Background: an optimization exercise with open tools, aiming at small area. Do not read the settings as production practice. RTL that was checked went through simulation tests only; none was proved equivalent to the original. Not every run is shown, and edits may drop behaviour that the tests do not exercise. Function not checked in run 4: the RTL went through the layout flow alone. No activity file was given, so power comes from the tool's default toggle rates.

Run 1, metal 1:
Cells faint in the background.
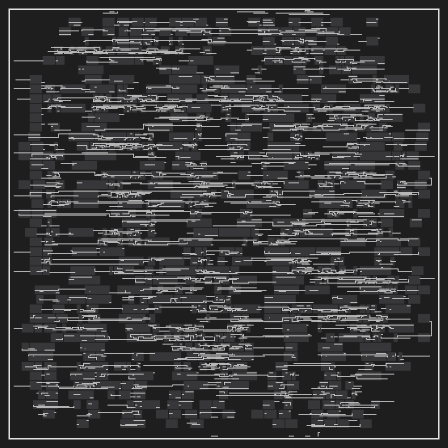
Run 1, signal wires on met2:
Cells faint in the background.
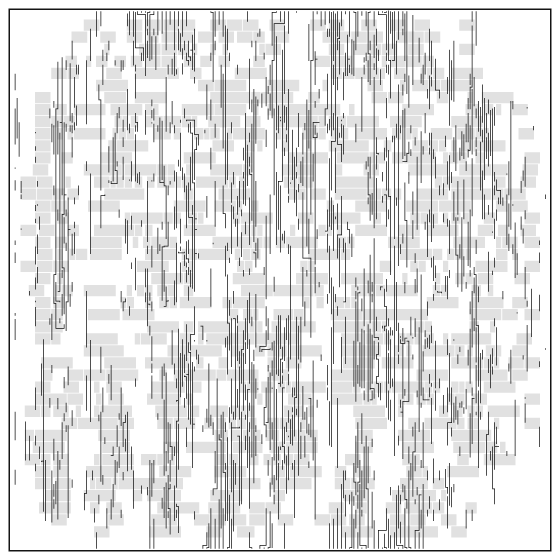
Run 1, M3 wires:
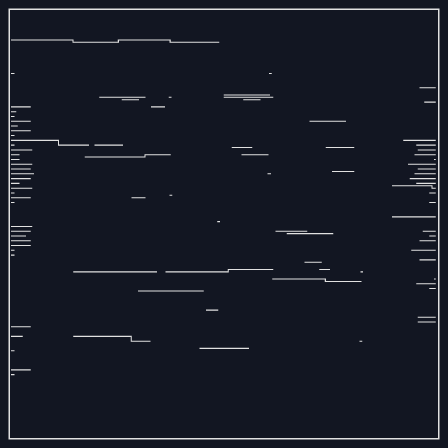
`flow/config.mk`:
```
export PLATFORM = sky130hd
export DESIGN_NAME = DSP_DATA_SWITCH_v1_0
export DESIGN_NICKNAME = DSP_DATA_SWITCH_v1_0
export VERILOG_FILES = /design/flow/design.v
export SDC_FILE = /design/flow/constraint.sdc
export NUM_CORES = 4
export LEC_CHECK = 0
export CAP_MARGIN = 20
export CORE_MARGIN = 2
export CORE_UTILIZATION = 40
export SLEW_MARGIN = 20
```
`flow/constraint.sdc`:
```
create_clock -name core_clock -period 5.0 [get_ports {ACLK}]
set_input_delay 1.0000 -clock core_clock [delete_from_list [all_inputs] [get_ports {ACLK}]]
set_output_delay 1.0000 -clock core_clock [all_outputs]
set_load 0.01 [all_outputs]
```
`flow/design.v`:
```
`timescale 1ns / 1ps
module DSP_DATA_SWITCH
#(parameter DATA_WIDTH_IN_BYTES = 4)
(
input   wire ACLK,
input   wire ARESETn,
input   wire   [7:0]                    s_axis_tdata_sel,
input   wire                            s_axis_tvalid_sel,
output  wire                            s_axis_tready_sel,
input  wire [8*DATA_WIDTH_IN_BYTES-1:0] s_axis_tdata_0,
input  wire                             s_axis_tvalid_0,
input  wire                             s_axis_tlast_0,
output wire                             s_axis_tready_0,
input  wire [8*DATA_WIDTH_IN_BYTES-1:0] s_axis_tdata_1,
input  wire                             s_axis_tlast_1,
input  wire                             s_axis_tvalid_1,
output wire                             s_axis_tready_1,
input  wire [8*DATA_WIDTH_IN_BYTES-1:0] s_axis_tdata_2,
input  wire                             s_axis_tvalid_2,
input  wire                             s_axis_tlast_2,
output wire                             s_axis_tready_2 ,
output wire [8*DATA_WIDTH_IN_BYTES-1:0] m_axis_tdata ,
output wire                             m_axis_tvalid,
output wire                             m_axis_tlast,
input  wire                             m_axis_tready,
output reg RDY
    );
reg [7:0] select;
reg [7:0] select_reg;
reg       state_sel,  next_state_sel;
reg [1:0] state_f,  next_state_f;
reg  allow_state_selection;
localparam [1:0] ST_W = 3'd0, 
ST_S0_go = 3'd1, ST_S1_go = 3'd2, ST_S2_go = 3'd3; 
reg                              m_axis_tvalid_int;
reg                              m_axis_tready_0_int;
reg                              m_axis_tready_1_int;
reg                              m_axis_tready_2_int;
reg  [8*DATA_WIDTH_IN_BYTES-1:0] m_axis_tdata_int; 
reg                              m_axis_tlast_int;
reg                              s_axis_tvalid_sel_int;
reg                              s_axis_tready_sel_int;
reg                              m_axis_tready_reg;
reg                              s_axis_tvalid_0_reg;
reg                              s_axis_tvalid_1_reg;
reg                              s_axis_tvalid_2_reg;
reg [8*DATA_WIDTH_IN_BYTES-1:0]  m_axis_tdata_reg; 
reg                              m_axis_tlast_reg;
reg [8*DATA_WIDTH_IN_BYTES-1:0]  temp_m_axis_tdata_reg ; 
reg                              temp_m_axis_tlast_reg ; 
assign  m_axis_tvalid   = m_axis_tvalid_int;
assign  s_axis_tready_0 = m_axis_tready_0_int;
assign  s_axis_tready_1 = m_axis_tready_1_int;
assign  s_axis_tready_2 = m_axis_tready_2_int;
assign  m_axis_tdata    = m_axis_tdata_reg;
assign  m_axis_tlast    = m_axis_tlast_reg;
assign  s_axis_tready_sel = s_axis_tready_sel_int;
always @(posedge ACLK) begin
    if (!ARESETn)
        RDY        <= 1;
    else begin  
        if (select > 8'd2) RDY <= 0;
        else               RDY <= 1;
    end
end
always @* begin
    case (state_sel)
        1'd0: begin
            if (!s_axis_tvalid_sel_int) begin   
                next_state_sel        = 1'd0;
            end else  begin 
                 next_state_sel = 1'd1;
                if (select > 8'd2 )
                next_state_sel = 1'd0;
            end    
        end
        1'd1:begin
            if (!m_axis_tlast_int) begin   
                if (select > 8'd2 )
                    next_state_sel = 1'd0; 
                else next_state_sel = 1'd1; 
            end else  begin 
                next_state_sel = 1'd0;
            end    
        end  
        default: begin
            if (!s_axis_tvalid_sel_int) begin   
                next_state_sel        = 1'd0;
            end else  begin 
            next_state_sel = 1'd1;
            end    
        end
    endcase 
end
always @( posedge ACLK ) begin
    if (!ARESETn) begin
        state_sel             <= 1'd0;
        s_axis_tvalid_sel_int <= 0;
        s_axis_tready_sel_int <= 0;
        allow_state_selection <= 1'b0; 
        select_reg            <= 0;
        select                <= 0;
    end else begin
    state_sel             <= next_state_sel;
    s_axis_tvalid_sel_int <= s_axis_tvalid_sel;
    case (state_sel) 
     1'd0: begin
        s_axis_tready_sel_int <= 1'b1;
        if (select > 8'd2) 
              select <= s_axis_tdata_sel ; 
        else  select <= select ; 
        allow_state_selection <= 1'b0;
     end
     1'd1:begin
        s_axis_tready_sel_int <= 1'b0;
        select_reg            <= s_axis_tdata_sel;
        allow_state_selection <= 1'b1;
        if (s_axis_tlast_0 || s_axis_tlast_1 || s_axis_tlast_2 ) begin
            select <= select_reg;
        end
     end
     default: begin
        s_axis_tready_sel_int <= 1'b1;
        select                <= select ;
        allow_state_selection <= 1'b0;
     end
    endcase
    end 
end 
always @* begin
    case (state_f)
        ST_W: begin
           if (m_axis_tready  && allow_state_selection) begin 
                    case (select)
                    8'd0: begin 
                        if ( s_axis_tvalid_0)   
                             next_state_f = ST_S0_go;
                        else next_state_f = ST_W;
                    end
                    8'd1: begin   
                        if (s_axis_tvalid_1_reg)   
                             next_state_f = ST_S1_go;
                        else next_state_f = ST_W;
                    end
                    8'd2: begin   
                        if (s_axis_tvalid_2_reg)   
                             next_state_f = ST_S2_go;
                        else next_state_f = ST_W;
                    end
                    default:begin      
                        next_state_f = ST_W;
                    end
                    endcase
           end else begin
                next_state_f = ST_W;
           end
        end
        ST_S0_go:begin          
            if (!m_axis_tlast_int) begin
                next_state_f = ST_S0_go;
            end else begin
                next_state_f = ST_W;
            end 
        end
        ST_S1_go:begin           
            if (!m_axis_tlast_int) begin
                next_state_f = ST_S1_go;
            end else begin
                next_state_f = ST_W;
            end 
        end
        ST_S2_go:begin
            if (!m_axis_tlast_int) begin
                 next_state_f = ST_S2_go;
            end else begin
                 next_state_f = ST_W;
            end 
        end
        default: begin
            if (m_axis_tready_reg && allow_state_selection) begin 
                case (select)
                8'd0:    next_state_f = ST_S0_go;
                8'd1:    next_state_f = ST_S1_go;
                8'd2:    next_state_f = ST_S2_go;
                default: next_state_f = ST_W; 
                endcase 
           end else begin
                next_state_f = ST_W;
           end  
        end
    endcase 
end
always @(posedge ACLK) begin
    if(!ARESETn) begin
        state_f               <= ST_W;
        m_axis_tready_reg     <= 0;
        s_axis_tvalid_0_reg   <= 0;
        s_axis_tvalid_1_reg   <= 0;
        s_axis_tvalid_2_reg   <= 0;
        m_axis_tready_0_int   <= 0;
        m_axis_tready_1_int   <= 0;
        m_axis_tready_2_int   <= 0;
        m_axis_tvalid_int     <= 0;
        m_axis_tlast_int      <= 0;
        m_axis_tdata_int      <= 0;
        m_axis_tdata_reg      <= 0;
        temp_m_axis_tdata_reg <= 0;    
        temp_m_axis_tlast_reg <= 0;    
        m_axis_tlast_reg      <= 0;    
    end else begin
            state_f             <= next_state_f;
            m_axis_tready_reg   <= m_axis_tready; 
            s_axis_tvalid_0_reg <= s_axis_tvalid_0;
            s_axis_tvalid_1_reg <= s_axis_tvalid_1; 
            s_axis_tvalid_2_reg <= s_axis_tvalid_2;
            case (select)
                8'd0:begin
                    m_axis_tdata_int    <= s_axis_tdata_0;
                    m_axis_tlast_int    <= s_axis_tlast_0;
                      if (m_axis_tlast_int || (m_axis_tready_0_int && !(m_axis_tready || !s_axis_tvalid_0_reg)))
                    m_axis_tready_0_int <= 0;
                     else m_axis_tready_0_int <= m_axis_tready_reg;
                    m_axis_tready_1_int <= 0;
                    m_axis_tready_2_int <= 0;
                end
                8'd1:begin
                     m_axis_tdata_int    <= s_axis_tdata_1;
                    m_axis_tlast_int    <= s_axis_tlast_1;
                      if (m_axis_tlast_int || (m_axis_tready_1_int && !(m_axis_tready || !s_axis_tvalid_1_reg)))
                    m_axis_tready_1_int <= 0;
                     else m_axis_tready_1_int <= m_axis_tready_reg;
                    m_axis_tready_0_int <= 0;
                    m_axis_tready_2_int <= 0;
                end
               8'd2:begin
                    m_axis_tdata_int    <= s_axis_tdata_2;
                    m_axis_tlast_int    <= s_axis_tlast_2;
                      if (m_axis_tlast_int || (m_axis_tready_2_int && !(m_axis_tready || !s_axis_tvalid_2_reg)))
                    m_axis_tready_2_int <= 0;
                     else m_axis_tready_2_int <= m_axis_tready_reg;
                    m_axis_tready_1_int <= 0;
                    m_axis_tready_0_int <= 0;
                end
                default:begin
                    m_axis_tdata_int    <= s_axis_tdata_0; 
                    m_axis_tready_0_int <= 0;
                    m_axis_tready_1_int <= 0;
                    m_axis_tready_2_int <= 0;
                end
            endcase
        case (state_f)
            ST_W: begin 
            m_axis_tlast_int    <= 0; 
              case (select)
                8'd0:    m_axis_tvalid_int   <= s_axis_tvalid_0; 
                8'd1:    m_axis_tvalid_int   <= s_axis_tvalid_1; 
                8'd2:    m_axis_tvalid_int   <= s_axis_tvalid_2; 
                default: m_axis_tvalid_int   <= 0;
              endcase 
            end 
            ST_S0_go:begin
                if (m_axis_tready_0_int) begin
                       if (m_axis_tready || !s_axis_tvalid_0_reg) begin
                           m_axis_tlast_reg  <= m_axis_tlast_int;
                           m_axis_tdata_reg  <= m_axis_tdata_int;
                           if (RDY)
                                m_axis_tvalid_int <= s_axis_tvalid_0; 
                           else m_axis_tvalid_int <= 0;
                       end else begin
                            temp_m_axis_tdata_reg  <=  m_axis_tdata_int;     
                            temp_m_axis_tlast_reg <=  m_axis_tlast_int;
                            if (RDY)
                                 m_axis_tvalid_int <= s_axis_tvalid_0_reg; 
                            else m_axis_tvalid_int <= 0;
                       end 
                 end else if (m_axis_tready) begin
                      m_axis_tdata_reg     <= temp_m_axis_tdata_reg;
                      m_axis_tlast_reg     <= temp_m_axis_tlast_reg;
                      if (!s_axis_tlast_0)
                          if (RDY)
                               m_axis_tvalid_int <= s_axis_tvalid_0_reg;
                          else m_axis_tvalid_int <= 0;
                      else m_axis_tvalid_int <= s_axis_tvalid_0;      
                 end
            end
            ST_S1_go: begin
                 if (m_axis_tready_1_int) begin
                       if (m_axis_tready || !s_axis_tvalid_1_reg) begin
                           m_axis_tlast_reg  <= m_axis_tlast_int;
                           m_axis_tdata_reg  <= m_axis_tdata_int;
                           if (RDY)                  
                              m_axis_tvalid_int <= s_axis_tvalid_1; 
                           else   m_axis_tvalid_int <= 0; 
                       end else begin
                            temp_m_axis_tdata_reg  <=  m_axis_tdata_int;     
                            temp_m_axis_tlast_reg <=  m_axis_tlast_int;
                            if (RDY)                      
                             m_axis_tvalid_int <= s_axis_tvalid_1_reg; 
                            else   m_axis_tvalid_int <= 0; 
                       end 
                 end else if (m_axis_tready) begin
                      m_axis_tdata_reg     <= temp_m_axis_tdata_reg;
                      m_axis_tlast_reg     <= temp_m_axis_tlast_reg;
                      if (!s_axis_tlast_1)
                            if (RDY)                      
                                 m_axis_tvalid_int      <= s_axis_tvalid_1_reg;
                            else m_axis_tvalid_int <= 0;
                      else m_axis_tvalid_int <= s_axis_tvalid_1;           
                 end
            end
            ST_S2_go: begin
                 if (m_axis_tready_2_int) begin
                       if (m_axis_tready || !s_axis_tvalid_2_reg) begin
                           m_axis_tlast_reg  <= m_axis_tlast_int;
                           m_axis_tdata_reg  <= m_axis_tdata_int;
                           if (RDY)                      
                                  m_axis_tvalid_int <= s_axis_tvalid_2; 
                           else   m_axis_tvalid_int <= 0;
                       end else begin
                            temp_m_axis_tdata_reg  <=  m_axis_tdata_int;     
                            temp_m_axis_tlast_reg <=  m_axis_tlast_int;
                            if (RDY)                      
                                   m_axis_tvalid_int <= s_axis_tvalid_2_reg; 
                            else   m_axis_tvalid_int <= 0; 
                       end 
                 end else if (m_axis_tready) begin
                      m_axis_tdata_reg     <= temp_m_axis_tdata_reg;
                      m_axis_tlast_reg     <= temp_m_axis_tlast_reg;
                      if (!s_axis_tlast_2)
                             if (RDY)                      
                                  m_axis_tvalid_int      <= s_axis_tvalid_2_reg;
                             else   m_axis_tvalid_int <= 0;
                      else m_axis_tvalid_int <= s_axis_tvalid_2;                      
                 end
            end
            default: begin
              m_axis_tlast_int    <= 0; 
              case (select)
                8'd0:    m_axis_tvalid_int   <= s_axis_tvalid_0; 
                8'd1:    m_axis_tvalid_int   <= s_axis_tvalid_1; 
                8'd2:    m_axis_tvalid_int   <= s_axis_tvalid_2; 
                default: m_axis_tvalid_int   <= 0;
              endcase 
            end 
        endcase
    end
end
endmodule
`timescale 1 ns / 1 ps
	module DSP_DATA_SWITCH_v1_0 #
	(
    parameter integer DATA_WIDTH_IN_BYTES	= 4
	)
	(
        output wire  RDY,
        input  wire  ACLK,
        input  wire  ARESETn,
		output wire  s00_axis_tready,
		input wire [8*DATA_WIDTH_IN_BYTES-1 : 0] s00_axis_tdata,
		input wire  s00_axis_tlast,
		input wire  s00_axis_tvalid,
		output wire  s01_axis_tready,
		input wire [8*DATA_WIDTH_IN_BYTES-1 : 0] s01_axis_tdata,
		input wire  s01_axis_tlast,
		input wire  s01_axis_tvalid,
		output wire  s02_axis_tready,
		input wire [8*DATA_WIDTH_IN_BYTES-1 : 0] s02_axis_tdata,
		input wire  s02_axis_tlast,
		input wire  s02_axis_tvalid,
		output wire  s03_sel_axis_tready,
		input wire [7:0] s03_sel_axis_tdata,
		input wire  s03_sel_axis_tvalid,
		output wire  m00_axis_tvalid,
		output wire [8*DATA_WIDTH_IN_BYTES-1 : 0] m00_axis_tdata,
		output wire  m00_axis_tlast,
		input wire  m00_axis_tready
	);
	DSP_DATA_SWITCH 
	#(
	.DATA_WIDTH_IN_BYTES(DATA_WIDTH_IN_BYTES)
	)
	DSP_DATA_SWITCH
	(	
	.s_axis_tdata_sel (s03_sel_axis_tdata ), 
	.s_axis_tvalid_sel(s03_sel_axis_tvalid),
	.s_axis_tready_sel(s03_sel_axis_tready),
	.s_axis_tdata_0 (s00_axis_tdata),
	.s_axis_tvalid_0(s00_axis_tvalid),
	.s_axis_tready_0(s00_axis_tready),
	.s_axis_tlast_0 (s00_axis_tlast),
	.s_axis_tdata_1 (s01_axis_tdata ),
	.s_axis_tvalid_1(s01_axis_tvalid),
	.s_axis_tready_1(s01_axis_tready),
	.s_axis_tlast_1 (s01_axis_tlast ),
	.s_axis_tdata_2 (s02_axis_tdata ),
	.s_axis_tvalid_2(s02_axis_tvalid),
	.s_axis_tready_2(s02_axis_tready),
	.s_axis_tlast_2 (s02_axis_tlast ),
	.m_axis_tdata  (m00_axis_tdata ),
	.m_axis_tvalid (m00_axis_tvalid),
	.m_axis_tready (m00_axis_tready),
    .m_axis_tlast  (m00_axis_tlast ),
    .RDY(RDY),
    .ACLK(ACLK),
    .ARESETn(ARESETn)
	);
	endmodule
```
`flow/run.sh`:
```
#!/bin/bash
# synth_recipe.tcl (not shown) runs the flow's synth.tcl, then flattens the netlist and writes it again
# the make line also repeats each setting of config.mk as NAME=value (left out here)
make -C /OpenROAD-flow-scripts/flow DESIGN_CONFIG=/design/flow/config.mk WORK_HOME=/design/flow/orfs CLKGATE_MAP_FILE= SYNTH_SCRIPT=/design/flow/synth_recipe.tcl finish
```
==> run summary, run 1 <==
* CTS sink count at between 100 and 150
* Non-filler cells, final at 954
* Minimum clock period at 2.997 ns
* #FFs+latches synth at 130
* Maximum fanout along the worst path at a little over 40
* CTS H-tree depth at 4
* Tcrit/Tclk final at 0.5993
* Drt initial violations at around 410
* Starting density of the core at 0.4042
* WL final at 14.23 mm
* FFs w/ async S/R, synth at 0
* Total CTS buffers at 17
* Post-CTS sizing at 0
* Final ANT Viol Nets at 0
* Hold Path Sink: DSP_DATA_SWITCH.temp_m_axis_tdata_reg[5]
* Setup TNS at 0 ns
* Crit path DAT at 3.24 ns
* Worst-path clk slew at 0.05 ns
* WS Path Type: input pin to register
* HP Start: DSP_DATA_SWITCH.temp_m_axis_tdata_reg[5]
* Final setup violation count at 0
* Startpoint types: input pin
* Wirelength per Cell at 14.92 um
* Number of enable flip-flop cells after synthesis at 0
* Mapped Area at ~0.0055 mm2
* Worst r2r src: DSP_DATA_SWITCH.state_f[1]
* Row count at 43
* Ant diodes at 0
* Hold path cells at 2
* Remaining global-route overflow at 0
* Ports at 153
* Cells after Synth at 641
* Port Buf Inserts at 152
* Largest net degree at the start of global routing at 127
* RSZ-0062 raised after global routing: no
* Area occupied by multi-input gates at 0.002693 mm2
* RD Place Congestion at 0.8884
* Actual slew at the worst max-slew pin at 1.035 ns
* CTS tree: yes
* Min-delay worst type: register to register
* CTS max path bufs at 2
* Die Y at 121.7 um
* Primary FF master, synth: dfxtp_1
* Setup Buffers After CTS at 0
* Worst endpoint required time at 5.24 ns
* Core area at between 0.01 and 0.015 mm2
* Final Hold Fails at 0
* VDD IR max at 0.2245 mV
* WHS at 0.4621 ns
* Yosys warns at 1
* Status: timing/DRC/antenna clean
## Picture notes: 'metal 1'
wire length on this layer: 6,500 um
longest straight run: 29.0 um
share of all routed wire: 46%

## Picture notes: 'signal wires on met2'
main direction: vertical
longest straight run: 47.3 um
nets with wire on the layer: 696

## Picture notes: 'M3 wires'
nets with wire on the layer: 75
wire length on this layer: 618 um
share of all routed wire: 4.3%
longest straight run: 23.5 um

run 1: kinds of logic (layout without fill, tap and decap cells):
group,Yosys count,count (layout),synth area share
and+or+nand+nor,232,232,0.2071
DFF,130,130,0.4693
AOI/OAI and AO/OA,200,200,0.2356
muxes,20,20,0.03700
buffers and inverters,59,192,0.05099
run 1: where the power goes:
part           switching [W]  leakage [nW]  internal [W]
sequential         0.0000393          1.06       0.00108
clock               0.000415         0.280      0.000723
combinational       0.000127          1.53      0.000150
run 1: worst max-delay path, stage by stage:
cell and delay [ns]:
clkdlybuf4s50_1 0.45, buf_4 0.36, nor2b_1 0.11, and2_1 0.21, nor2b_1 0.25, o22a_2 0.64
o22ai_1 0.20
run 1: how the worst max path moves through the flow:
| stage | from | end | slack (ns) |
|---|---|---|---|
| floorplan | m00_axis_tready | DSP_DATA_SWITCH.temp_m_axis_tdata_reg[15] | 2.79 |
| detailed placement | m00_axis_tready | DSP_DATA_SWITCH.m_axis_tdata_reg[7] | 1.57 |
| global route | m00_axis_tready | DSP_DATA_SWITCH.m_axis_tdata_reg[13] | 1.85 |
| CTS | m00_axis_tready | DSP_DATA_SWITCH.m_axis_tdata_reg[14] | 2.02 |
| global placement | m00_axis_tready | DSP_DATA_SWITCH.m_axis_tdata_reg[18] | 1.26 |
| finish | m00_axis_tready | DSP_DATA_SWITCH.m_axis_tdata_reg[14] | 2.00 |
run 1: placed cells by master (no fill, tap or decap), types with 2 or more instances in the layout:
cell / synthesis / layout
clkdlybuf4s50_1: 0 / 151
dfxtp_1: 130 / 130
nand2_1: 114 / 114
a21oi_1: 40 / 40
o21ai_0: 36 / 36
nand3_1: 35 / 35
o22ai_1: 35 / 35
and3_1: 34 / 34
a22oi_1: 34 / 33
a21boi_1: 30 / 30
mux2i_1: 18 / 18
nor2b_1: 17 / 17
clkbuf_16: 0 / 17
and2_1: 10 / 10
o211a_1: 9 / 9
clkbuf_8: 0 / 7
buf_4: 0 / 6
nand2b_1: 5 / 5
nor2_1: 4 / 4
clkbuf_1: 39 / 4
clkinv_2: 0 / 4
nor3_1: 3 / 3
a31oi_1: 4 / 3
nor4_4: 2 / 2
inv_1: 2 / 2
a21boi_0: 2 / 2
o31ai_1: 2 / 2
run 1: cells in the mapped netlist (7+ instances only):
cell type | number | share of area
dfxtp_1 | 130 | 0.47
nand2_1 | 114 | 0.077
a21oi_1 | 40 | 0.036
clkbuf_1 | 39 | 0.026
o21ai_0 | 36 | 0.032
nand3_1 | 35 | 0.032
o22ai_1 | 35 | 0.039
a22oi_1 | 34 | 0.046
and3_1 | 34 | 0.038
a21boi_1 | 30 | 0.041
mux2i_1 | 18 | 0.032
nor2b_1 | 17 | 0.019
and2_1 | 10 | 0.011
o211a_1 | 9 | 0.016
buf_2 | 7 | 0.0063
buf_6 | 7 | 0.014
run 1: per-layer routing:
layer / track usage / vias up / share of wire
met5: 0 / - / 0
met4: 0.08190 / 0 / 0.010
met3: 0.04635 / 11 / 0.043
met2: 0.3307 / 120 / 0.49
met1: 0.2455 / 2338 / 0.46
li1: - / 2533 / -
run 1: per-stage QoR:
step | setup slack, ns | total power [W] | instance area (um2)
2_1_floorplan | 2.794 | 0.001293 | 5545
4_1_cts | 2.022 | 0.002562 | 7649
3_3_place_gp | 1.258 | 0.001418 | 7091
6_report | 2.003 | 0.002535 | 7652
5_1_grt | 1.855 | 0.002641 | 7652
3_5_place_dp | 1.571 | 0.001422 | 7092
run 1: layout make-up:
type	instances	area share
Clock buffer	28	0.07014
Clock inverter	4	0.002616
Inverter	2	0.0009810
Multi-Input combinational cell	452	0.3519
Sequential cell	130	0.3401
Tap cell	180	0.02943
Timing Repair Buffer	158	0.2049
Run 1, clock wiring as the flow saved it:
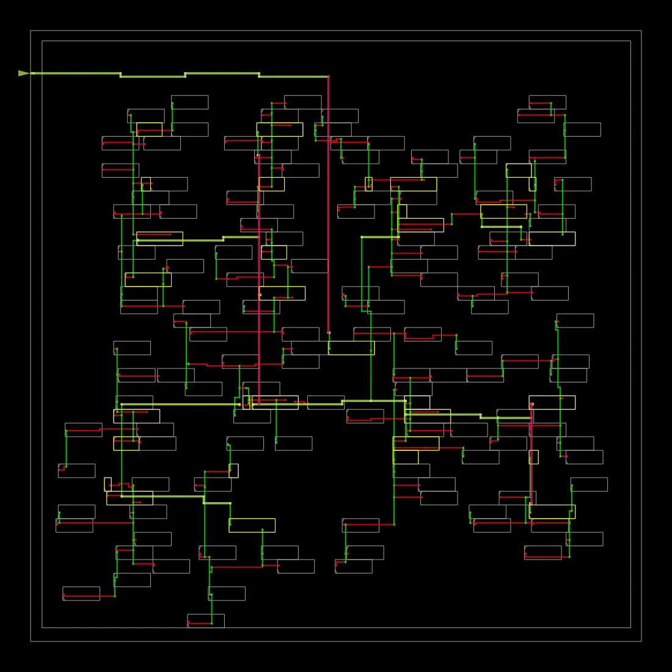

## Run 2: files that changed since run 1, shown whole
removed: flow/run.sh
==> flow/design.v <==
`timescale 1ns / 1ps
module DSP_DATA_SWITCH
#(parameter DATA_WIDTH_IN_BYTES = 4)
(
input   wire ACLK,
input   wire ARESETn,
input   wire   [7:0]                    s_axis_tdata_sel,
input   wire                            s_axis_tvalid_sel,
output  wire                            s_axis_tready_sel,
input  wire [8*DATA_WIDTH_IN_BYTES-1:0] s_axis_tdata_0,
input  wire                             s_axis_tvalid_0,
input  wire                             s_axis_tlast_0,
output wire                             s_axis_tready_0,
input  wire [8*DATA_WIDTH_IN_BYTES-1:0] s_axis_tdata_1,
input  wire                             s_axis_tlast_1,
input  wire                             s_axis_tvalid_1,
output wire                             s_axis_tready_1,
input  wire [8*DATA_WIDTH_IN_BYTES-1:0] s_axis_tdata_2,
input  wire                             s_axis_tvalid_2,
input  wire                             s_axis_tlast_2,
output wire                             s_axis_tready_2 ,
output wire [8*DATA_WIDTH_IN_BYTES-1:0] m_axis_tdata ,
output wire                             m_axis_tvalid,
output wire                             m_axis_tlast,
input  wire                             m_axis_tready,
output reg RDY
    );
localparam W = 8*DATA_WIDTH_IN_BYTES;
wire [1:0] sel_code = (|s_axis_tdata_sel[7:2]) ? 2'd3 : s_axis_tdata_sel[1:0];
reg  [1:0] select;
reg  [1:0] select_reg;
reg        state_sel;
reg        s_axis_tvalid_sel_int;
reg        s_axis_tready_sel_int;
reg        allow_state_selection;
reg  [1:0] state_f;           
reg        m_axis_tready_reg;
reg        s_axis_tvalid_0_reg, s_axis_tvalid_1_reg, s_axis_tvalid_2_reg;
reg        m_axis_tready_0_int, m_axis_tready_1_int, m_axis_tready_2_int;
reg        m_axis_tvalid_int;
reg        m_axis_tlast_int;
reg  [W-1:0] m_axis_tdata_int;
reg  [W-1:0] m_axis_tdata_reg;
reg          m_axis_tlast_reg;
reg  [W-1:0] temp_m_axis_tdata_reg;
reg          temp_m_axis_tlast_reg;
reg          temp_loaded;     
assign m_axis_tvalid     = m_axis_tvalid_int;
assign s_axis_tready_0   = m_axis_tready_0_int;
assign s_axis_tready_1   = m_axis_tready_1_int;
assign s_axis_tready_2   = m_axis_tready_2_int;
assign m_axis_tdata      = m_axis_tdata_reg;
assign m_axis_tlast      = m_axis_tlast_reg;
assign s_axis_tready_sel = s_axis_tready_sel_int;
wire sel_ok  = (select != 2'd3);
wire sel0    = (select == 2'd0);
wire sel1    = (select == 2'd1);
wire sel2    = (select == 2'd2);
wire any_last = s_axis_tlast_0 | s_axis_tlast_1 | s_axis_tlast_2;
always @(posedge ACLK) begin
    if (!ARESETn) begin
        RDY                   <= 1'b1;
        state_sel             <= 1'b0;
        s_axis_tvalid_sel_int <= 1'b0;
        s_axis_tready_sel_int <= 1'b0;
        allow_state_selection <= 1'b0;
        select_reg            <= 2'd0;
        select                <= 2'd0;
    end else begin
        RDY                   <= sel_ok;
        state_sel             <= sel_ok & (state_sel ? !m_axis_tlast_int : s_axis_tvalid_sel_int);
        s_axis_tvalid_sel_int <= s_axis_tvalid_sel;
        s_axis_tready_sel_int <= !state_sel;
        allow_state_selection <= state_sel;
        if (state_sel) begin
            select_reg <= sel_code;
            if (any_last) select <= select_reg;
        end else if (!sel_ok) begin
            select <= sel_code;
        end
    end
end
wire       st_w  = (state_f == 2'd0);
wire       st_0  = (state_f == 2'd1);
wire       st_1  = (state_f == 2'd2);
wire       st_2  = (state_f == 2'd3);
wire       x_rdy   = st_0 & m_axis_tready_0_int | st_1 & m_axis_tready_1_int | st_2 & m_axis_tready_2_int;
wire       x_vreg  = st_0 & s_axis_tvalid_0_reg | st_1 & s_axis_tvalid_1_reg | st_2 & s_axis_tvalid_2_reg;
wire       x_valid = st_0 & s_axis_tvalid_0     | st_1 & s_axis_tvalid_1     | st_2 & s_axis_tvalid_2;
wire       x_last  = st_0 & s_axis_tlast_0      | st_1 & s_axis_tlast_1      | st_2 & s_axis_tlast_2;
wire       s_valid = sel0 & s_axis_tvalid_0 | sel1 & s_axis_tvalid_1 | sel2 & s_axis_tvalid_2;
wire       s_vreg  = sel0 & s_axis_tvalid_0_reg | sel1 & s_axis_tvalid_1_reg | sel2 & s_axis_tvalid_2_reg;
wire       s_rdy   = sel0 & m_axis_tready_0_int | sel1 & m_axis_tready_1_int | sel2 & m_axis_tready_2_int;
wire       s_last  = sel0 & s_axis_tlast_0 | sel1 & s_axis_tlast_1 | sel2 & s_axis_tlast_2;
wire       rdy_next = !(m_axis_tlast_int | (s_rdy & !m_axis_tready & s_vreg)) & m_axis_tready_reg;
wire       start = m_axis_tready & allow_state_selection &
                   (sel0 & s_axis_tvalid_0 | sel1 & s_axis_tvalid_1_reg | sel2 & s_axis_tvalid_2_reg);
wire       load_out  = !st_w & x_rdy & (m_axis_tready | !x_vreg);
wire       load_temp = !st_w & x_rdy & !(m_axis_tready | !x_vreg);
wire       load_skid = !st_w & !x_rdy & m_axis_tready;
always @(posedge ACLK) begin
    if (!ARESETn) begin
        state_f             <= 2'd0;
        m_axis_tready_reg   <= 1'b0;
        s_axis_tvalid_0_reg <= 1'b0;
        s_axis_tvalid_1_reg <= 1'b0;
        s_axis_tvalid_2_reg <= 1'b0;
        m_axis_tready_0_int <= 1'b0;
        m_axis_tready_1_int <= 1'b0;
        m_axis_tready_2_int <= 1'b0;
        m_axis_tvalid_int   <= 1'b0;
        m_axis_tlast_int    <= 1'b0;
        m_axis_tdata_reg    <= {W{1'b0}};
        m_axis_tlast_reg    <= 1'b0;
        temp_loaded         <= 1'b0;
    end else begin
        if (st_w) begin
            if (start) state_f <= select + 2'd1;
        end else if (m_axis_tlast_int) begin
            state_f <= 2'd0;
        end
        m_axis_tready_reg   <= m_axis_tready;
        s_axis_tvalid_0_reg <= s_axis_tvalid_0;
        s_axis_tvalid_1_reg <= s_axis_tvalid_1;
        s_axis_tvalid_2_reg <= s_axis_tvalid_2;
        m_axis_tready_0_int <= sel0 & rdy_next;
        m_axis_tready_1_int <= sel1 & rdy_next;
        m_axis_tready_2_int <= sel2 & rdy_next;
        if (st_w)        m_axis_tlast_int <= 1'b0;
        else if (sel_ok) m_axis_tlast_int <= s_last;
        if (st_w)
            m_axis_tvalid_int <= s_valid;
        else if (x_rdy)
            m_axis_tvalid_int <= RDY & (m_axis_tready | !x_vreg ? x_valid : x_vreg);
        else if (m_axis_tready)
            m_axis_tvalid_int <= x_last ? x_valid : RDY & x_vreg;
        if (load_out) begin
            m_axis_tdata_reg <= m_axis_tdata_int;
            m_axis_tlast_reg <= m_axis_tlast_int;
        end else if (load_skid) begin
            m_axis_tdata_reg <= temp_loaded ? temp_m_axis_tdata_reg : {W{1'b0}};
            m_axis_tlast_reg <= temp_loaded & temp_m_axis_tlast_reg;
        end
        if (load_temp) temp_loaded <= 1'b1;
    end
end
always @(posedge ACLK) begin
    m_axis_tdata_int <= sel1 ? s_axis_tdata_1 : sel2 ? s_axis_tdata_2 : s_axis_tdata_0;
    if (load_temp) begin
        temp_m_axis_tdata_reg <= m_axis_tdata_int;
        temp_m_axis_tlast_reg <= m_axis_tlast_int;
    end
end
endmodule
`timescale 1 ns / 1 ps
	module DSP_DATA_SWITCH_v1_0 #
	(
    parameter integer DATA_WIDTH_IN_BYTES	= 4
	)
	(
        output wire  RDY,
        input  wire  ACLK,
        input  wire  ARESETn,
		output wire  s00_axis_tready,
		input wire [8*DATA_WIDTH_IN_BYTES-1 : 0] s00_axis_tdata,
		input wire  s00_axis_tlast,
		input wire  s00_axis_tvalid,
		output wire  s01_axis_tready,
		input wire [8*DATA_WIDTH_IN_BYTES-1 : 0] s01_axis_tdata,
		input wire  s01_axis_tlast,
		input wire  s01_axis_tvalid,
		output wire  s02_axis_tready,
		input wire [8*DATA_WIDTH_IN_BYTES-1 : 0] s02_axis_tdata,
		input wire  s02_axis_tlast,
		input wire  s02_axis_tvalid,
		output wire  s03_sel_axis_tready,
		input wire [7:0] s03_sel_axis_tdata,
		input wire  s03_sel_axis_tvalid,
		output wire  m00_axis_tvalid,
		output wire [8*DATA_WIDTH_IN_BYTES-1 : 0] m00_axis_tdata,
		output wire  m00_axis_tlast,
		input wire  m00_axis_tready
	);
	DSP_DATA_SWITCH 
	#(
	.DATA_WIDTH_IN_BYTES(DATA_WIDTH_IN_BYTES)
	)
	DSP_DATA_SWITCH
	(	
	.s_axis_tdata_sel (s03_sel_axis_tdata ), 
	.s_axis_tvalid_sel(s03_sel_axis_tvalid),
	.s_axis_tready_sel(s03_sel_axis_tready),
	.s_axis_tdata_0 (s00_axis_tdata),
	.s_axis_tvalid_0(s00_axis_tvalid),
	.s_axis_tready_0(s00_axis_tready),
	.s_axis_tlast_0 (s00_axis_tlast),
	.s_axis_tdata_1 (s01_axis_tdata ),
	.s_axis_tvalid_1(s01_axis_tvalid),
	.s_axis_tready_1(s01_axis_tready),
	.s_axis_tlast_1 (s01_axis_tlast ),
	.s_axis_tdata_2 (s02_axis_tdata ),
	.s_axis_tvalid_2(s02_axis_tvalid),
	.s_axis_tready_2(s02_axis_tready),
	.s_axis_tlast_2 (s02_axis_tlast ),
	.m_axis_tdata  (m00_axis_tdata ),
	.m_axis_tvalid (m00_axis_tvalid),
	.m_axis_tready (m00_axis_tready),
    .m_axis_tlast  (m00_axis_tlast ),
    .RDY(RDY),
    .ACLK(ACLK),
    .ARESETn(ARESETn)
	);
	endmodule
==> flow/flow/run.sh <==
#!/bin/bash
# Standard ORFS layout, with the port buffers made as sky130_fd_sc_hd__buf_1.
set -euo pipefail
export BUFFER_PORTS_ARGS="-buffer_cell sky130_fd_sc_hd__buf_1"
bash standard.sh finish "BUFFER_PORTS_ARGS=$BUFFER_PORTS_ARGS" > orfs_make.log 2>&1
==> flow/standard.sh <==
#!/bin/bash
# synth_recipe.tcl (not shown) runs the flow's synth.tcl, then flattens the netlist and writes it again
# the make line also repeats each setting of config.mk as NAME=value (left out here)
make -C /OpenROAD-flow-scripts/flow DESIGN_CONFIG=/design/flow/config.mk WORK_HOME=/design/flow/orfs CLKGATE_MAP_FILE= SYNTH_SCRIPT=/design/flow/synth_recipe.tcl "${@:-finish}"
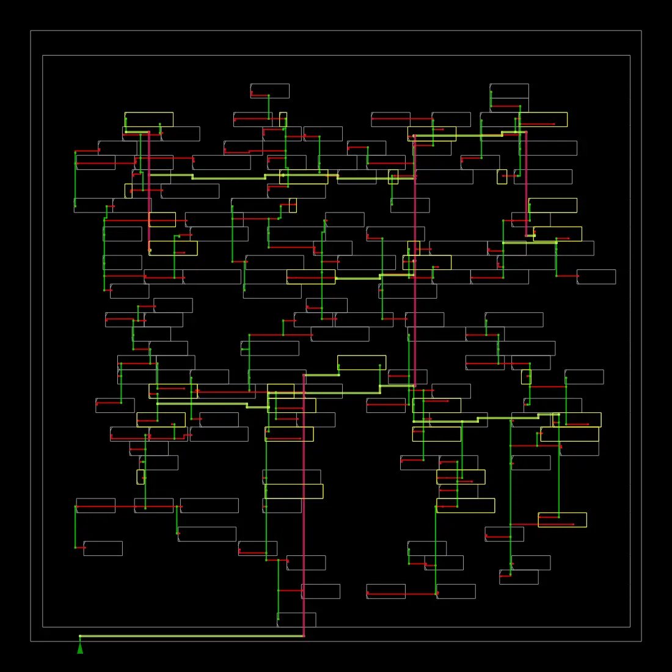
Run 2: clock wiring as the flow saved it
num sequential: 119
Layout Skew: 0.005328 ns

==> run 2 against run 1 <==
Against the previous run: clock skew is essentially flat; count of clock-buffer cells in the layout shrank 3; worst setup slack lost 0.092 ns; synthesized cell count shrank 24%; highest routed layer unchanged.
==> run summary, run 2 <==
* Worst path cell trace: clkbuf_2 > buf_4 > inv_1 > a21oi_1 > o22ai_4 > a21oi_4 > o211a_1 (was clkdlybuf4s50_1 > buf_4 > nor2b_1 > and2_1 > nor2b_1 > o22a_2 > o22ai_1)
* Mapped Area at 0.005037 mm2 (was 0.005545 mm2)
* Primary FF master, synth: dfxtp_1 (unchanged)
* RSZ-0062 raised after global routing: no (unchanged)
* DP Worst Slack at 1.522 ns (was 1.571 ns)
* Most frequent cells in the layout: buf_1 (150), dfxtp_1 (85), nand2_1 (81) (was clkdlybuf4s50_1 (151), dfxtp_1 (130), nand2_1 (114))
* FFs w/ async S/R, synth at 0 (unchanged)
* Status: timing/DRC/antenna clean (unchanged)
* Setup TNS at 0 ns (unchanged)
* Synth area leaders: dfxtp_1 (34%), edfxtp_1 (20%), mux2i_1 (6.8%) (was dfxtp_1 (47%), nand2_1 (7.7%), a22oi_1 (4.6%))
* Post-CTS sizing at 0 (unchanged)
* Non-filler cells, final at 803 (was 954)
* RD Place Congestion at 0.8728 (was 0.8884)
* Largest net degree at the start of global routing at 70 (was 127)
* Remaining global-route overflow at 0 (unchanged)
* Commonest non-fill, non-tap cell in the layout: buf_1 (was clkdlybuf4s50_1)
* Hold path cells at 0 (was 2)
* Port Buf Inserts at 152 (unchanged)
* #FFs+latches synth at 119 (was 130)
* WS Path Type: input pin to register (unchanged)
* Final ANT Viol Nets at 0 (unchanged)
* Number of enable flip-flop cells after synthesis at 33 (was 0)
* Max stage delay on crit path at 0.82 ns (was 0.64 ns)
* Yosys warns at 1 (unchanged)
* WHS at 0.4324 ns (was 0.4621 ns)
* Total CTS buffers at 17 (unchanged)
* Final setup violation count at 0 (unchanged)
* Worst-path clk slew at 0.05 ns (about the same)
* Die Y at 116.2 um (was 121.7 um)
* Actual slew at the worst max-slew pin at 1.038 ns (was 1.035 ns)
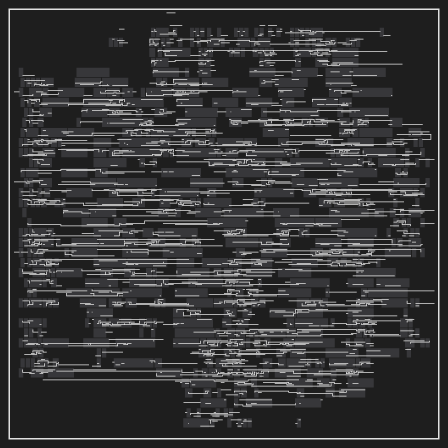
Run 2: metal 1
Cells faint in the background.
longest straight run: 46.5 um
share of all routed wire: 45%
nets with wire on the layer: 628

-- run 2: cell count changes after synthesis, sizes merged, moves of 31 or more --
cell | previous run | this run
dfxtp | 130 | 86
o22ai | 35 | 1
a211o | 0 | 33
and3 | 34 | 1
edfxtp | 0 | 33
nand2 | 114 | 81
a21boi | 32 | 0
nand3 | 35 | 4
-- run 2: final timing paths --
kind                                            start                                       end  slack [ns]
setup / recovery                      m00_axis_tready      DSP_DATA_SWITCH.m_axis_tdata_reg[28]        1.91
hold / removal    DSP_DATA_SWITCH.m_axis_tdata_int[9]  DSP_DATA_SWITCH.temp_m_axis_tdata_reg[9]        0.43
setup reg to reg           DSP_DATA_SWITCH.state_f[1]      DSP_DATA_SWITCH.m_axis_tdata_reg[28]        2.52
hold reg to reg   DSP_DATA_SWITCH.m_axis_tdata_int[9]  DSP_DATA_SWITCH.temp_m_axis_tdata_reg[9]        0.43
-- run 2: area by class of cell --
| type | instances | area [um2] | share of cell area |
|---|---|---|---|
| inverter | 7 | 26.28 | 0.004144 |
| clock buffer | 25 | 518.0 | 0.08171 |
| tap | 168 | 210.2 | 0.03316 |
| timing repair buffer | 156 | 615.6 | 0.09710 |
| multi-input combinational | 321 | 2145 | 0.3383 |
| clock inverter | 7 | 111.4 | 0.01756 |
| sequential | 119 | 2714 | 0.4281 |
-- run 2: cells by family after synthesis --
| group | share of synthesized area |
|---|---|
| AO/OA/AOI/OAI | 0.2370 |
| adder cells (fa/ha/maj) | 0.009936 |
| multiplexers | 0.07278 |
| flip-flops | 0.5385 |
| AND/OR/NAND/NOR | 0.09886 |
| buffers and inverters | 0.04297 |
-- run 2: worst max-delay path, delay by kind of cell --
kind,cells,cell delay (ns)
compound gates,4,1.68
buf+inv,3,0.72
-- run 2: metal layers --
metal | track usage | up-vias | wire [um]
li1 | - | 2057 | -
met5 | 0 | - | 0
met4 | 0.07540 | 0 | 161
met2 | 0.2853 | 145 | 5469
met3 | 0.05553 | 13 | 810
met1 | 0.2287 | 1856 | 5321
-- run 2: power by group --
group	switching (W)	leakage [nW]	internal, W
Sequential	0.0000375	1.01	0.00106
Combinational	0.000103	1.18	0.0000823
Clock	0.000403	0.312	0.000867
Total	0.000544	2.50	0.00201
-- run 2: per-stage QoR --
stage | cell area, um2 | total power, W
floorplan | 5037 | 0.001219
global placement | 5679 | 0.001293
detailed placement | 5700 | 0.001299
CTS | 6330 | 0.002570
global route | 6340 | 0.002649
finish | 6340 | 0.002549
Run 2, placed standard cells:
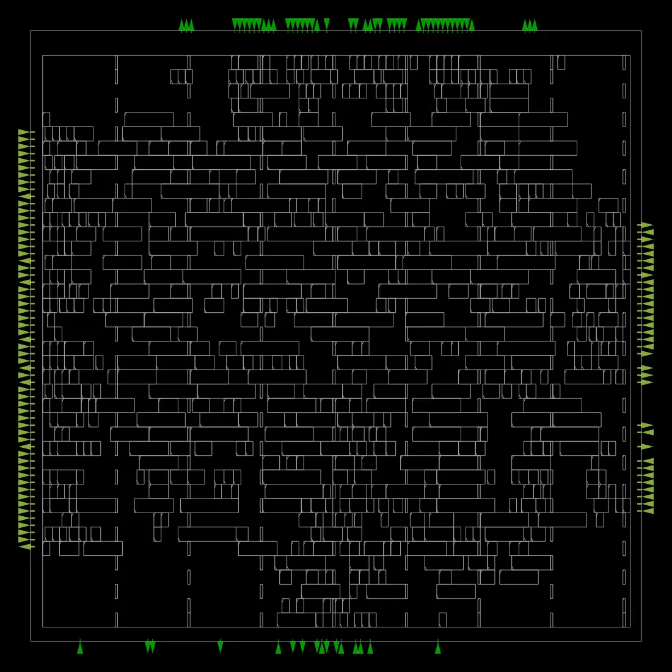

==> inputs of run 3 (changes only) <==
==> flow/run.sh (new file) <==
#!/bin/bash
# synth_recipe.tcl (not shown) runs the flow's synth.tcl, then flattens the netlist and writes it again
# the make line also repeats each setting of config.mk as NAME=value (left out here)
make -C /OpenROAD-flow-scripts/flow DESIGN_CONFIG=/design/flow/config.mk WORK_HOME=/design/flow/orfs CLKGATE_MAP_FILE= SYNTH_SCRIPT=/design/flow/synth_recipe.tcl finish
removed: flow/flow/run.sh
removed: flow/standard.sh
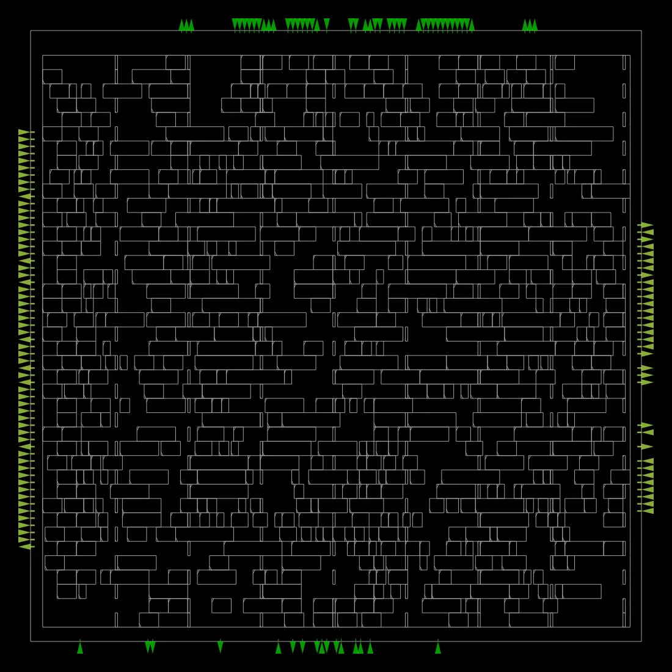
Run 3: placed standard cells
non-filler cells, final: 803
final core utilization: 0.5935
row count: 40

==> run 3 against run 2 <==
Against the previous run: largest cell class unchanged; global-route usage is 0.67 points higher; area after synthesis stayed put; critical endpoint is now DSP_DATA_SWITCH.m_axis_tdata_reg[24]; register-to-register slack worse by 0.06 ns; critical path depth stayed put; non-clock buffer count stayed put; count of clock-buffer cells in the layout is 4 lower; clock skew is 0.0019 ns higher; worst hold slack worse by 0.0023 ns.
==> run summary, run 3 <==
* VDD IR max at 0.2705 mV (was 0.2020 mV)
* Net Sw Power at 0.0005602 W (was 0.0005439 W)
* RD Place Congestion at 0.8123 (was 0.8728)
* CTS H-tree depth at 4 (unchanged)
* WS Path Type: input pin to register (unchanged)
* Adder-cell share of the synthesized area at 0.009935 (unchanged)
* Port Buf Inserts at 152 (unchanged)
* Drt initial violations at 290 (was 236)
* Crit path DAT at 3.48 ns (was 3.44 ns)
* Worst-path clk slew at 0.05 ns (about the same)
* Startpoint types: input pin (unchanged)
* Largest net degree at the start of global routing at 69 (was 70)
* Top Family by Delay on Critical Path: compound AO/OA/AOI/OAI gates (unchanged)
* Core area at 0.01216 mm2 (unchanged)
* XOR/XNOR Fraction of Synth Area at 0 (unchanged)
* CP max stage cell: a21oi_4 (unchanged)
* Post-CTS sizing at 0 (unchanged)
* Final setup violation count at 0 (unchanged)
* Compound-gate portion of the synthesized area at 0.2370 (unchanged)
* Logic pwr share at 0.100 (was 0.073)
* Hold path cells at 0 (unchanged)
* Worst endpoint required time at 5.34 ns (was 5.35 ns)
* Yosys warns at 1 (unchanged)
* Die Y at 116.2 um (unchanged)
* Starting density of the core at 0.4142 (unchanged)
* Top-count cell post-synth: dfxtp_1 (unchanged)
* Post-synth top area share at 0.3418 (unchanged)
* Min-delay worst type: register to register (unchanged)
* Status: timing/DRC/antenna clean (unchanged)
* Largest area contributor in the netlist: dfxtp_1 (unchanged)
* CTS tree: yes (unchanged)
* #FFs+latches synth at 119 (unchanged)
* RSZ-0062 raised after global routing: no (unchanged)
* Tcrit/Tclk final at 0.6276 (was 0.6177)
* Switching share of total power at 0.2223 (was 0.2134)
* Actual slew at the worst max-slew pin at 1.062 ns (was 1.038 ns)
* Final ANT Viol Nets at 0 (unchanged)
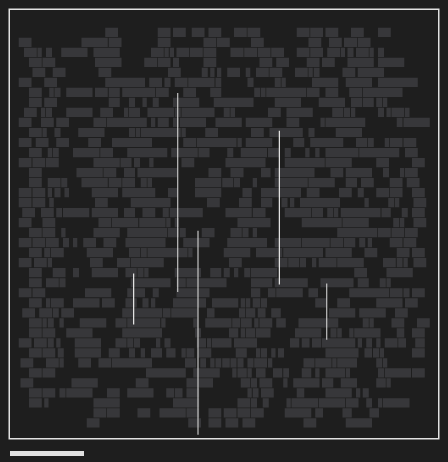
Run 3: signal wires on met4
The bar under the picture is 20 um long. Cells faint in the background.
main direction: vertical
nets with wire on the layer: 2
share of all routed wire: 1.4%
wire length on this layer: 179 um

==> run 3: cell counts after synthesis <==
Identical to the previous run, type by type.
==> run 3: per-layer routing <==
metal	global-route usage	wire length, um	vias to the layer above
met5	0	0	-
met4	0.06587	178	0
met3	0.05086	884	17
met2	0.3112	5909	150
met1	0.2335	5484	1887
li1	-	-	2067
==> run 3: stage by stage <==
step / setup slack (ns) / instance area, um2 / instances / utilization
floorplan: 0.8146 / 5037 / 489 / -
global placement: 1.496 / 6625 / 771 / 0.5448
detailed placement: 1.431 / 6634 / 771 / 0.5455
CTS: 1.857 / 7218 / 803 / 0.5935
global route: 1.631 / 7218 / 803 / 0.5935
finish: 1.862 / 7218 / 803 / 0.5935
==> run 3: cell families (layout without fill, tap and decap cells) <==
group	count (synthesis)	count (layout)
AOI/OAI and AO/OA	167	167
DFF	119	119
and+or+nand+nor	114	114
buffers and inverters	49	195
muxes	36	36
adders and majority gates	4	4
==> run 3: worst reg2reg max path: cells and delay by family, from the launching register on <==
kind | cells | cell delay, ns
AO/OA/AOI/OAI | 4 | 1.68
flip-flops | 1 | 0.63
buffers and inverters | 1 | 0.16
==> run 3: power by group through the flow <==
stage	Combinational (W)	Sequential, W	Clock (W)
2_1_floorplan	0.000120	0.00110	0
3_3_place_gp	0.000252	0.00111	0
3_5_place_dp	0.000255	0.00111	0
4_1_cts	0.000256	0.00109	0.00120
5_1_grt	0.000279	0.00109	0.00125
6_report	0.000252	0.00109	0.00118
==> run 3: area by class of cell <==
type / count / area [um2] / area share
sequential: 119 / 2714 / 0.3760
inverter: 7 / 26.28 / 0.003640
clock buffer: 21 / 460.4 / 0.06379
multi-input combinational: 321 / 2142 / 0.2968
clock inverter: 11 / 123.9 / 0.01716
tap: 168 / 210.2 / 0.02912
timing repair buffer: 156 / 1541 / 0.2136
==> run 3: worst paths after layout <==
| path | end | from | slack, ns |
|---|---|---|---|
| max | DSP_DATA_SWITCH.m_axis_tdata_reg[24] | m00_axis_tready | 1.86 |
| min | DSP_DATA_SWITCH.temp_m_axis_tdata_reg[31] | DSP_DATA_SWITCH.m_axis_tdata_int[31] | 0.43 |
| max reg2reg | DSP_DATA_SWITCH.m_axis_tdata_reg[24] | DSP_DATA_SWITCH.state_f[1] | 2.46 |
| min reg2reg | DSP_DATA_SWITCH.temp_m_axis_tdata_reg[31] | DSP_DATA_SWITCH.m_axis_tdata_int[31] | 0.43 |
Run 3, clock wiring as the flow saved it:
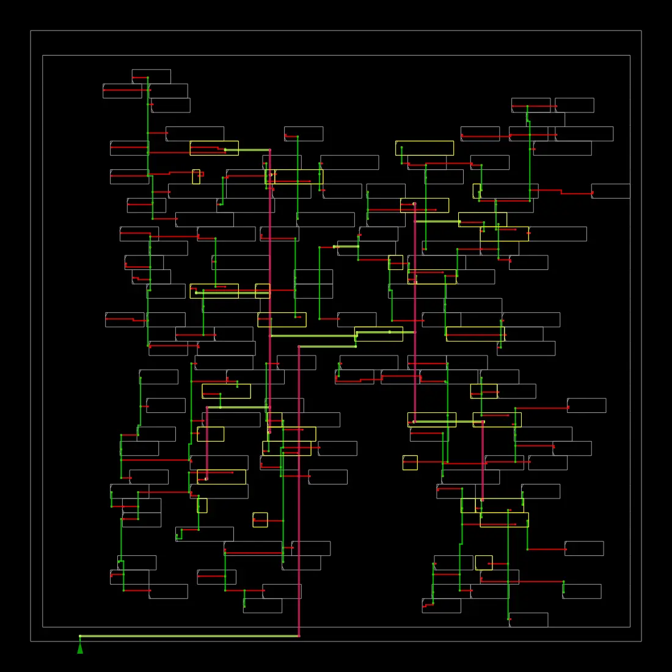

==> inputs of run 4 (changes only) <==
--- a/flow/design.v
+++ b/flow/design.v
@@ -111,6 +111,4 @@
         m_axis_tvalid_int   <= 1'b0;
         m_axis_tlast_int    <= 1'b0;
-        m_axis_tdata_reg    <= {W{1'b0}};
-        m_axis_tlast_reg    <= 1'b0;
         temp_loaded         <= 1'b0;
     end else begin
@@ -135,16 +133,16 @@
         else if (m_axis_tready)
             m_axis_tvalid_int <= x_last ? x_valid : RDY & x_vreg;
-        if (load_out) begin
-            m_axis_tdata_reg <= m_axis_tdata_int;
-            m_axis_tlast_reg <= m_axis_tlast_int;
-        end else if (load_skid) begin
-            m_axis_tdata_reg <= temp_loaded ? temp_m_axis_tdata_reg : {W{1'b0}};
-            m_axis_tlast_reg <= temp_loaded & temp_m_axis_tlast_reg;
-        end
         if (load_temp) temp_loaded <= 1'b1;
     end
 end
-always @(posedge ACLK) begin
-    m_axis_tdata_int <= sel1 ? s_axis_tdata_1 : sel2 ? s_axis_tdata_2 : s_axis_tdata_0;
+wire c_a = ARESETn & load_out;
+wire c_b = ARESETn & load_skid & temp_loaded;
+wire c_h = ARESETn & !load_out & !load_skid;
+always @(posedge ACLK) begin
+    m_axis_tdata_reg <= {W{c_a}} & m_axis_tdata_int | {W{c_b}} & temp_m_axis_tdata_reg | {W{c_h}} & m_axis_tdata_reg;
+    m_axis_tlast_reg <= c_a & m_axis_tlast_int | c_b & temp_m_axis_tlast_reg | c_h & m_axis_tlast_reg;
+end
+always @(posedge ACLK) begin
+    m_axis_tdata_int <= {W{sel0}} & s_axis_tdata_0 | {W{sel1}} & s_axis_tdata_1 | {W{sel2}} & s_axis_tdata_2;
     if (load_temp) begin
         temp_m_axis_tdata_reg <= m_axis_tdata_int;
==> flow/flow/run.sh (new file) <==
#!/bin/bash
# Standard ORFS layout with: port buffers made as sky130_fd_sc_hd__buf_1, and a clock tree
# of small clock buffers without dummy loads.
set -euo pipefail
BP="-buffer_cell sky130_fd_sc_hd__buf_1"
CA="-sink_clustering_enable -repair_clock_nets -dont_use_dummy_load -buf_list sky130_fd_sc_hd__clkbuf_4 -root_buf sky130_fd_sc_hd__clkbuf_4"
export BUFFER_PORTS_ARGS="$BP" CTS_ARGS="$CA"
bash standard.sh finish "BUFFER_PORTS_ARGS=$BP" "CTS_ARGS=$CA" > orfs_make.log 2>&1
==> flow/standard.sh (new file) <==
#!/bin/bash
# synth_recipe.tcl (not shown) runs the flow's synth.tcl, then flattens the netlist and writes it again
# the make line also repeats each setting of config.mk as NAME=value (left out here)
make -C /OpenROAD-flow-scripts/flow DESIGN_CONFIG=/design/flow/config.mk WORK_HOME=/design/flow/orfs CLKGATE_MAP_FILE= SYNTH_SCRIPT=/design/flow/synth_recipe.tcl "${@:-finish}"
removed: flow/run.sh
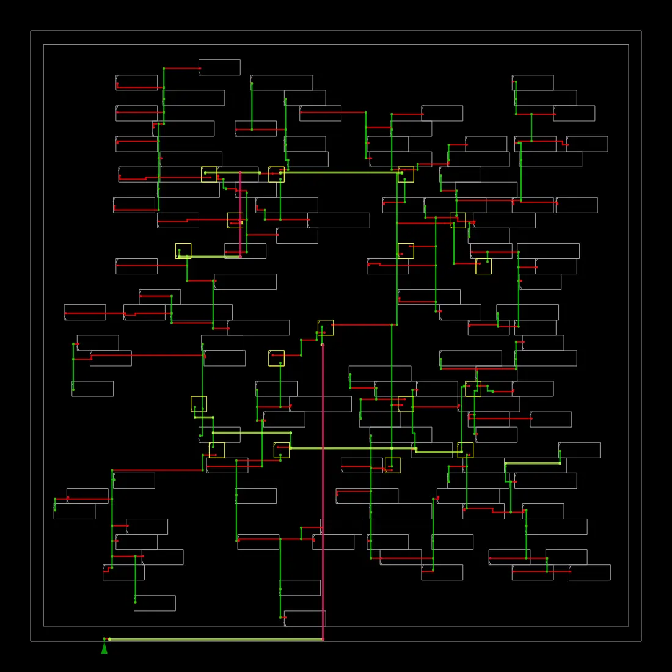
Run 4: clock wiring as the flow saved it
clock buffers: 17
clk latency of the worst-skew pair: 0.48 ns
total CTS buffers: 17
Layout Skew: 0.04669 ns
P_clk: 0.000429 W

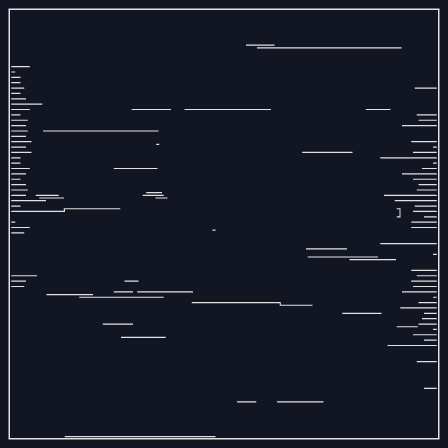
Run 4: M3 wires
longest straight run: 38.0 um
share of all routed wire: 7.2%

==> run 4 against run 3 <==
Against the previous run: clock skew up 0.040 ns; non-clock buffer count unchanged; worst setup slack better by 0.62 ns; clock power down 64%; final cell count down 18%; sequential share of layout area up 15 points; total power down 34%; area after synthesis down 13%; routed wire length down 17%; highest routed layer unchanged; largest power group is now registers.
==> run summary, run 4 <==
* Post-synth top area share at 0.3938 (was 0.3418)
* Starting density of the core at 0.4068 (was 0.4142)
* Drt initial violations at 345 (was 290)
* Final ANT Viol Nets at 0 (unchanged)
* Top-count cell post-synth: dfxtp_1 (unchanged)
* Setup TNS at 0 ns (unchanged)
* WHS at 0.4213 ns (was 0.4301 ns)
* Ports at 153 (unchanged)
* #FFs+latches synth at 119 (unchanged)
* Mapped Area at 0.004372 mm2 (was 0.005037 mm2)
* Compound-gate portion of the synthesized area at 0.2066 (was 0.2370)
* Maximum fanout along the worst path at 33 (was 43)
* Top cells by count, synth: dfxtp_1 (86), inv_1 (74), a222oi_1 (67) (was dfxtp_1 (86), nand2_1 (81), o21ai_0 (41))
* Remaining global-route overflow at 0 (unchanged)
* VDD IR max at 0.1091 mV (was 0.2705 mV)
* Synth area leaders: dfxtp_1 (39%), edfxtp_1 (23%), a222oi_1 (15%) (was dfxtp_1 (34%), edfxtp_1 (20%), mux2i_1 (6.8%))
* Status: timing/DRC/antenna clean (unchanged)
* Crit path DAT at 2.90 ns (was 3.48 ns)
* CTS max path bufs at 2 (unchanged)
* Final Hold Fails at 0 (unchanged)
* Min-delay worst type: register to register (unchanged)
* Primary FF master, synth: dfxtp_1 (unchanged)
* CTS H-tree depth at 4 (unchanged)
* Tcrit/Tclk final at 0.5032 (was 0.6276)
* CTS sink count at 119 (unchanged)
* WL final at 10.32 mm (was 12.46 mm)
* Wirelength per Cell at 15.68 um (was 15.51 um)
* XOR/XNOR Fraction of Synth Area at 0 (unchanged)
* WS Path Type: input pin to register (unchanged)
* Startpoint types: input pin (unchanged)
* Commonest non-fill, non-tap cell in the layout: buf_1 (was clkdlybuf4s50_1)
* Row count at 38 (was 40)
* Minimum clock period at 2.516 ns (was 3.138 ns)
* Cells after Synth at 370 (was 489)
* Final Cell Area at 0.005145 mm2 (was 0.007218 mm2)
* Post-CTS sizing at 0 (unchanged)
* FFs w/ async S/R, synth at 0 (unchanged)
* Port Buf Inserts at 152 (unchanged)
* Dpl hpwl at 6.977 mm (was 8.030 mm)
* Post-Synth Simple-Gate Area at 0.05409 (was 0.09886)
* RSZ-0062 raised after global routing: no (unchanged)
* Worst-path clk slew at 0.09 ns (was 0.05 ns)
* Sequential cell area at 0.002713 mm2 (was 0.002714 mm2)
* Worst endpoint required time at 5.39 ns (was 5.34 ns)
* Adder-cell share of the synthesized area at 0.01145 (was 0.009935)
* RD Place Congestion at 0.7795 (was 0.8123)
* Non-filler cells, final at 658 (was 803)
* Final setup violation count at 0 (unchanged)
* Number of enable flip-flop cells after synthesis at 33 (unchanged)
* Main combinational cell family by area after synthesis: compound AO/OA/AOI/OAI gates (unchanged)
* Most frequent cells in the layout: buf_1 (152), dfxtp_1 (86), inv_1 (74) (was clkdlybuf4s50_1 (150), dfxtp_1 (85), nand2_1 (81))
* Core area at 0.01075 mm2 (was 0.01216 mm2)
* Yosys warns at 1 (unchanged)
* Mux contribution to synthesized area at 0.01259 (was 0.07278)
* Largest area contributor in the netlist: dfxtp_1 (unchanged)
* Setup Buffers After CTS at 0 (unchanged)
* Area after DPL at 0.005015 mm2 (was 0.006634 mm2)
* Die Y at 108.5 um (was 116.2 um)
* Placed cells at 640 (was 771)
run 4: changes by cell type after synthesis, moves of 33 or more:
cell,delta
nand2_1,-63
a222oi_1,+65
a21oi_1,-39
o21ai_0,-35
o211a_1,-33
inv_1,+67
run 4: through the flow:
step | power, W | setup WS (ns) | utilization
floorplan | 0.001192 | 2.644 | -
global placement | 0.001260 | 2.121 | 0.4667
detailed placement | 0.001267 | 2.045 | 0.4667
CTS | 0.001699 | 2.539 | 0.4786
global route | 0.001765 | 2.325 | 0.4788
finish | 0.001672 | 2.484 | 0.4788
run 4: area by class of cell:
cell class,count,share of cell area
clock buffers,17,0.02481
diodes,1,0.0004864
repair buffers,156,0.1167
flip-flops and latches,119,0.5272
inverters,74,0.05399
multi-input cells,151,0.2427
well taps,140,0.03405
run 4: path summary, 6_finish.rpt:
check        cells after the start                                       end                           startpoint  slack [ns]
max                              5      DSP_DATA_SWITCH.m_axis_tdata_reg[30]                              ARESETn        2.48
min                              0  DSP_DATA_SWITCH.temp_m_axis_tdata_reg[1]  DSP_DATA_SWITCH.m_axis_tdata_int[1]        0.42
max reg2reg                      5      DSP_DATA_SWITCH.m_axis_tdata_reg[30]           DSP_DATA_SWITCH.state_f[0]        2.62
min reg2reg                      0  DSP_DATA_SWITCH.temp_m_axis_tdata_reg[1]  DSP_DATA_SWITCH.m_axis_tdata_int[1]        0.42
run 4: layer usage:
layer  up-vias  share of wire  global-route usage
met5         -              0                   0
met4         0         0.0065             0.06044
met3         5          0.072             0.05546
met2       140           0.49              0.3085
met1      1635           0.43              0.2175
li1       1677              -                   -
run 4: power breakdown:
group | internal (W) | switching [W] | total, W
Combinational | 0.0000698 | 0.0000930 | 0.000163
Sequential | 0.00105 | 0.0000304 | 0.00108
Clock | 0.000156 | 0.000273 | 0.000429
run 4: cell families after synthesis:
| family | after synthesis |
|---|---|
| adders and majority gates | 4 |
| buffers and inverters | 100 |
| AOI/OAI and AO/OA | 95 |
| and+or+nand+nor | 47 |
| muxes | 5 |
| DFF | 119 |
run 4: critical path, cell delays in order:
cell      delay, ns
buf_1          0.53
nand2_1        0.19
a21oi_4        0.80
a222oi_1       0.28
inv_1          0.08
Run 4, clock network drawn from the DEF:
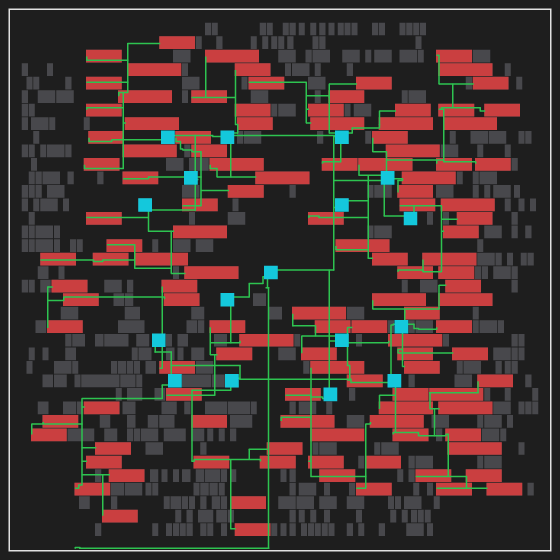

==> run 5: a larger rewrite; changed files in full <==
==> flow/design.v <==
`timescale 1ns / 1ps
module DSP_DATA_SWITCH
#(parameter DATA_WIDTH_IN_BYTES = 4)
(
input   wire ACLK,
input   wire ARESETn,
input   wire   [7:0]                    s_axis_tdata_sel,
input   wire                            s_axis_tvalid_sel,
output  wire                            s_axis_tready_sel,
input  wire [8*DATA_WIDTH_IN_BYTES-1:0] s_axis_tdata_0,
input  wire                             s_axis_tvalid_0,
input  wire                             s_axis_tlast_0,
output wire                             s_axis_tready_0,
input  wire [8*DATA_WIDTH_IN_BYTES-1:0] s_axis_tdata_1,
input  wire                             s_axis_tlast_1,
input  wire                             s_axis_tvalid_1,
output wire                             s_axis_tready_1,
input  wire [8*DATA_WIDTH_IN_BYTES-1:0] s_axis_tdata_2,
input  wire                             s_axis_tvalid_2,
input  wire                             s_axis_tlast_2,
output wire                             s_axis_tready_2 ,
output wire [8*DATA_WIDTH_IN_BYTES-1:0] m_axis_tdata ,
output wire                             m_axis_tvalid,
output wire                             m_axis_tlast,
input  wire                             m_axis_tready,
output reg RDY
    );
localparam W = 8*DATA_WIDTH_IN_BYTES;
wire       cmd_hi = |s_axis_tdata_sel[7:2];
wire [2:0] cmd = cmd_hi ? 3'b000 :
                 {s_axis_tdata_sel[1] & !s_axis_tdata_sel[0],
                  !s_axis_tdata_sel[1] & s_axis_tdata_sel[0],
                  !s_axis_tdata_sel[1] & !s_axis_tdata_sel[0]};
reg  [2:0] select;            
reg  [2:0] select_reg;
reg        state_sel;
reg        s_axis_tvalid_sel_int;
reg        s_axis_tready_sel_int;
reg        allow_state_selection;
reg  [2:0] state_f;           
reg        m_axis_tready_reg;
reg  [2:0] s_axis_tvalid_reg;
reg  [2:0] m_axis_tready_int;
reg        m_axis_tvalid_int;
reg        m_axis_tlast_int;
reg  [W-1:0] m_axis_tdata_int;
reg  [W-1:0] m_axis_tdata_reg;
reg          m_axis_tlast_reg;
reg  [W-1:0] temp_m_axis_tdata_reg;
reg          temp_m_axis_tlast_reg;
reg          temp_loaded;     
assign m_axis_tvalid     = m_axis_tvalid_int;
assign s_axis_tready_0   = m_axis_tready_int[0];
assign s_axis_tready_1   = m_axis_tready_int[1];
assign s_axis_tready_2   = m_axis_tready_int[2];
assign m_axis_tdata      = m_axis_tdata_reg;
assign m_axis_tlast      = m_axis_tlast_reg;
assign s_axis_tready_sel = s_axis_tready_sel_int;
wire [2:0] s_valid3 = {s_axis_tvalid_2, s_axis_tvalid_1, s_axis_tvalid_0};
wire [2:0] s_last3  = {s_axis_tlast_2, s_axis_tlast_1, s_axis_tlast_0};
wire sel_ok   = |select;
wire any_last = |s_last3;
always @(posedge ACLK) begin
    if (!ARESETn) begin
        RDY                   <= 1'b1;
        state_sel             <= 1'b0;
        s_axis_tvalid_sel_int <= 1'b0;
        s_axis_tready_sel_int <= 1'b0;
        allow_state_selection <= 1'b0;
        select_reg            <= 3'b001;
        select                <= 3'b001;
    end else begin
        RDY                   <= sel_ok;
        state_sel             <= sel_ok & (state_sel ? !m_axis_tlast_int : s_axis_tvalid_sel_int);
        s_axis_tvalid_sel_int <= s_axis_tvalid_sel;
        s_axis_tready_sel_int <= !state_sel;
        allow_state_selection <= state_sel;
        if (state_sel) begin
            select_reg <= cmd;
            if (any_last) select <= select_reg;
        end else if (!sel_ok) begin
            select <= cmd;
        end
    end
end
wire st_w    = !(|state_f);
wire x_rdy   = |(state_f & m_axis_tready_int);
wire x_vreg  = |(state_f & s_axis_tvalid_reg);
wire x_valid = |(state_f & s_valid3);
wire x_last  = |(state_f & s_last3);
wire s_valid = |(select & s_valid3);
wire s_stall = |(select & m_axis_tready_int & s_axis_tvalid_reg) & !m_axis_tready;
wire s_last  = |(select & s_last3);
wire rdy_next = m_axis_tready_reg & !m_axis_tlast_int & !s_stall;
wire start   = m_axis_tready & allow_state_selection &
               |(select & {s_axis_tvalid_reg[2:1], s_axis_tvalid_0});
wire load_out  = x_rdy & (m_axis_tready | !x_vreg);
wire load_temp = x_rdy & !m_axis_tready & x_vreg;
wire load_skid = !st_w & !x_rdy & m_axis_tready;
always @(posedge ACLK) begin
    if (!ARESETn) begin
        state_f           <= 3'b000;
        m_axis_tready_reg <= 1'b0;
        m_axis_tready_int <= 3'b000;
        m_axis_tvalid_int <= 1'b0;
        m_axis_tlast_int  <= 1'b0;
        temp_loaded       <= 1'b0;
    end else begin
        if (st_w)
            state_f <= start ? select : 3'b000;
        else if (m_axis_tlast_int)
            state_f <= 3'b000;
        m_axis_tready_reg <= m_axis_tready;
        m_axis_tready_int <= select & {3{rdy_next}};
        if (st_w)        m_axis_tlast_int <= 1'b0;
        else if (sel_ok) m_axis_tlast_int <= s_last;
        if (st_w)
            m_axis_tvalid_int <= s_valid;
        else if (x_rdy)
            m_axis_tvalid_int <= RDY & (m_axis_tready | !x_vreg ? x_valid : x_vreg);
        else if (m_axis_tready)
            m_axis_tvalid_int <= x_last ? x_valid : RDY & x_vreg;
        if (load_temp) temp_loaded <= 1'b1;
    end
end
always @(posedge ACLK)
    s_axis_tvalid_reg <= s_valid3;
wire c_a = ARESETn & load_out;
wire c_b = ARESETn & load_skid & temp_loaded;
wire c_h = ARESETn & !load_out & !load_skid;
always @(posedge ACLK) begin
    m_axis_tdata_reg <= {W{c_a}} & ~m_axis_tdata_int | {W{c_b}} & ~temp_m_axis_tdata_reg | {W{c_h}} & m_axis_tdata_reg;
    m_axis_tlast_reg <= c_a & m_axis_tlast_int | c_b & temp_m_axis_tlast_reg | c_h & m_axis_tlast_reg;
end
always @(posedge ACLK) begin
    m_axis_tdata_int <= ~({W{select[0]}} & s_axis_tdata_0 | {W{select[1]}} & s_axis_tdata_1 | {W{select[2]}} & s_axis_tdata_2);
    if (load_temp) begin
        temp_m_axis_tdata_reg <= m_axis_tdata_int;
        temp_m_axis_tlast_reg <= m_axis_tlast_int;
    end
end
endmodule
`timescale 1 ns / 1 ps
	module DSP_DATA_SWITCH_v1_0 #
	(
    parameter integer DATA_WIDTH_IN_BYTES	= 4
	)
	(
        output wire  RDY,
        input  wire  ACLK,
        input  wire  ARESETn,
		output wire  s00_axis_tready,
		input wire [8*DATA_WIDTH_IN_BYTES-1 : 0] s00_axis_tdata,
		input wire  s00_axis_tlast,
		input wire  s00_axis_tvalid,
		output wire  s01_axis_tready,
		input wire [8*DATA_WIDTH_IN_BYTES-1 : 0] s01_axis_tdata,
		input wire  s01_axis_tlast,
		input wire  s01_axis_tvalid,
		output wire  s02_axis_tready,
		input wire [8*DATA_WIDTH_IN_BYTES-1 : 0] s02_axis_tdata,
		input wire  s02_axis_tlast,
		input wire  s02_axis_tvalid,
		output wire  s03_sel_axis_tready,
		input wire [7:0] s03_sel_axis_tdata,
		input wire  s03_sel_axis_tvalid,
		output wire  m00_axis_tvalid,
		output wire [8*DATA_WIDTH_IN_BYTES-1 : 0] m00_axis_tdata,
		output wire  m00_axis_tlast,
		input wire  m00_axis_tready
	);
	DSP_DATA_SWITCH 
	#(
	.DATA_WIDTH_IN_BYTES(DATA_WIDTH_IN_BYTES)
	)
	DSP_DATA_SWITCH
	(	
	.s_axis_tdata_sel (s03_sel_axis_tdata ), 
	.s_axis_tvalid_sel(s03_sel_axis_tvalid),
	.s_axis_tready_sel(s03_sel_axis_tready),
	.s_axis_tdata_0 (s00_axis_tdata),
	.s_axis_tvalid_0(s00_axis_tvalid),
	.s_axis_tready_0(s00_axis_tready),
	.s_axis_tlast_0 (s00_axis_tlast),
	.s_axis_tdata_1 (s01_axis_tdata ),
	.s_axis_tvalid_1(s01_axis_tvalid),
	.s_axis_tready_1(s01_axis_tready),
	.s_axis_tlast_1 (s01_axis_tlast ),
	.s_axis_tdata_2 (s02_axis_tdata ),
	.s_axis_tvalid_2(s02_axis_tvalid),
	.s_axis_tready_2(s02_axis_tready),
	.s_axis_tlast_2 (s02_axis_tlast ),
	.m_axis_tdata  (m00_axis_tdata ),
	.m_axis_tvalid (m00_axis_tvalid),
	.m_axis_tready (m00_axis_tready),
    .m_axis_tlast  (m00_axis_tlast ),
    .RDY(RDY),
    .ACLK(ACLK),
    .ARESETn(ARESETn)
	);
	endmodule
==> flow/flow/run.sh <==
#!/bin/bash
# Standard ORFS layout with three changes:
#  - synthesis maps the combinational logic with an area-oriented ABC script (flow/synth.tcl);
#  - port buffers are made as sky130_fd_sc_hd__buf_1;
#  - the clock tree uses small clock buffers and no dummy loads.
set -euo pipefail
HERE=$(pwd)
export FLOW_FLOW_ABC="$HERE/flow/area.abc"
BP="-buffer_cell sky130_fd_sc_hd__buf_1"
CA="-sink_clustering_enable -repair_clock_nets -dont_use_dummy_load -sink_clustering_size 40 -sink_clustering_max_diameter 150 -buf_list {sky130_fd_sc_hd__clkbuf_4 sky130_fd_sc_hd__clkbuf_8} -root_buf sky130_fd_sc_hd__clkbuf_8"
export BUFFER_PORTS_ARGS="$BP" CTS_ARGS="$CA"
bash standard.sh finish "SYNTH_SCRIPT=$HERE/flow/synth.tcl" "BUFFER_PORTS_ARGS=$BP" "CTS_ARGS=$CA" > orfs_make.log 2>&1
==> flow/flow/area.abc <==
strash
&get -n
&dch -f
&nf -p -R 1000 -F 8 -A 4 -a
&put
topo
==> flow/flow/synth.tcl <==
# Standard ORFS synthesis (as synth_recipe.tcl runs it), except that the combinational logic is
# mapped with an area-oriented ABC script (flow/area.abc, path in FLOW_FLOW_ABC). Flip-flops are
# mapped before ABC runs, so the registers, their names and cell types are the standard ones.
proc synth {args} { yosys synth -nofsm -noshare {*}$args }
set f [open $::env(SCRIPTS_DIR)/synth.tcl]; set txt [read $f]; close $f
set pre {source $::env(SCRIPTS_DIR)/synth_preamble.tcl}
set idx [string first $pre $txt]
if {$idx < 0} { error "preamble line not found" }
set txt [string replace $txt $idx [expr {$idx + [string length $pre] - 1}] \
  "$pre\nset abc_args \[list -script $::env(FLOW_FLOW_ABC) {*}\[lrange \$abc_args 2 end\]\]\nputs \"custom abc args: \$abc_args\""]
eval $txt
# left out here: clear keep_hierarchy, flatten, clean up, hide names made inside functions, write 1_2_yosys.v
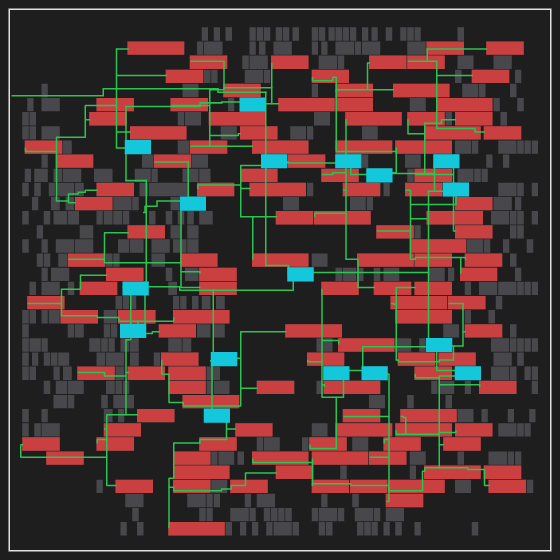
Run 5: clock network drawn from the DEF
legend:
  cyan:
    item: cells driving clock nets
    count: 17
  green:
    item: clock wires
    length: 1,400 um
  red:
    item: flip-flops
    count: 122
flops lie: widely spread

==> run 5 against run 4 <==
Against the previous run: synthesized cell count decreased by 17%; still clean on timing, DRC and antenna; largest power group unchanged; die area decreased by 8.4%; worst hold slack improved by 0.0079 ns; combinational power down 15%; largest cell class unchanged; non-clock buffer count increased by 5; design area is 1.8% lower; critical path type unchanged; total power rose by 10%.
==> run summary, run 5 <==
* Status: timing/DRC/antenna clean (unchanged)
* #FFs+latches synth at 122 (was 119)
* Mapped Area at 0.003991 mm2 (was 0.004372 mm2)
* CTS tree: yes (unchanged)
* Most frequent cells in the layout: buf_1 (152), dfxtp_1 (89), nand2_1 (49) (was buf_1 (152), dfxtp_1 (86), inv_1 (74))
* Port Buf Inserts at 152 (unchanged)
* Yosys warns at 1 (unchanged)
* RD Place Congestion at 0.7882 (was 0.7795)
* Core area at 0.009729 mm2 (was 0.01075 mm2)
* Maximum fanout along the worst path at 17 (was 33)
* Starting density of the core at 0.4102 (was 0.4068)
* Top Family by Delay on Critical Path: simple AND/OR/NAND/NOR gates (was compound AO/OA/AOI/OAI gates)
* Crit path DAT at 3.01 ns (was 2.90 ns)
* Final ANT Viol Nets at 0 (unchanged)
* Post-synth top area share at 0.4464 (was 0.3938)
* Top-count cell post-synth: dfxtp_1 (unchanged)
* HP Start: DSP_DATA_SWITCH.m_axis_tdata_int[12] (was DSP_DATA_SWITCH.m_axis_tdata_int[1])
* Worst endpoint required time at 5.34 ns (was 5.39 ns)
* Ant diodes at 0 (was 1)
* Setup Buffers After CTS at 0 (unchanged)
* Drt initial violations at 367 (was 345)
* Cells after Synth at 307 (was 370)
* Final setup violation count at 0 (unchanged)
* R2R Setup Slk at 2.52 ns (was 2.62 ns)
* Die Y at 103.9 um (was 108.5 um)
* Worst path cell trace: buf_1 > and2_0 > nand4_1 > buf_4 > nor2b_1 > a21oi_1 > o21ai_0 (was buf_1 > nand2_1 > a21oi_4 > a222oi_1 > inv_1)
* CP max stage cell: nand4_1 (was a21oi_4)
* Clk latency of the worst-skew pair at 0.42 ns (was 0.48 ns)
* Synth area leaders: dfxtp_1 (45%), edfxtp_1 (25%), a222oi_1 (9.8%) (was dfxtp_1 (39%), edfxtp_1 (23%), a222oi_1 (15%))
* Worst-path clk slew at 0.07 ns (was 0.09 ns)
* WS Path Type: input pin to register (unchanged)
* Hold path cells at 0 (unchanged)
* Largest net degree at the start of global routing at 41 (was 35)
* Reg2reg end: DSP_DATA_SWITCH.m_axis_tlast_reg (was DSP_DATA_SWITCH.m_axis_tdata_reg[30])
* Wirelength per Cell at 16.09 um (was 15.68 um)
* Post-CTS sizing at 0 (unchanged)
* Tcrit/Tclk final at 0.5346 (was 0.5032)
* Actual slew at the worst max-slew pin at 1.002 ns (was 0.9993 ns)
* Depth of the most critical reg-to-reg path at 7 (was 5)
* Layout Skew at 0.02099 ns (was 0.04669 ns)
* Row count at 36 (was 38)
* FFs w/ async S/R, synth at 0 (unchanged)
* Max stage delay on crit path at 0.68 ns (was 0.80 ns)
* Remaining global-route overflow at 0 (unchanged)
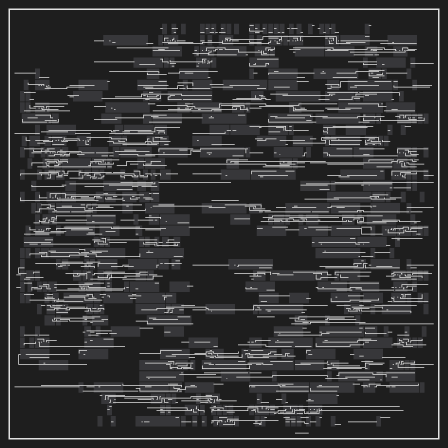
Run 5: metal 1
Cells faint in the background.
main direction: horizontal
longest straight run: 42.3 um
wire length on this layer: 4,500 um
nets with wire on the layer: 501

run 5: cell count changes after synthesis, moves of 5 or more:
cell	before	now
a21oi_1	1	6
a222oi_1	67	39
and2_1	10	0
buf_2	7	0
clkbuf_1	11	0
inv_1	74	0
nand2_1	18	49
o221ai_1	0	32
run 5: kinds of logic (layout without fill, tap and decap cells):
family | count (synthesis) | count (layout) | synth area share
simple gates | 82 | 82 | 0.08840
buf+inv | 4 | 182 | 0.003761
flops | 122 | 122 | 0.6947
compound gates | 97 | 97 | 0.2078
mux | 2 | 2 | 0.005329
run 5: final cells by class:
type	count	area, um2
Fill cell	914	4679
Clock buffer	17	234.0
Timing Repair Buffer	161	638.1
Multi-Input combinational cell	181	1224
Sequential cell	122	2773
Tap cell	133	166.4
Inverter	4	15.01
run 5: worst max path at each step:
stage,startpoint,end,slack (ns),cells after the start
2_1_floorplan,m00_axis_tready,DSP_DATA_SWITCH.temp_m_axis_tdata_reg[0],1.13,1
3_3_place_gp,m00_axis_tready,DSP_DATA_SWITCH.m_axis_tlast_reg,1.96,7
3_5_place_dp,m00_axis_tready,DSP_DATA_SWITCH.m_axis_tlast_reg,1.92,7
4_1_cts,m00_axis_tready,DSP_DATA_SWITCH.m_axis_tlast_reg,2.34,7
5_1_grt,m00_axis_tready,DSP_DATA_SWITCH.m_axis_tlast_reg,2.19,7
6_report,m00_axis_tready,DSP_DATA_SWITCH.m_axis_tlast_reg,2.33,7
run 5: per-stage QoR:
stage | setup slack, ns | util | power (W) | cells | hold slack, ns
after floorplan | 1.134 | - | 0.001183 | 307 | 0.4086
after global placement | 1.956 | 0.4950 | 0.001254 | 601 | 0.4192
after detailed placement | 1.916 | 0.4950 | 0.001257 | 601 | 0.4211
after CTS | 2.342 | 0.5190 | 0.001871 | 618 | 0.4359
after global routing | 2.185 | 0.5190 | 0.001925 | 618 | 0.4361
final | 2.327 | 0.5190 | 0.001846 | 618 | 0.4292
run 5: per-layer routing:
| layer | track usage | share of wire |
|---|---|---|
| met2 | 0.2961 | 0.46 |
| met4 | 0.06081 | 0.0098 |
| met1 | 0.2489 | 0.45 |
| met5 | 0 | 0 |
| met3 | 0.06140 | 0.082 |
run 5: report_power, final:
group | switching [W] | internal [W] | total [W]
registers | 0.0000273 | 0.00107 | 0.00110
clock network | 0.000311 | 0.000298 | 0.000610
logic | 0.0000727 | 0.0000654 | 0.000138
Run 5, placed standard cells:
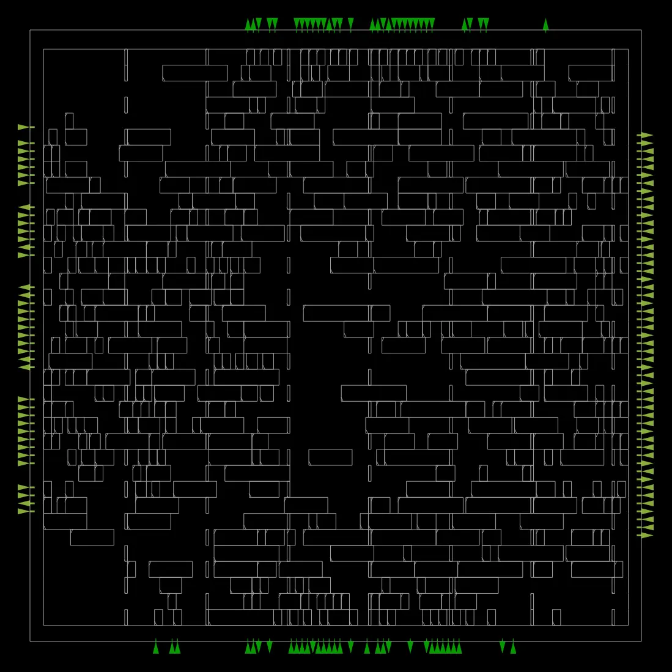

==> inputs of run 6 (changes only) <==
--- a/flow/flow/run.sh
+++ b/flow/flow/run.sh
@@ -8,5 +8,5 @@
 export FLOW_FLOW_ABC="$HERE/flow/area.abc"
 BP="-buffer_cell sky130_fd_sc_hd__buf_1"
-CA="-sink_clustering_enable -repair_clock_nets -dont_use_dummy_load -sink_clustering_size 40 -sink_clustering_max_diameter 150 -buf_list {sky130_fd_sc_hd__clkbuf_4 sky130_fd_sc_hd__clkbuf_8} -root_buf sky130_fd_sc_hd__clkbuf_8"
+CA="-sink_clustering_enable -repair_clock_nets -dont_use_dummy_load -buf_list sky130_fd_sc_hd__clkbuf_4 -root_buf sky130_fd_sc_hd__clkbuf_4"
 export BUFFER_PORTS_ARGS="$BP" CTS_ARGS="$CA"
 bash standard.sh finish "SYNTH_SCRIPT=$HERE/flow/synth.tcl" "BUFFER_PORTS_ARGS=$BP" "CTS_ARGS=$CA" > orfs_make.log 2>&1
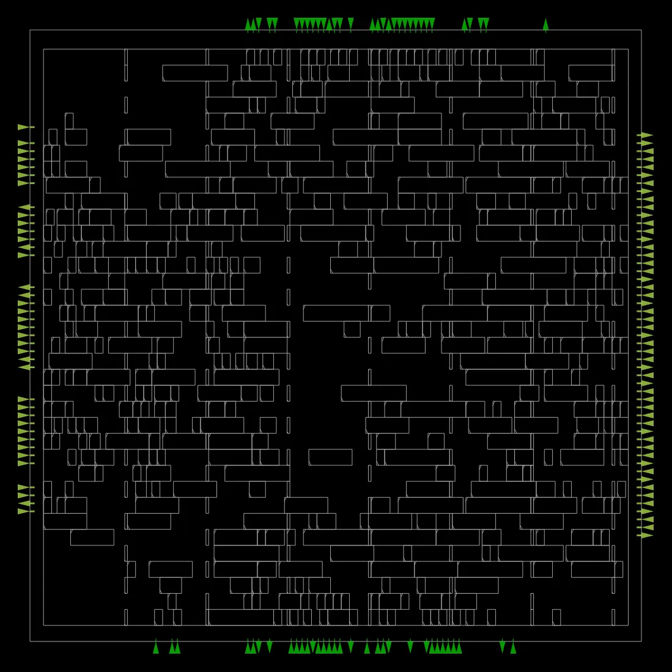
Run 6: placed standard cells
filler instances: 923
final core utilization: 0.5081

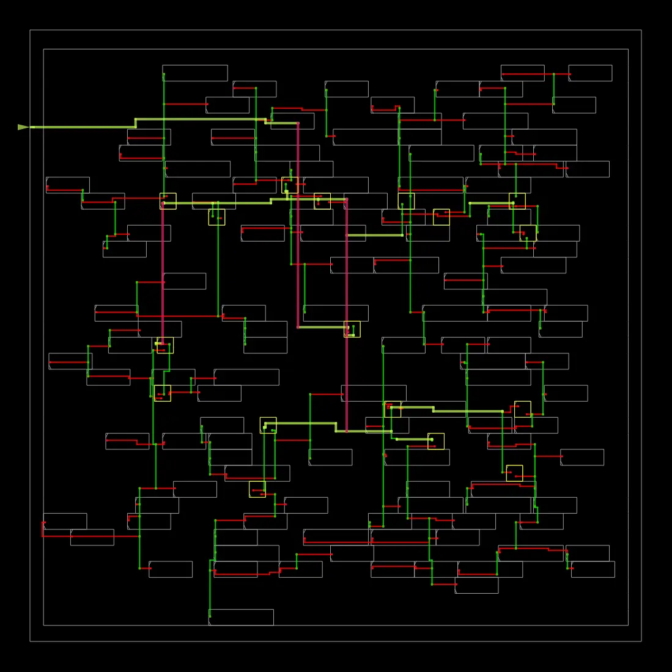
Run 6: clock wiring as the flow saved it
P_clk: 0.000439 W
num sequential: 122
Layout Skew: 0.03409 ns
CTS sink count: 122

==> run 6 against run 5 <==
Against the previous run: count of clock-buffer cells in the layout is the same; critical endpoint unchanged; largest power group unchanged; design area shrank 2.1%; still clean on timing, DRC and antenna; routed wire length shrank 1.5%; core utilization shrank 1.1 points; die area is the same; sequential power is essentially flat; clock skew grew 0.013 ns; total power shrank 9.4%; critical path type unchanged; register-to-register slack gained 0.02 ns; area after synthesis is the same; worst setup slack gained 0.098 ns.
==> run summary, run 6 <==
* Status: timing/DRC/antenna clean (unchanged)
* Tcrit/Tclk final at 0.5151 (was 0.5346)
* Post-synth top area share at 0.4464 (unchanged)
* R2R Setup Slk at 2.54 ns (was 2.52 ns)
* Worst-path clk slew at 0.11 ns (was 0.07 ns)
* Number of enable flip-flop cells after synthesis at 33 (unchanged)
* Final Power at 0.001673 W (was 0.001846 W)
* CTS max path bufs at 2 (unchanged)
* Max stage delay on crit path at 0.66 ns (was 0.68 ns)
* Depth of the most critical reg-to-reg path at 7 (unchanged)
* Largest net degree at the start of global routing at 41 (unchanged)
* Startpoint types: input pin (unchanged)
* Area occupied by multi-input gates at 0.001224 mm2 (unchanged)
* Area after DPL at 0.004816 mm2 (unchanged)
* Worst endpoint required time at 5.39 ns (was 5.34 ns)
* Dpl hpwl at 6.264 mm (unchanged)
* Drt initial violations at 333 (was 367)
* Cells after Synth at 307 (unchanged)
* Worst path cell trace: buf_1 > and2_0 > nand4_1 > buf_4 > nor2b_1 > a21oi_1 > o21ai_0 (unchanged)
* Mapped Area at 0.003991 mm2 (unchanged)
* Min-delay worst type: register to register (unchanged)
* Starting density of the core at 0.4102 (unchanged)
* Remaining global-route overflow at 0 (unchanged)
* Clk latency of the worst-skew pair at 0.48 ns (was 0.42 ns)
* Largest area contributor in the netlist: dfxtp_1 (unchanged)
* Wirelength per Cell at 15.86 um (was 16.09 um)
[run 6: cell types whose count changed in the layout (fill, tap and decap cells not counted)]
| cell | delta |
|---|---|
| clkbuf_4 | +17 |
| clkbuf_8 | -17 |
[run 6: worst min-delay path by stage]
stage                                         startpoint                                   endpoint
floorplan            DSP_DATA_SWITCH.m_axis_tdata_int[0]   DSP_DATA_SWITCH.temp_m_axis_tdata_reg[0]
global placement    DSP_DATA_SWITCH.m_axis_tdata_int[19]  DSP_DATA_SWITCH.temp_m_axis_tdata_reg[19]
detailed placement  DSP_DATA_SWITCH.m_axis_tdata_int[13]  DSP_DATA_SWITCH.temp_m_axis_tdata_reg[13]
CTS                 DSP_DATA_SWITCH.m_axis_tdata_int[23]  DSP_DATA_SWITCH.temp_m_axis_tdata_reg[23]
global route        DSP_DATA_SWITCH.m_axis_tdata_int[12]  DSP_DATA_SWITCH.temp_m_axis_tdata_reg[12]
finish              DSP_DATA_SWITCH.m_axis_tdata_int[12]  DSP_DATA_SWITCH.temp_m_axis_tdata_reg[12]
[run 6: cells by family (layout without fill, tap and decap cells)]
group           Yosys count  in the layout  share of synthesized area
mux                       2              2                   0.005329
flops                   122            122                     0.6947
simple gates             82             82                    0.08840
compound gates           97             97                     0.2078
buf+inv                   4            182                   0.003761
[run 6: per-layer routing]
metal  routed length, um  vias to the layer above
met4                 114                        0
li1                    -                     1632
met1                4410                     1598
met5                   0                        -
met3                 776                       10
met2                4498                      150
[run 6: power groups by stage]
stage                     sequential (W)  combinational [W]  clock, W
after global routing             0.00110           0.000154  0.000500
after floorplan                  0.00112          0.0000603         0
after global placement           0.00112           0.000136         0
after detailed placement         0.00112           0.000138         0
after CTS                        0.00110           0.000139  0.000463
final                            0.00110           0.000137  0.000439
[run 6: final cells by class]
type / count / share of cell area
Multi-Input combinational cell: 181 / 0.2475
Tap cell: 133 / 0.03366
Inverter: 4 / 0.003037
Clock buffer: 17 / 0.02582
Sequential cell: 122 / 0.5609
Timing Repair Buffer: 161 / 0.1291
[run 6: per-stage QoR]
step	setup WS [ns]	hold slack (ns)
final	2.425	0.4334
after global routing	2.274	0.4395
after CTS	2.418	0.4402
after detailed placement	1.916	0.4211
after global placement	1.956	0.4192
after floorplan	1.134	0.4086
[run 6: critical path: cells and delay by family]
| kind | cells | cell delay [ns] |
|---|---|---|
| and+or+nand+nor | 3 | 1.01 |
| AOI/OAI and AO/OA | 2 | 0.14 |
| buffers and inverters | 2 | 0.80 |
Run 6, M3 wires:
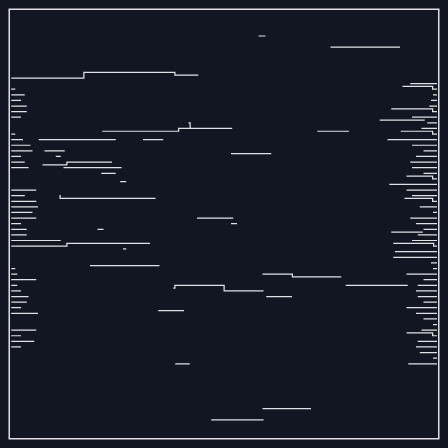

==> inputs of run 7 (changes only) <==
--- a/flow/design.v
+++ b/flow/design.v
@@ -33,10 +33,13 @@
                   !s_axis_tdata_sel[1] & !s_axis_tdata_sel[0]};
 reg  [2:0] select;            
-reg  [2:0] select_reg;
+reg  [1:0] select_reg;        
+wire [1:0] cmd_code = {cmd_hi | s_axis_tdata_sel[1], cmd_hi | s_axis_tdata_sel[0]};
+wire [2:0] select_reg_dec = {select_reg == 2'd2, select_reg == 2'd1, select_reg == 2'd0};
 reg        state_sel;
 reg        s_axis_tvalid_sel_int;
 reg        s_axis_tready_sel_int;
 reg        allow_state_selection;
-reg  [2:0] state_f;           
+reg  [1:0] state_f;           
+wire [2:0] st = {state_f == 2'd2, state_f == 2'd1, state_f == 2'd0};
 reg        m_axis_tready_reg;
 reg  [2:0] s_axis_tvalid_reg;
@@ -68,5 +71,5 @@
         s_axis_tready_sel_int <= 1'b0;
         allow_state_selection <= 1'b0;
-        select_reg            <= 3'b001;
+        select_reg            <= 2'd0;
         select                <= 3'b001;
     end else begin
@@ -77,6 +80,6 @@
         allow_state_selection <= state_sel;
         if (state_sel) begin
-            select_reg <= cmd;
-            if (any_last) select <= select_reg;
+            select_reg <= cmd_code;
+            if (any_last) select <= select_reg_dec;
         end else if (!sel_ok) begin
             select <= cmd;
@@ -84,9 +87,9 @@
     end
 end
-wire st_w    = !(|state_f);
-wire x_rdy   = |(state_f & m_axis_tready_int);
-wire x_vreg  = |(state_f & s_axis_tvalid_reg);
-wire x_valid = |(state_f & s_valid3);
-wire x_last  = |(state_f & s_last3);
+wire st_w    = &state_f;
+wire x_rdy   = |(st & m_axis_tready_int);
+wire x_vreg  = |(st & s_axis_tvalid_reg);
+wire x_valid = |(st & s_valid3);
+wire x_last  = |(st & s_last3);
 wire s_valid = |(select & s_valid3);
 wire s_stall = |(select & m_axis_tready_int & s_axis_tvalid_reg) & !m_axis_tready;
@@ -100,5 +103,5 @@
 always @(posedge ACLK) begin
     if (!ARESETn) begin
-        state_f           <= 3'b000;
+        state_f           <= 2'd3;
         m_axis_tready_reg <= 1'b0;
         m_axis_tready_int <= 3'b000;
@@ -108,7 +111,7 @@
     end else begin
         if (st_w)
-            state_f <= start ? select : 3'b000;
+            state_f <= start ? {select[2], select[1]} : 2'd3;
         else if (m_axis_tlast_int)
-            state_f <= 3'b000;
+            state_f <= 2'd3;
         m_axis_tready_reg <= m_axis_tready;
         m_axis_tready_int <= select & {3{rdy_next}};
--- a/flow/config.mk
+++ b/flow/config.mk
@@ -6,6 +6,7 @@
 export NUM_CORES = 4
 export LEC_CHECK = 0
-export CAP_MARGIN = 20
+export CAP_MARGIN = 0
 export CORE_MARGIN = 2
 export CORE_UTILIZATION = 40
-export SLEW_MARGIN = 20
+export GPL_TIMING_DRIVEN = 0
+export SLEW_MARGIN = 0
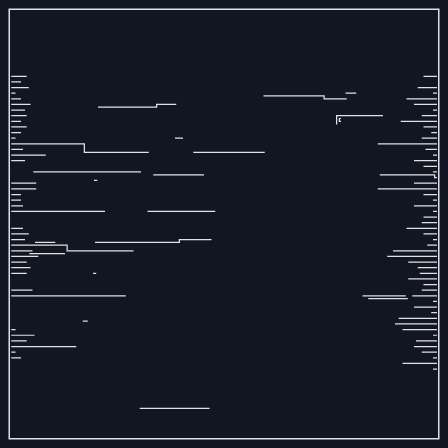
Run 7: M3 wires
nets with wire on the layer: 102
wire length on this layer: 690 um
main direction: horizontal
share of all routed wire: 7.1%
longest straight run: 27.4 um

==> run 7 against run 6 <==
Against the previous run: still clean; clock skew is 0.0065 ns higher; via count down 2.2%; maximum frequency is 6.0% lower; largest cell class unchanged.
==> run summary, run 7 <==
* Number of enable flip-flop cells after synthesis at 33 (unchanged)
* Post-CTS sizing at 0 (unchanged)
* Drt initial violations at 233 (was 333)
* Non-filler cells, final at 614 (was 618)
* Final ANT Viol Nets at 0 (unchanged)
* VDD IR max at 0.1647 mV (was 0.1658 mV)
* Commonest non-fill, non-tap cell in the layout: buf_1 (unchanged)
* Remaining global-route overflow at 0 (unchanged)
* Cells after Synth at 307 (unchanged)
* #FFs+latches synth at 120 (was 122)
* Minimum clock period at 2.740 ns (was 2.575 ns)
* Placed cells at 597 (was 601)
* Setup Buffers After CTS at 0 (unchanged)
* Tcrit/Tclk final at 0.5479 (was 0.5151)
* Total CTS buffers at 17 (unchanged)
* Wirelength per Cell at 15.85 um (was 15.86 um)
* CTS H-tree depth at 4 (unchanged)
* Status: timing/DRC/antenna clean (unchanged)
* RSZ-0062 raised after global routing: no (unchanged)
* CTS max path bufs at 2 (unchanged)
* Port Buf Inserts at 152 (unchanged)
* Yosys warns at 1 (unchanged)
* Switching share of total power at 0.2722 (was 0.2288)
* Synth area leaders: dfxtp_1 (44%), edfxtp_1 (25%), a222oi_1 (8.9%) (was dfxtp_1 (45%), edfxtp_1 (25%), a222oi_1 (9.8%))
* Net Sw Power at 0.0005293 W (was 0.0003827 W)
* Core area at 0.009684 mm2 (was 0.009729 mm2)
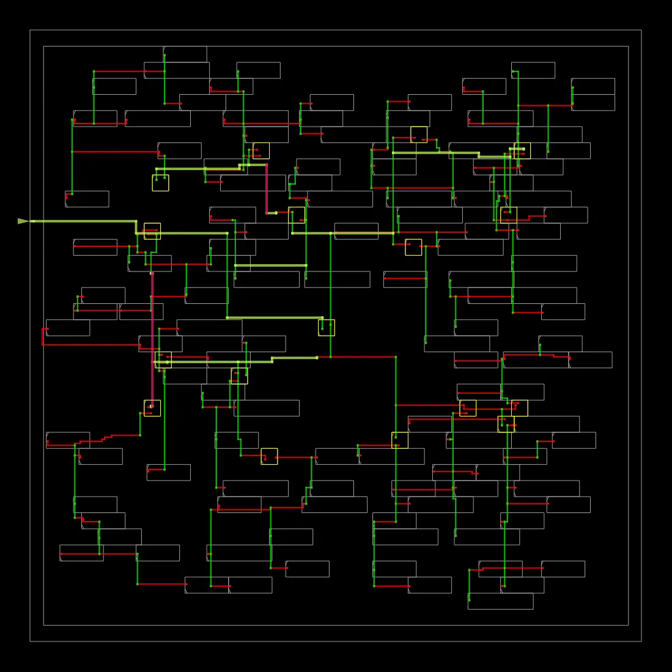
Run 7: clock wiring as the flow saved it
CTS sink count: 120
clk latency of the worst-skew pair: 0.49 ns
P_clk: 0.000437 W
num sequential: 120
Layout Skew: 0.04061 ns

run 7: cell types whose count changed in the layout (fill, tap and decap cells not counted), moves of 3 or more:
cell,before,now
dfxtp_1,89,84
nand3b_1,1,4
a222oi_1,39,35
a22o_1,0,3
a32oi_1,3,0
buf_6,0,3
dfxtp_2,0,3
and3_1,0,4
buf_4,9,0
run 7: layer usage:
| layer | part of all wire | wire (um) | up-vias | global-route usage |
|---|---|---|---|---|
| met5 | 0 | 0 | - | 0 |
| met4 | 0.0031 | 30 | 0 | 0.06680 |
| met3 | 0.071 | 690 | 5 | 0.06384 |
| met2 | 0.46 | 4453 | 129 | 0.2859 |
| met1 | 0.47 | 4558 | 1572 | 0.2391 |
| li1 | - | - | 1611 | - |
run 7: kinds of logic (layout without fill, tap and decap cells):
family,count (synthesis),after routing,share of synthesized area
flip-flops,120,120,0.6916
buffers and inverters,2,176,0.001901
AO/OA/AOI/OAI,97,97,0.2068
AND/OR/NAND/NOR,87,87,0.09721
multiplexers,1,1,0.002533
run 7: power groups by stage:
stage          combinational [W]  clock, W  sequential [W]
2_1_floorplan           0.000128         0         0.00127
3_3_place_gp            0.000198         0         0.00132
3_5_place_dp            0.000202         0         0.00133
4_1_cts                 0.000205  0.000459         0.00131
5_1_grt                 0.000226  0.000499         0.00133
6_report                0.000202  0.000437         0.00131
run 7: per-stage QoR:
stage          area [um2]  total power (W)  setup slack [ns]  setup TNS (ns)  hold WS, ns
6_report             4898         0.001945             2.261               0       0.4347
2_1_floorplan        3951         0.001393             1.134               0       0.4085
4_1_cts              4897         0.001971             2.243               0       0.4390
3_3_place_gp         4688         0.001516           -0.6266          -37.63       0.4159
3_5_place_dp         4770         0.001532             1.757               0       0.4160
5_1_grt              4898         0.002053             2.019               0       0.4513
run 7: final cells by class:
class | count | area [um2]
Fill cell | 929 | 4786
Sequential cell | 120 | 2736
Multi-Input combinational cell | 185 | 1226
Timing Repair Buffer | 157 | 634.4
Tap cell | 133 | 166.4
Clock buffer | 17 | 127.6
Inverter | 2 | 7.507
run 7: worst max-delay path, cell delays in order:
cell and delay [ns]:
buf_1 0.59, nand2_1 1.00, o221ai_1 0.47
run 7: final timing paths:
check,startpoint,to,cells after the start
setup / recovery,ARESETn,DSP_DATA_SWITCH.m_axis_tdata_reg[0],3
hold / removal,DSP_DATA_SWITCH.m_axis_tdata_int[29],DSP_DATA_SWITCH.m_axis_tdata_reg[29],1
hold reg to reg,DSP_DATA_SWITCH.m_axis_tdata_int[29],DSP_DATA_SWITCH.m_axis_tdata_reg[29],1
setup reg to reg,DSP_DATA_SWITCH.state_f[1],DSP_DATA_SWITCH.m_axis_tdata_reg[0],6
Run 7, clock network drawn from the DEF:
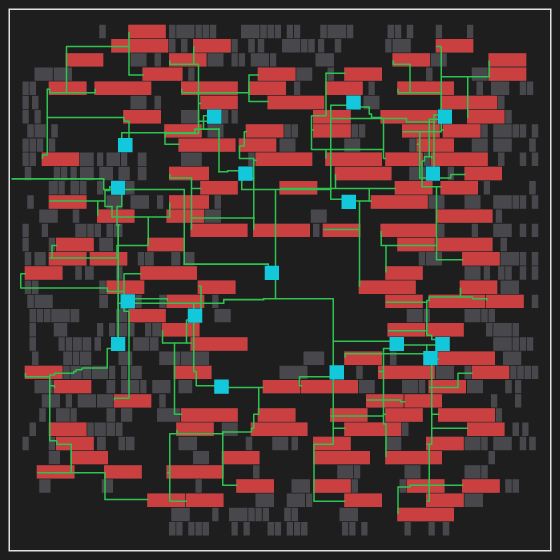

==> inputs of run 8 (changes only) <==
--- a/flow/config.mk
+++ b/flow/config.mk
@@ -8,5 +8,5 @@
 export CAP_MARGIN = 0
 export CORE_MARGIN = 2
-export CORE_UTILIZATION = 40
-export GPL_TIMING_DRIVEN = 0
+export CORE_UTILIZATION = 50
+export PLACE_DENSITY = 0.65
 export SLEW_MARGIN = 0
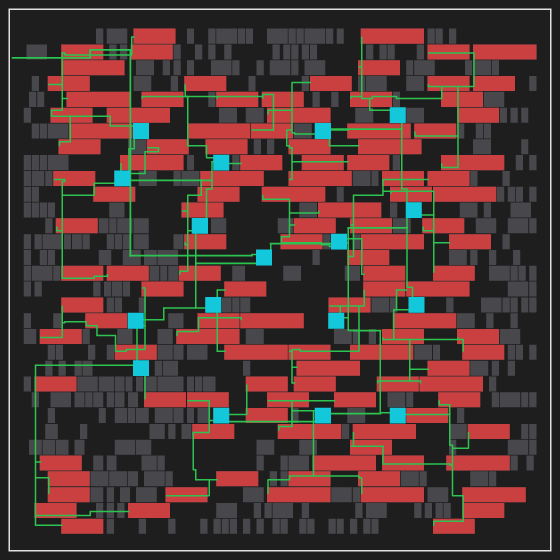
Run 8: clock network drawn from the DEF
legend:
  red:
    item: flip-flops
    count: 120
  green:
    item: clock wires
    length: 1,150 um
  cyan:
    item: cells driving clock nets
    count: 17
flops lie: widely spread
routed clock nets: 18

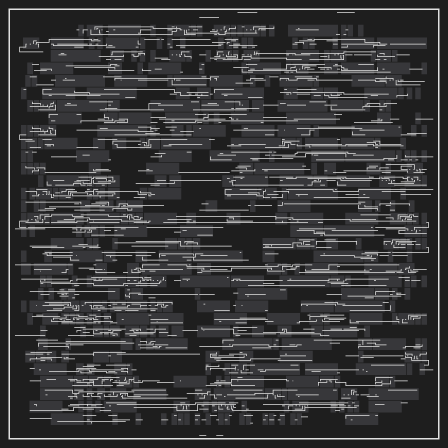
Run 8: metal 1
Cells faint in the background.
nets with wire on the layer: 513
share of all routed wire: 44%
longest straight run: 31.3 um
wire length on this layer: 4,180 um

==> run 8 against run 7 <==
Against the previous run: worst hold slack got worse by 0.015 ns; design area is 1.2% lower; register-to-register slack better by 0.56 ns; critical endpoint is now DSP_DATA_SWITCH.select[0]; largest cell class unchanged; largest power group unchanged.
==> run summary, run 8 <==
* Status: timing/DRC/antenna clean (unchanged)
* Setup TNS at 0 ns (unchanged)
* Mapped Area at 0.003951 mm2 (unchanged)
* Yosys warns at 1 (unchanged)
* Actual slew at the worst max-slew pin at 0.8888 ns (was 1.302 ns)
* Most frequent cells in the layout: buf_1 (152), dfxtp_1 (87), nand2_1 (51) (was buf_1 (152), dfxtp_1 (84), nand2_1 (51))
* Drt initial violations at 355 (was 233)
* CTS max path bufs at 2 (unchanged)
* Final setup violation count at 0 (unchanged)
* WL met1 at 4.176 mm (was 4.558 mm)
* WHS at 0.4195 ns (was 0.4347 ns)
* Post-synth top area share at 0.4408 (unchanged)
* #FFs+latches synth at 120 (unchanged)
* CP Capture Type: register (unchanged)
* Ports at 153 (unchanged)
* RD Place Congestion at 0.8602 (was 0.8486)
* Dpl hpwl at 6.334 mm (was 6.388 mm)
* Max Used Layer: met4 (unchanged)
* Top cells by count, synth: dfxtp_1 (87), nand2_1 (51), a222oi_1 (35) (unchanged)
* Worst endpoint required time at 5.29 ns (was 5.35 ns)
* Die Y at 92.90 um (was 103.4 um)
* CTS tree: yes (unchanged)
* CTS H-tree depth at 4 (unchanged)
* Starting density of the core at 0.5140 (was 0.4080)
* Total CTS buffers at 17 (unchanged)
* Setup Buffers After CTS at 0 (unchanged)
* Commonest non-fill, non-tap cell in the layout: buf_1 (unchanged)
* RSZ-0062 raised after global routing: no (unchanged)
* Cells after Synth at 307 (unchanged)
* Final Hold Fails at 0 (unchanged)
* Port Buf Inserts at 152 (unchanged)
* WS Path Type: register to register (was input pin to register)
* Ant diodes at 0 (unchanged)
* Synth area leaders: dfxtp_1 (44%), edfxtp_1 (25%), a222oi_1 (8.9%) (unchanged)
* VDD IR max at 0.1868 mV (was 0.1647 mV)
* Row count at 32 (was 36)
* Total GRT Usage at 0.2239 (was 0.1840)
* Crit path DAT at 2.47 ns (was 3.09 ns)
* Remaining global-route overflow at 0 (unchanged)
* Layout Skew at 0.04537 ns (was 0.04061 ns)
* Maximum fanout along the worst path at 21 (was 33)
* Wirelength per Cell at 16.37 um (was 15.85 um)
* Top-count cell post-synth: dfxtp_1 (unchanged)
* Largest net degree at the start of global routing at 35 (was 41)
* FFs w/ async S/R, synth at 0 (unchanged)
* Startpoint types: register (was input pin)
* Vias in the first global route at 3,136 (was 3,076)
* CTS sink count at 120 (unchanged)
* Met2 routed WL at 4.505 mm (was 4.453 mm)
* Met3 wire len at 807 um (was 690 um)
* Min-delay worst type: register to register (unchanged)
* Minimum clock period at 2.177 ns (was 2.740 ns)
* WL final at 9.574 mm (was 9.732 mm)
* Post-CTS sizing at 0 (unchanged)
* Core area at 0.007687 mm2 (was 0.009684 mm2)
* Clk latency of the worst-skew pair at 0.48 ns (was 0.49 ns)
* Primary FF master, synth: dfxtp_1 (unchanged)
* Final ANT Viol Nets at 0 (unchanged)
* Number of enable flip-flop cells after synthesis at 33 (unchanged)
* Tcrit/Tclk final at 0.4354 (was 0.5479)
==> run 8: cell counts after synthesis <==
Identical to the previous run, type by type.
==> run 8: layout make-up <==
type,count,area (um2)
sequential,120,2733
clock buffer,17,127.6
inverter,2,7.507
fill,641,2848
multi-input combinational,185,1221
tap,102,127.6
timing repair buffer,159,623.1
==> run 8: cells by family (layout without fill, tap and decap cells) <==
group / count (synthesis) / count (layout) / share of synthesized area
buffers and inverters: 2 / 178 / 0.001901
AO/OA/AOI/OAI: 97 / 97 / 0.2068
AND/OR/NAND/NOR: 87 / 87 / 0.09721
flip-flops: 120 / 120 / 0.6916
multiplexers: 1 / 1 / 0.002533
==> run 8: metal layers <==
layer	up-vias	track usage
met5	-	0
met4	0	0.08211
met3	6	0.06672
met2	156	0.3593
met1	1610	0.2879
li1	1616	-
==> run 8: critical path, cell delays in order, from the launching register on <==
cell     delay (ns)
dfxtp_1        0.54
buf_4          0.35
nor3_1         0.44
nor2_1         0.07
a21oi_1        0.34
mux2i_1        0.23
nand2_1        0.06
==> run 8: final timing paths <==
kind	start	end	slack (ns)	depth (start not counted)
hold reg to reg	DSP_DATA_SWITCH.m_axis_tdata_int[21]	DSP_DATA_SWITCH.temp_m_axis_tdata_reg[21]	0.42	0
hold / removal	DSP_DATA_SWITCH.m_axis_tdata_int[21]	DSP_DATA_SWITCH.temp_m_axis_tdata_reg[21]	0.42	0
setup reg to reg	DSP_DATA_SWITCH.select[1]	DSP_DATA_SWITCH.select[0]	2.82	6
setup / recovery	DSP_DATA_SWITCH.select[1]	DSP_DATA_SWITCH.select[0]	2.82	6
==> run 8: report_power, final <==
part / leakage [nW] / switching [W] / total (W) / internal, W
registers: 1.01 / 0.000109 / 0.00125 / 0.00114
logic: 0.546 / 0.000144 / 0.000267 / 0.000122
clock network: 0.0782 / 0.000269 / 0.000424 / 0.000155
==> run 8: through the flow <==
| stage | power [W] | utilization | cells | setup WS [ns] | instance area (um2) |
|---|---|---|---|---|---|
| final | 0.001943 | 0.6296 | 585 | 2.823 | 4840 |
| after detailed placement | 0.001542 | 0.6130 | 568 | 2.522 | 4712 |
| after CTS | 0.001961 | 0.6296 | 585 | 2.830 | 4840 |
| after global routing | 0.002049 | 0.6296 | 585 | 2.588 | 4840 |
| after floorplan | 0.001393 | - | 307 | 1.134 | 3951 |
| after global placement | 0.001526 | 0.6130 | 568 | 2.618 | 4712 |
Run 8, signal wires on met2:
Cells faint in the background.
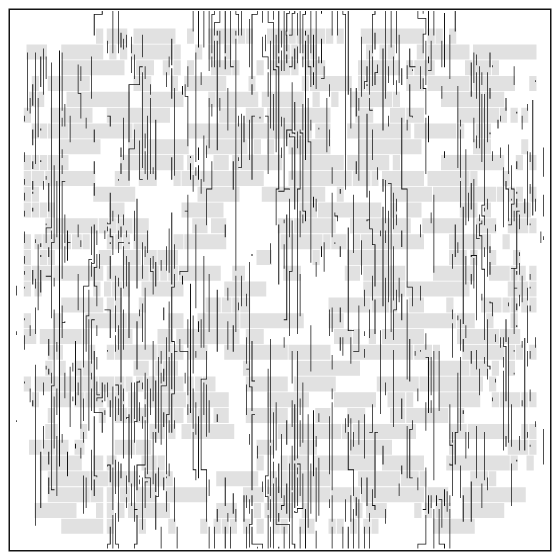

==> inputs of run 9 (changes only) <==
--- a/flow/config.mk
+++ b/flow/config.mk
@@ -8,5 +8,5 @@
 export CAP_MARGIN = 0
 export CORE_MARGIN = 2
-export CORE_UTILIZATION = 50
-export PLACE_DENSITY = 0.65
+export CORE_UTILIZATION = 65
+export PLACE_DENSITY = 0.8
 export SLEW_MARGIN = 0
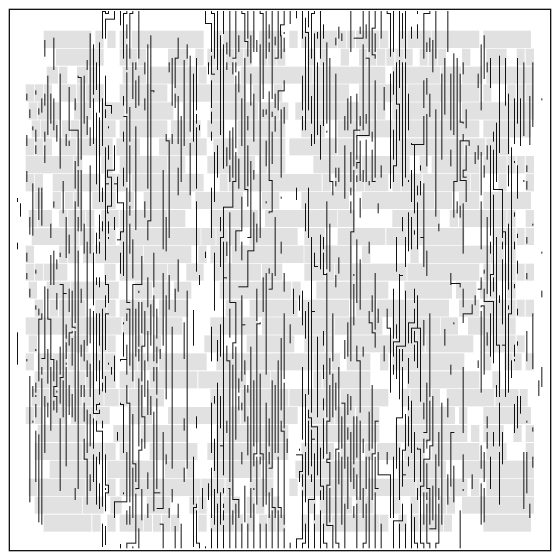
Run 9: signal wires on met2
Cells faint in the background.
main direction: vertical
share of all routed wire: 51%
nets with wire on the layer: 513

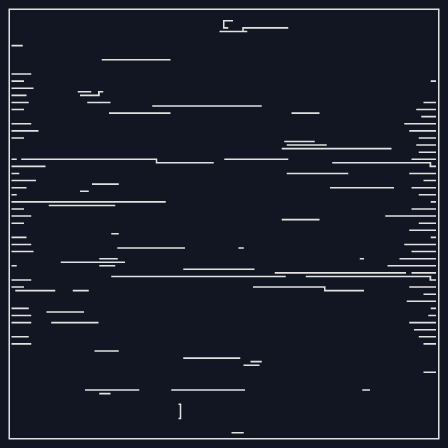
Run 9: M3 wires
main direction: horizontal
wire length on this layer: 704 um

==> run 9 against run 8 <==
Against the previous run: count of clock-buffer cells in the layout unchanged; via count is 0.47% higher; clock power about the same; area after synthesis is the same; clock skew down 0.0098 ns; maximum frequency is 0.67% lower; worst setup slack lost 0.015 ns; register-to-register slack about the same; critical path type unchanged; largest power group unchanged.
==> run summary, run 9 <==
* RD Place Congestion at 0.8897 (was 0.8602)
* Ant diodes at 0 (unchanged)
* Die Y at 81.97 um (was 92.90 um)
* Post-synth top area share at 0.4408 (unchanged)
* Mapped Area at 0.003951 mm2 (unchanged)
* Actual slew at the worst max-slew pin at 0.7421 ns (was 0.8888 ns)
* Adder-cell share of the synthesized area at 0 (unchanged)
* Final setup violation count at 0 (unchanged)
* Setup Buffers After CTS at 0 (unchanged)
* Max stage delay on crit path at 0.41 ns (was 0.54 ns)
* M3 GR Usage at 0.08352 (was 0.06672)
* Ports at 153 (unchanged)
* Busiest grt layer: met2 (unchanged)
* Startpoint types: register (unchanged)
* Port Buf Inserts at 152 (unchanged)
* Clk latency of the worst-skew pair at 0.50 ns (was 0.48 ns)
* Yosys warns at 1 (unchanged)
* GR Util met1 at 0.3343 (was 0.2879)
* Tcrit/Tclk final at 0.4384 (was 0.4354)
* Total CTS buffers at 17 (unchanged)
* Cells after Synth at 307 (unchanged)
* Final core utilization at 0.8165 (was 0.6296)
* Layout Skew at 0.03557 ns (was 0.04537 ns)
* #FFs+latches synth at 120 (unchanged)
* Total GRT Usage at 0.2869 (was 0.2239)
* Worst-path clk slew at 0.10 ns (was 0.08 ns)
* Number of enable flip-flop cells after synthesis at 33 (unchanged)
* Remaining global-route overflow at 0 (unchanged)
* Starting density of the core at 0.6713 (was 0.5140)
* CTS sink count at 120 (unchanged)
* Wirelength per Cell at 16.73 um (was 16.37 um)
* Core area at 0.005886 mm2 (was 0.007687 mm2)
* Final ANT Viol Nets at 0 (unchanged)
* Status: timing/DRC/antenna clean (unchanged)
* Largest area contributor in the netlist: dfxtp_1 (unchanged)
* Mux contribution to synthesized area at 0.002533 (unchanged)
* Final Power at 0.001941 W (was 0.001943 W)
* Worst path cell trace: nor2b_1 > a22o_1 > a21oi_1 > nor2_1 > nor3b_2 > buf_4 > nand2_1 > o221ai_1 (was buf_4 > nor3_1 > nor2_1 > a21oi_1 > mux2i_1 > nand2_1)
* CTS max path bufs at 2 (unchanged)
* Row count at 28 (was 32)
* XOR/XNOR Fraction of Synth Area at 0 (unchanged)
* Drt initial violations at 339 (was 355)
* Vias in the first global route at 3,178 (was 3,136)
* FFs w/ async S/R, synth at 0 (unchanged)
* CP Capture Type: register (unchanged)
* Non-filler cells, final at 558 (was 585)
* VDD IR max at 0.2766 mV (was 0.1868 mV)
* Largest net degree at the start of global routing at 35 (unchanged)
* CP max stage cell: a21oi_1 (was dfxtp_1)
* Minimum clock period at 2.192 ns (was 2.177 ns)
* Crit path DAT at 2.58 ns (was 2.47 ns)
* Worst endpoint required time at 5.38 ns (was 5.29 ns)
* Main combinational cell family by area after synthesis: compound AO/OA/AOI/OAI gates (unchanged)
* Final Hold Fails at 0 (unchanged)
* Post-CTS sizing at 0 (unchanged)
* CTS H-tree depth at 4 (unchanged)
## run 9: cell counts after synthesis
No cell type changed its count.
## run 9: worst max-delay path, delay by kind of cell (launching register included)
| kind | cells | cell delay (ns) |
|---|---|---|
| buf+inv | 1 | 0.36 |
| simple gates | 4 | 0.63 |
| compound gates | 3 | 0.75 |
| flops | 1 | 0.34 |
## run 9: kinds of logic after synthesis
| logic type | after synthesis |
|---|---|
| AOI/OAI and AO/OA | 97 |
| DFF | 120 |
| buffers and inverters | 2 |
| and+or+nand+nor | 87 |
| muxes | 1 |
## run 9: layout make-up
cell class | count | area [um2]
Clock buffer | 17 | 127.6
Fill cell | 380 | 1080
Inverter | 2 | 7.507
Multi-Input combinational cell | 185 | 1221
Sequential cell | 120 | 2733
Tap cell | 75 | 93.84
Timing Repair Buffer | 159 | 623.1
## run 9: stage by stage
step	cell area [um2]	setup slack [ns]	hold slack [ns]
2_1_floorplan	3951	1.134	0.4085
5_1_grt	4806	2.638	0.4269
4_1_cts	4806	2.850	0.4221
3_5_place_dp	4678	2.581	0.4207
3_3_place_gp	4678	2.657	0.4110
6_report	4806	2.808	0.4186
## run 9: final timing paths
kind / end / from / cells past startpoint / slack [ns]
hold reg to reg: DSP_DATA_SWITCH.temp_m_axis_tdata_reg[12] / DSP_DATA_SWITCH.m_axis_tdata_int[12] / 0 / 0.42
setup reg to reg: DSP_DATA_SWITCH.m_axis_tdata_reg[6] / DSP_DATA_SWITCH.state_f[1] / 8 / 2.81
setup / recovery: DSP_DATA_SWITCH.m_axis_tdata_reg[6] / DSP_DATA_SWITCH.state_f[1] / 8 / 2.81
hold / removal: DSP_DATA_SWITCH.temp_m_axis_tdata_reg[12] / DSP_DATA_SWITCH.m_axis_tdata_int[12] / 0 / 0.42
## run 9: per-layer routing
layer / vias to the layer above / routed length [um]
met5: - / 0
met4: 0 / 114
met3: 11 / 703
met2: 160 / 4803
met1: 1610 / 3716
li1: 1623 / -
## run 9: where the power goes
part | total, W | switching, W | internal, W
Clock | 0.000425 | 0.000270 | 0.000155
Combinational | 0.000282 | 0.000160 | 0.000122
Sequential | 0.00123 | 0.0000908 | 0.00114
Total | 0.00194 | 0.000520 | 0.00142
Run 9, metal 1:
Cells faint in the background.
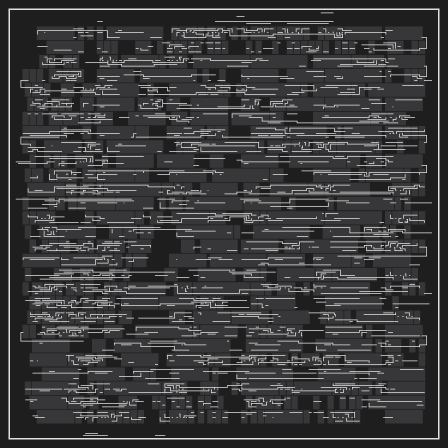

==> inputs of run 10 (changes only) <==
--- a/flow/config.mk
+++ b/flow/config.mk
@@ -8,5 +8,5 @@
 export CAP_MARGIN = 0
 export CORE_MARGIN = 2
-export CORE_UTILIZATION = 65
-export PLACE_DENSITY = 0.8
+export CORE_UTILIZATION = 60
+export PLACE_DENSITY = 0.75
 export SLEW_MARGIN = 0
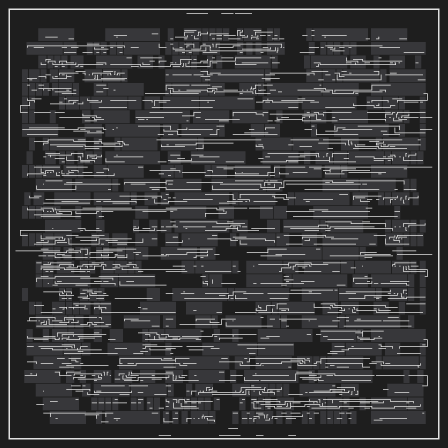
Run 10: metal 1
Cells faint in the background.
main direction: horizontal
longest straight run: 24.4 um
share of all routed wire: 40%

==> run 10 against run 9 <==
Against the previous run: still clean on timing, DRC and antenna; routed wire length down 0.73%; sequential share of layout area about the same; final cell count up 0.36%; critical path type unchanged.
==> run summary, run 10 <==
* Cells after Synth at 307 (unchanged)
* Adder-cell share of the synthesized area at 0 (unchanged)
* Worst r2r src: DSP_DATA_SWITCH.state_f[1] (unchanged)
* Die Y at 85.15 um (was 81.97 um)
* Minimum clock period at 2.120 ns (was 2.192 ns)
* #FFs+latches synth at 120 (unchanged)
* Setup Buffers After CTS at 0 (unchanged)
* Crit path DAT at 2.51 ns (was 2.58 ns)
* Startpoint types: register (unchanged)
* CTS sink count at 120 (unchanged)
* Main combinational cell family by area after synthesis: compound AO/OA/AOI/OAI gates (unchanged)
* Starting density of the core at 0.6223 (was 0.6713)
* Row count at 29 (was 28)
* Compound-gate portion of the synthesized area at 0.2068 (unchanged)
* Maximum fanout along the worst path at 33 (unchanged)
* Dpl hpwl at 6.233 mm (was 6.224 mm)
* Setup TNS at 0 ns (unchanged)
* Post-synth top area share at 0.4408 (unchanged)
* Mux contribution to synthesized area at 0.002533 (unchanged)
* VDD IR max at 0.2481 mV (was 0.2766 mV)
* Status: timing/DRC/antenna clean (unchanged)
* Max stage delay on crit path at 0.36 ns (was 0.41 ns)
* CP max stage cell: a21oi_1 (unchanged)
* Hold path cells at 0 (unchanged)
* R2R Setup Slk at 2.88 ns (was 2.81 ns)
* Ports at 153 (unchanged)
* Largest net degree at the start of global routing at 41 (was 35)
* Port Buf Inserts at 152 (unchanged)
* CTS tree: yes (unchanged)
* Mapped Area at 0.003951 mm2 (unchanged)
* Post-CTS sizing at 0 (unchanged)
* Actual slew at the worst max-slew pin at 0.7428 ns (was 0.7421 ns)
* Synth area leaders: dfxtp_1 (44%), edfxtp_1 (25%), a222oi_1 (8.9%) (unchanged)
* Tcrit/Tclk final at 0.4241 (was 0.4384)
* Total CTS buffers at 17 (unchanged)
* Vias in the first global route at 3,209 (was 3,178)
* Number of enable flip-flop cells after synthesis at 33 (unchanged)
* Worst Setup EP: DSP_DATA_SWITCH.m_axis_tlast_reg (was DSP_DATA_SWITCH.m_axis_tdata_reg[6])
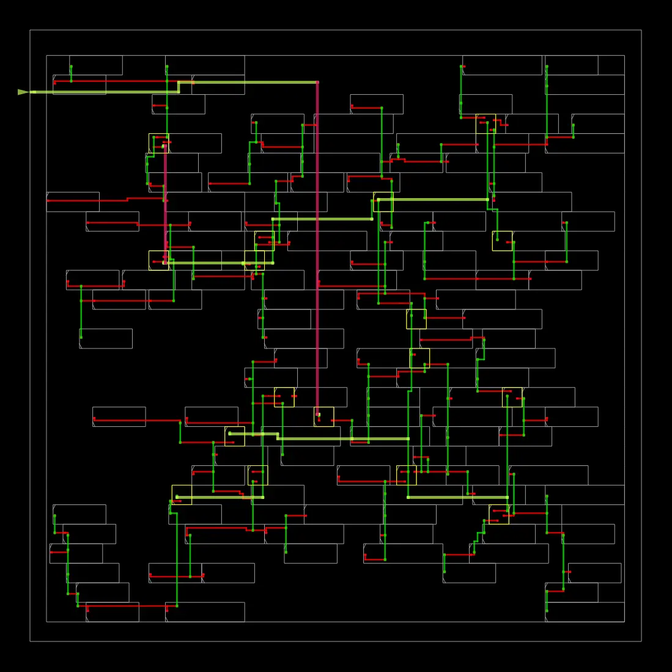
Run 10: clock wiring as the flow saved it
Layout Skew: 0.03577 ns
P_clk: 0.000421 W

run 10: cell counts in the layout (fill, tap and decap cells not counted):
No cell type changed its count.
run 10: worst min-delay path by stage:
stage	startpoint	end	slack (ns)
2_1_floorplan	DSP_DATA_SWITCH.m_axis_tdata_int[0]	DSP_DATA_SWITCH.temp_m_axis_tdata_reg[0]	0.41
3_3_place_gp	DSP_DATA_SWITCH.m_axis_tdata_int[12]	DSP_DATA_SWITCH.temp_m_axis_tdata_reg[12]	0.41
3_5_place_dp	DSP_DATA_SWITCH.m_axis_tdata_int[31]	DSP_DATA_SWITCH.temp_m_axis_tdata_reg[31]	0.41
4_1_cts	DSP_DATA_SWITCH.m_axis_tdata_int[20]	DSP_DATA_SWITCH.temp_m_axis_tdata_reg[20]	0.42
5_1_grt	DSP_DATA_SWITCH.m_axis_tdata_int[26]	DSP_DATA_SWITCH.temp_m_axis_tdata_reg[26]	0.44
6_report	DSP_DATA_SWITCH.m_axis_tdata_int[20]	DSP_DATA_SWITCH.temp_m_axis_tdata_reg[20]	0.42
run 10: area by class of cell:
type	count	area, um2
Clock buffer	17	127.6
Timing Repair Buffer	159	623.1
Multi-Input combinational cell	185	1221
Sequential cell	120	2733
Inverter	2	7.507
Tap cell	77	96.34
Fill cell	460	1541
run 10: layer usage:
layer  vias to the layer above  track usage  share of wire
li1                       1621            -              -
met1                      1616       0.3078           0.40
met2                       152       0.4453           0.51
met3                        16      0.06907          0.068
met4                         0       0.1212          0.019
met5                         -            0              0
run 10: logic make-up (layout without fill, tap and decap cells):
kind of cell           Yosys count  after routing
DFF                            120            120
buffers and inverters            2            178
and+or+nand+nor                 87             87
muxes                            1              1
AOI/OAI and AO/OA               97             97
run 10: stage by stage:
| step | total power, W | utilization | setup WS, ns | area (um2) |
|---|---|---|---|---|
| floorplan | 0.001393 | - | 1.134 | 3951 |
| global placement | 0.001519 | 0.7371 | 2.643 | 4681 |
| detailed placement | 0.001532 | 0.7371 | 2.578 | 4681 |
| CTS | 0.001944 | 0.7572 | 2.871 | 4808 |
| global route | 0.002030 | 0.7572 | 2.667 | 4808 |
| finish | 0.001934 | 0.7572 | 2.880 | 4808 |
run 10: report_power, final:
part	total, W	switching (W)	internal, W
Sequential	0.00123	0.0000873	0.00114
Clock	0.000421	0.000266	0.000155
Combinational	0.000283	0.000160	0.000122
Total	0.00193	0.000513	0.00142
Run 10, M3 wires:
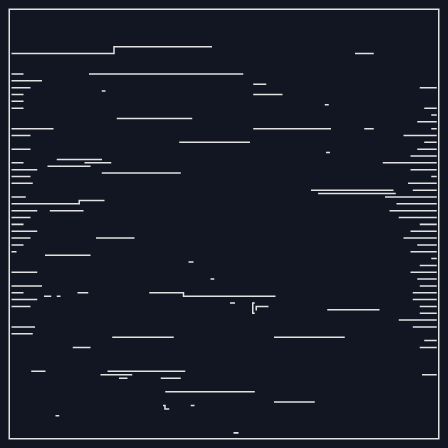

==> inputs of run 11 (changes only) <==
--- a/flow/design.v
+++ b/flow/design.v
@@ -121,5 +121,5 @@
             m_axis_tvalid_int <= s_valid;
         else if (x_rdy)
-            m_axis_tvalid_int <= RDY & (m_axis_tready | !x_vreg ? x_valid : x_vreg);
+            m_axis_tvalid_int <= x_valid | !m_axis_tready & x_vreg;
         else if (m_axis_tready)
             m_axis_tvalid_int <= x_last ? x_valid : RDY & x_vreg;
==> flow/flow/area.abc (replaced) <==
strash
ifraig
scorr
dc2
strash
dch -f
&get -n
&nf -p -R 1000 -F 8 -A 4 -a
&put
topo
--- a/flow/config.mk
+++ b/flow/config.mk
@@ -9,4 +9,5 @@
 export CORE_MARGIN = 2
 export CORE_UTILIZATION = 60
+export GPL_TIMING_DRIVEN = 0
 export PLACE_DENSITY = 0.75
 export SLEW_MARGIN = 0
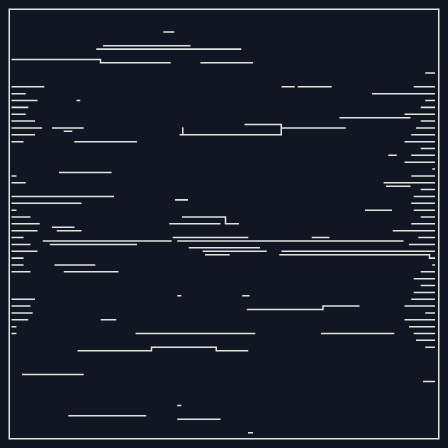
Run 11: M3 wires
main direction: horizontal
nets with wire on the layer: 96
longest straight run: 44.6 um
wire length on this layer: 856 um
share of all routed wire: 8.9%

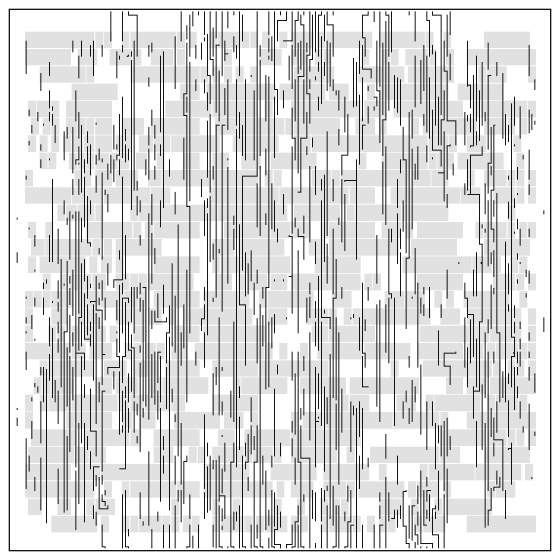
Run 11: signal wires on met2
Cells faint in the background.
wire length on this layer: 4,740 um
share of all routed wire: 49%
longest straight run: 53.0 um
main direction: vertical
nets with wire on the layer: 494

==> run 11 against run 10 <==
Against the previous run: still clean; global-route usage up 0.26 points; synthesized cell count down 2.0%; final cell count down 1.4%; maximum frequency down 28%; design area up 0.21%; sequential power down 9.8%; clock skew up 0.0049 ns; clock power up 2%; count of clock-buffer cells in the layout unchanged; combinational power down about 60%; die area down 0.48%; critical path type unchanged.
==> run summary, run 11 <==
* Status: timing/DRC/antenna clean (unchanged)
* Fin worst setup slack at 2.036 ns (was 2.880 ns)
* Top Family by Delay on Critical Path: simple AND/OR/NAND/NOR gates (was compound AO/OA/AOI/OAI gates)
* Worst r2r src: DSP_DATA_SWITCH.state_f[0] (was DSP_DATA_SWITCH.state_f[1])
* CTS tree: yes (unchanged)
* Most frequent cells in the layout: buf_1 (152), dfxtp_1 (84), nand2_1 (50) (was buf_1 (152), dfxtp_1 (87), nand2_1 (51))
* Yosys warns at 1 (unchanged)
* Compound-gate portion of the synthesized area at 0.2002 (was 0.2068)
* Drt initial violations at 292 (was 299)
* Worst path cell trace: nor2_1 > a222oi_1 > nor2_1 > nand2_1 > o221ai_1 (was nor2b_1 > a22o_1 > a21oi_1 > and3_1 > nand3_1 > buf_4 > nor2b_1 > a21oi_1 > o21ai_0)
* WL final at 9.581 mm (was 9.269 mm)
* Tcrit/Tclk final at 0.5927 (was 0.4241)
* Top-count cell post-synth: dfxtp_1 (unchanged)
* CTS sink count at 120 (unchanged)
* Cells after Synth at 301 (was 307)
* Buf+Inv Stages, Crit Path at 0 (was 1)
* Port Buf Inserts at 152 (unchanged)
* Commonest non-fill, non-tap cell in the layout: buf_1 (unchanged)
* RSZ-0062 raised after global routing: no (unchanged)
* Largest area contributor in the netlist: dfxtp_1 (unchanged)
* Total GRT Usage at 0.2635 (was 0.2609)
* Largest net degree at the start of global routing at 41 (unchanged)
* Mux contribution to synthesized area at 0.005092 (was 0.002533)
* Row count at 29 (unchanged)
* Starting density of the core at 0.6191 (was 0.6223)
* Ant diodes at 0 (unchanged)
* Main combinational cell family by area after synthesis: compound AO/OA/AOI/OAI gates (unchanged)
* Setup Buffers After CTS at 0 (unchanged)
* Post-Synth Simple-Gate Area at 0.09580 (was 0.09721)
* Synth area leaders: dfxtp_1 (44%), edfxtp_1 (25%), a222oi_1 (9.9%) (was dfxtp_1 (44%), edfxtp_1 (25%), a222oi_1 (8.9%))
* Final Hold Fails at 0 (unchanged)
* HP Start: DSP_DATA_SWITCH.m_axis_tdata_int[10] (was DSP_DATA_SWITCH.m_axis_tdata_int[20])
* Crit path DAT at 3.26 ns (was 2.51 ns)
* Die Y at 84.95 um (was 85.15 um)
* Actual slew at the worst max-slew pin at 1.285 ns (was 0.7428 ns)
* CTS max path bufs at 2 (unchanged)
* RD Place Congestion at 0.8636 (was 0.8581)
* Number of enable flip-flop cells after synthesis at 33 (unchanged)
* #FFs+latches synth at 120 (unchanged)
* Critical path's most frequent cell: nor2_1
* Max stage delay on crit path at 0.99 ns (was 0.36 ns)
* Minimum clock period at 2.964 ns (was 2.120 ns)
* FFs w/ async S/R, synth at 0 (unchanged)
* CTS H-tree depth at 4 (unchanged)
* Clk latency of the worst-skew pair at 0.49 ns (was 0.47 ns)
* Post-synth top area share at 0.4430 (was 0.4408)
* Total CTS buffers at 17 (unchanged)
* Final core utilization at 0.7588 (was 0.7572)
* Vias in the first global route at 3,153 (was 3,209)
* Primary FF master, synth: dfxtp_1 (unchanged)
* Dpl hpwl at 6.288 mm (was 6.233 mm)
* Final ANT Viol Nets at 0 (unchanged)
* Worst endpoint required time at 5.30 ns (was 5.39 ns)
* CP Capture Type: register (unchanged)
* R2R Setup Slk at 2.04 ns (was 2.88 ns)
* Maximum fanout along the worst path at 33 (unchanged)
-- run 11: per-stage QoR --
step | area (um2) | setup TNS, ns | power, W | std cells
2_1_floorplan | 3931 | 0 | 0.001171 | 301
3_3_place_gp | 4598 | -17.94 | 0.001233 | 530
3_5_place_dp | 4687 | 0 | 0.001240 | 535
4_1_cts | 4815 | 0 | 0.001659 | 552
5_1_grt | 4818 | 0 | 0.001715 | 552
6_report | 4818 | 0 | 0.001648 | 552
-- run 11: power breakdown --
| group | internal (W) | switching (W) | leakage, nW |
|---|---|---|---|
| logic | 0.0000634 | 0.0000499 | 0.517 |
| clock network | 0.000155 | 0.000274 | 0.0782 |
| registers | 0.00106 | 0.0000502 | 1.01 |
| total | 0.00127 | 0.000374 | 1.61 |
-- run 11: cell families after synthesis --
logic type,Yosys count
flops,120
compound gates,90
simple gates,85
buf+inv,4
mux,2
-- run 11: cell type report --
| class | instances | area [um2] |
|---|---|---|
| repair buffers | 157 | 646.9 |
| clock buffers | 17 | 127.6 |
| fillers | 474 | 1531 |
| flip-flops and latches | 120 | 2736 |
| inverters | 4 | 15.01 |
| well taps | 77 | 96.34 |
| multi-input cells | 177 | 1196 |
-- run 11: metal layers --
layer | GRT usage | up-vias | wire [um]
met3 | 0.07879 | 8 | 855
met1 | 0.3305 | 1571 | 3899
met2 | 0.4389 | 165 | 4738
met5 | 0 | - | 0
met4 | 0.08802 | 0 | 89
li1 | - | 1596 | -
-- run 11: final timing paths --
kind | end | cells after the start
setup / recovery | DSP_DATA_SWITCH.m_axis_tdata_reg[1] | 5
hold / removal | DSP_DATA_SWITCH.temp_m_axis_tdata_reg[10] | 0
setup reg to reg | DSP_DATA_SWITCH.m_axis_tdata_reg[1] | 5
hold reg to reg | DSP_DATA_SWITCH.temp_m_axis_tdata_reg[10] | 0

[afterwards: timing with drivers on the ports]
Ports are ideal in the flow. The routed layouts listed here were re-timed in OpenROAD.
Step 1, drivers: a clkbuf_16 drives ACLK and a buf_2 each remaining input, both assumed.
Step 2 also shifts input and output timing later by t, the mid clock arrival at the registers, as if the neighbouring blocks saw the same clock.
Slacks: no drivers / after step 1 / after step 2; pairs: no drivers / after step 1.
run	t, ns	slack for setup (ns)
run 1	0.450	2.003 / 2.020 / 1.570
run 2	0.445	1.912 / 1.916 / 1.471
run 3	0.437	1.862 / 1.874 / 1.437
run 4	0.485	2.484 / 2.486 / 2.001
run 5	0.441	2.327 / 2.335 / 1.895
run 6	0.497	2.425 / 2.432 / 1.934
run 7	0.496	2.261 / 2.261 / 1.765
run 8	0.486	2.823 / 2.823 / 2.540
run 9	0.510	2.808 / 2.808 / 2.536
run 10	0.486	2.880 / 2.880 / 2.555
run 11	0.496	2.036 / 2.036 / 1.862
After both steps setup and hold are still met in every run listed.
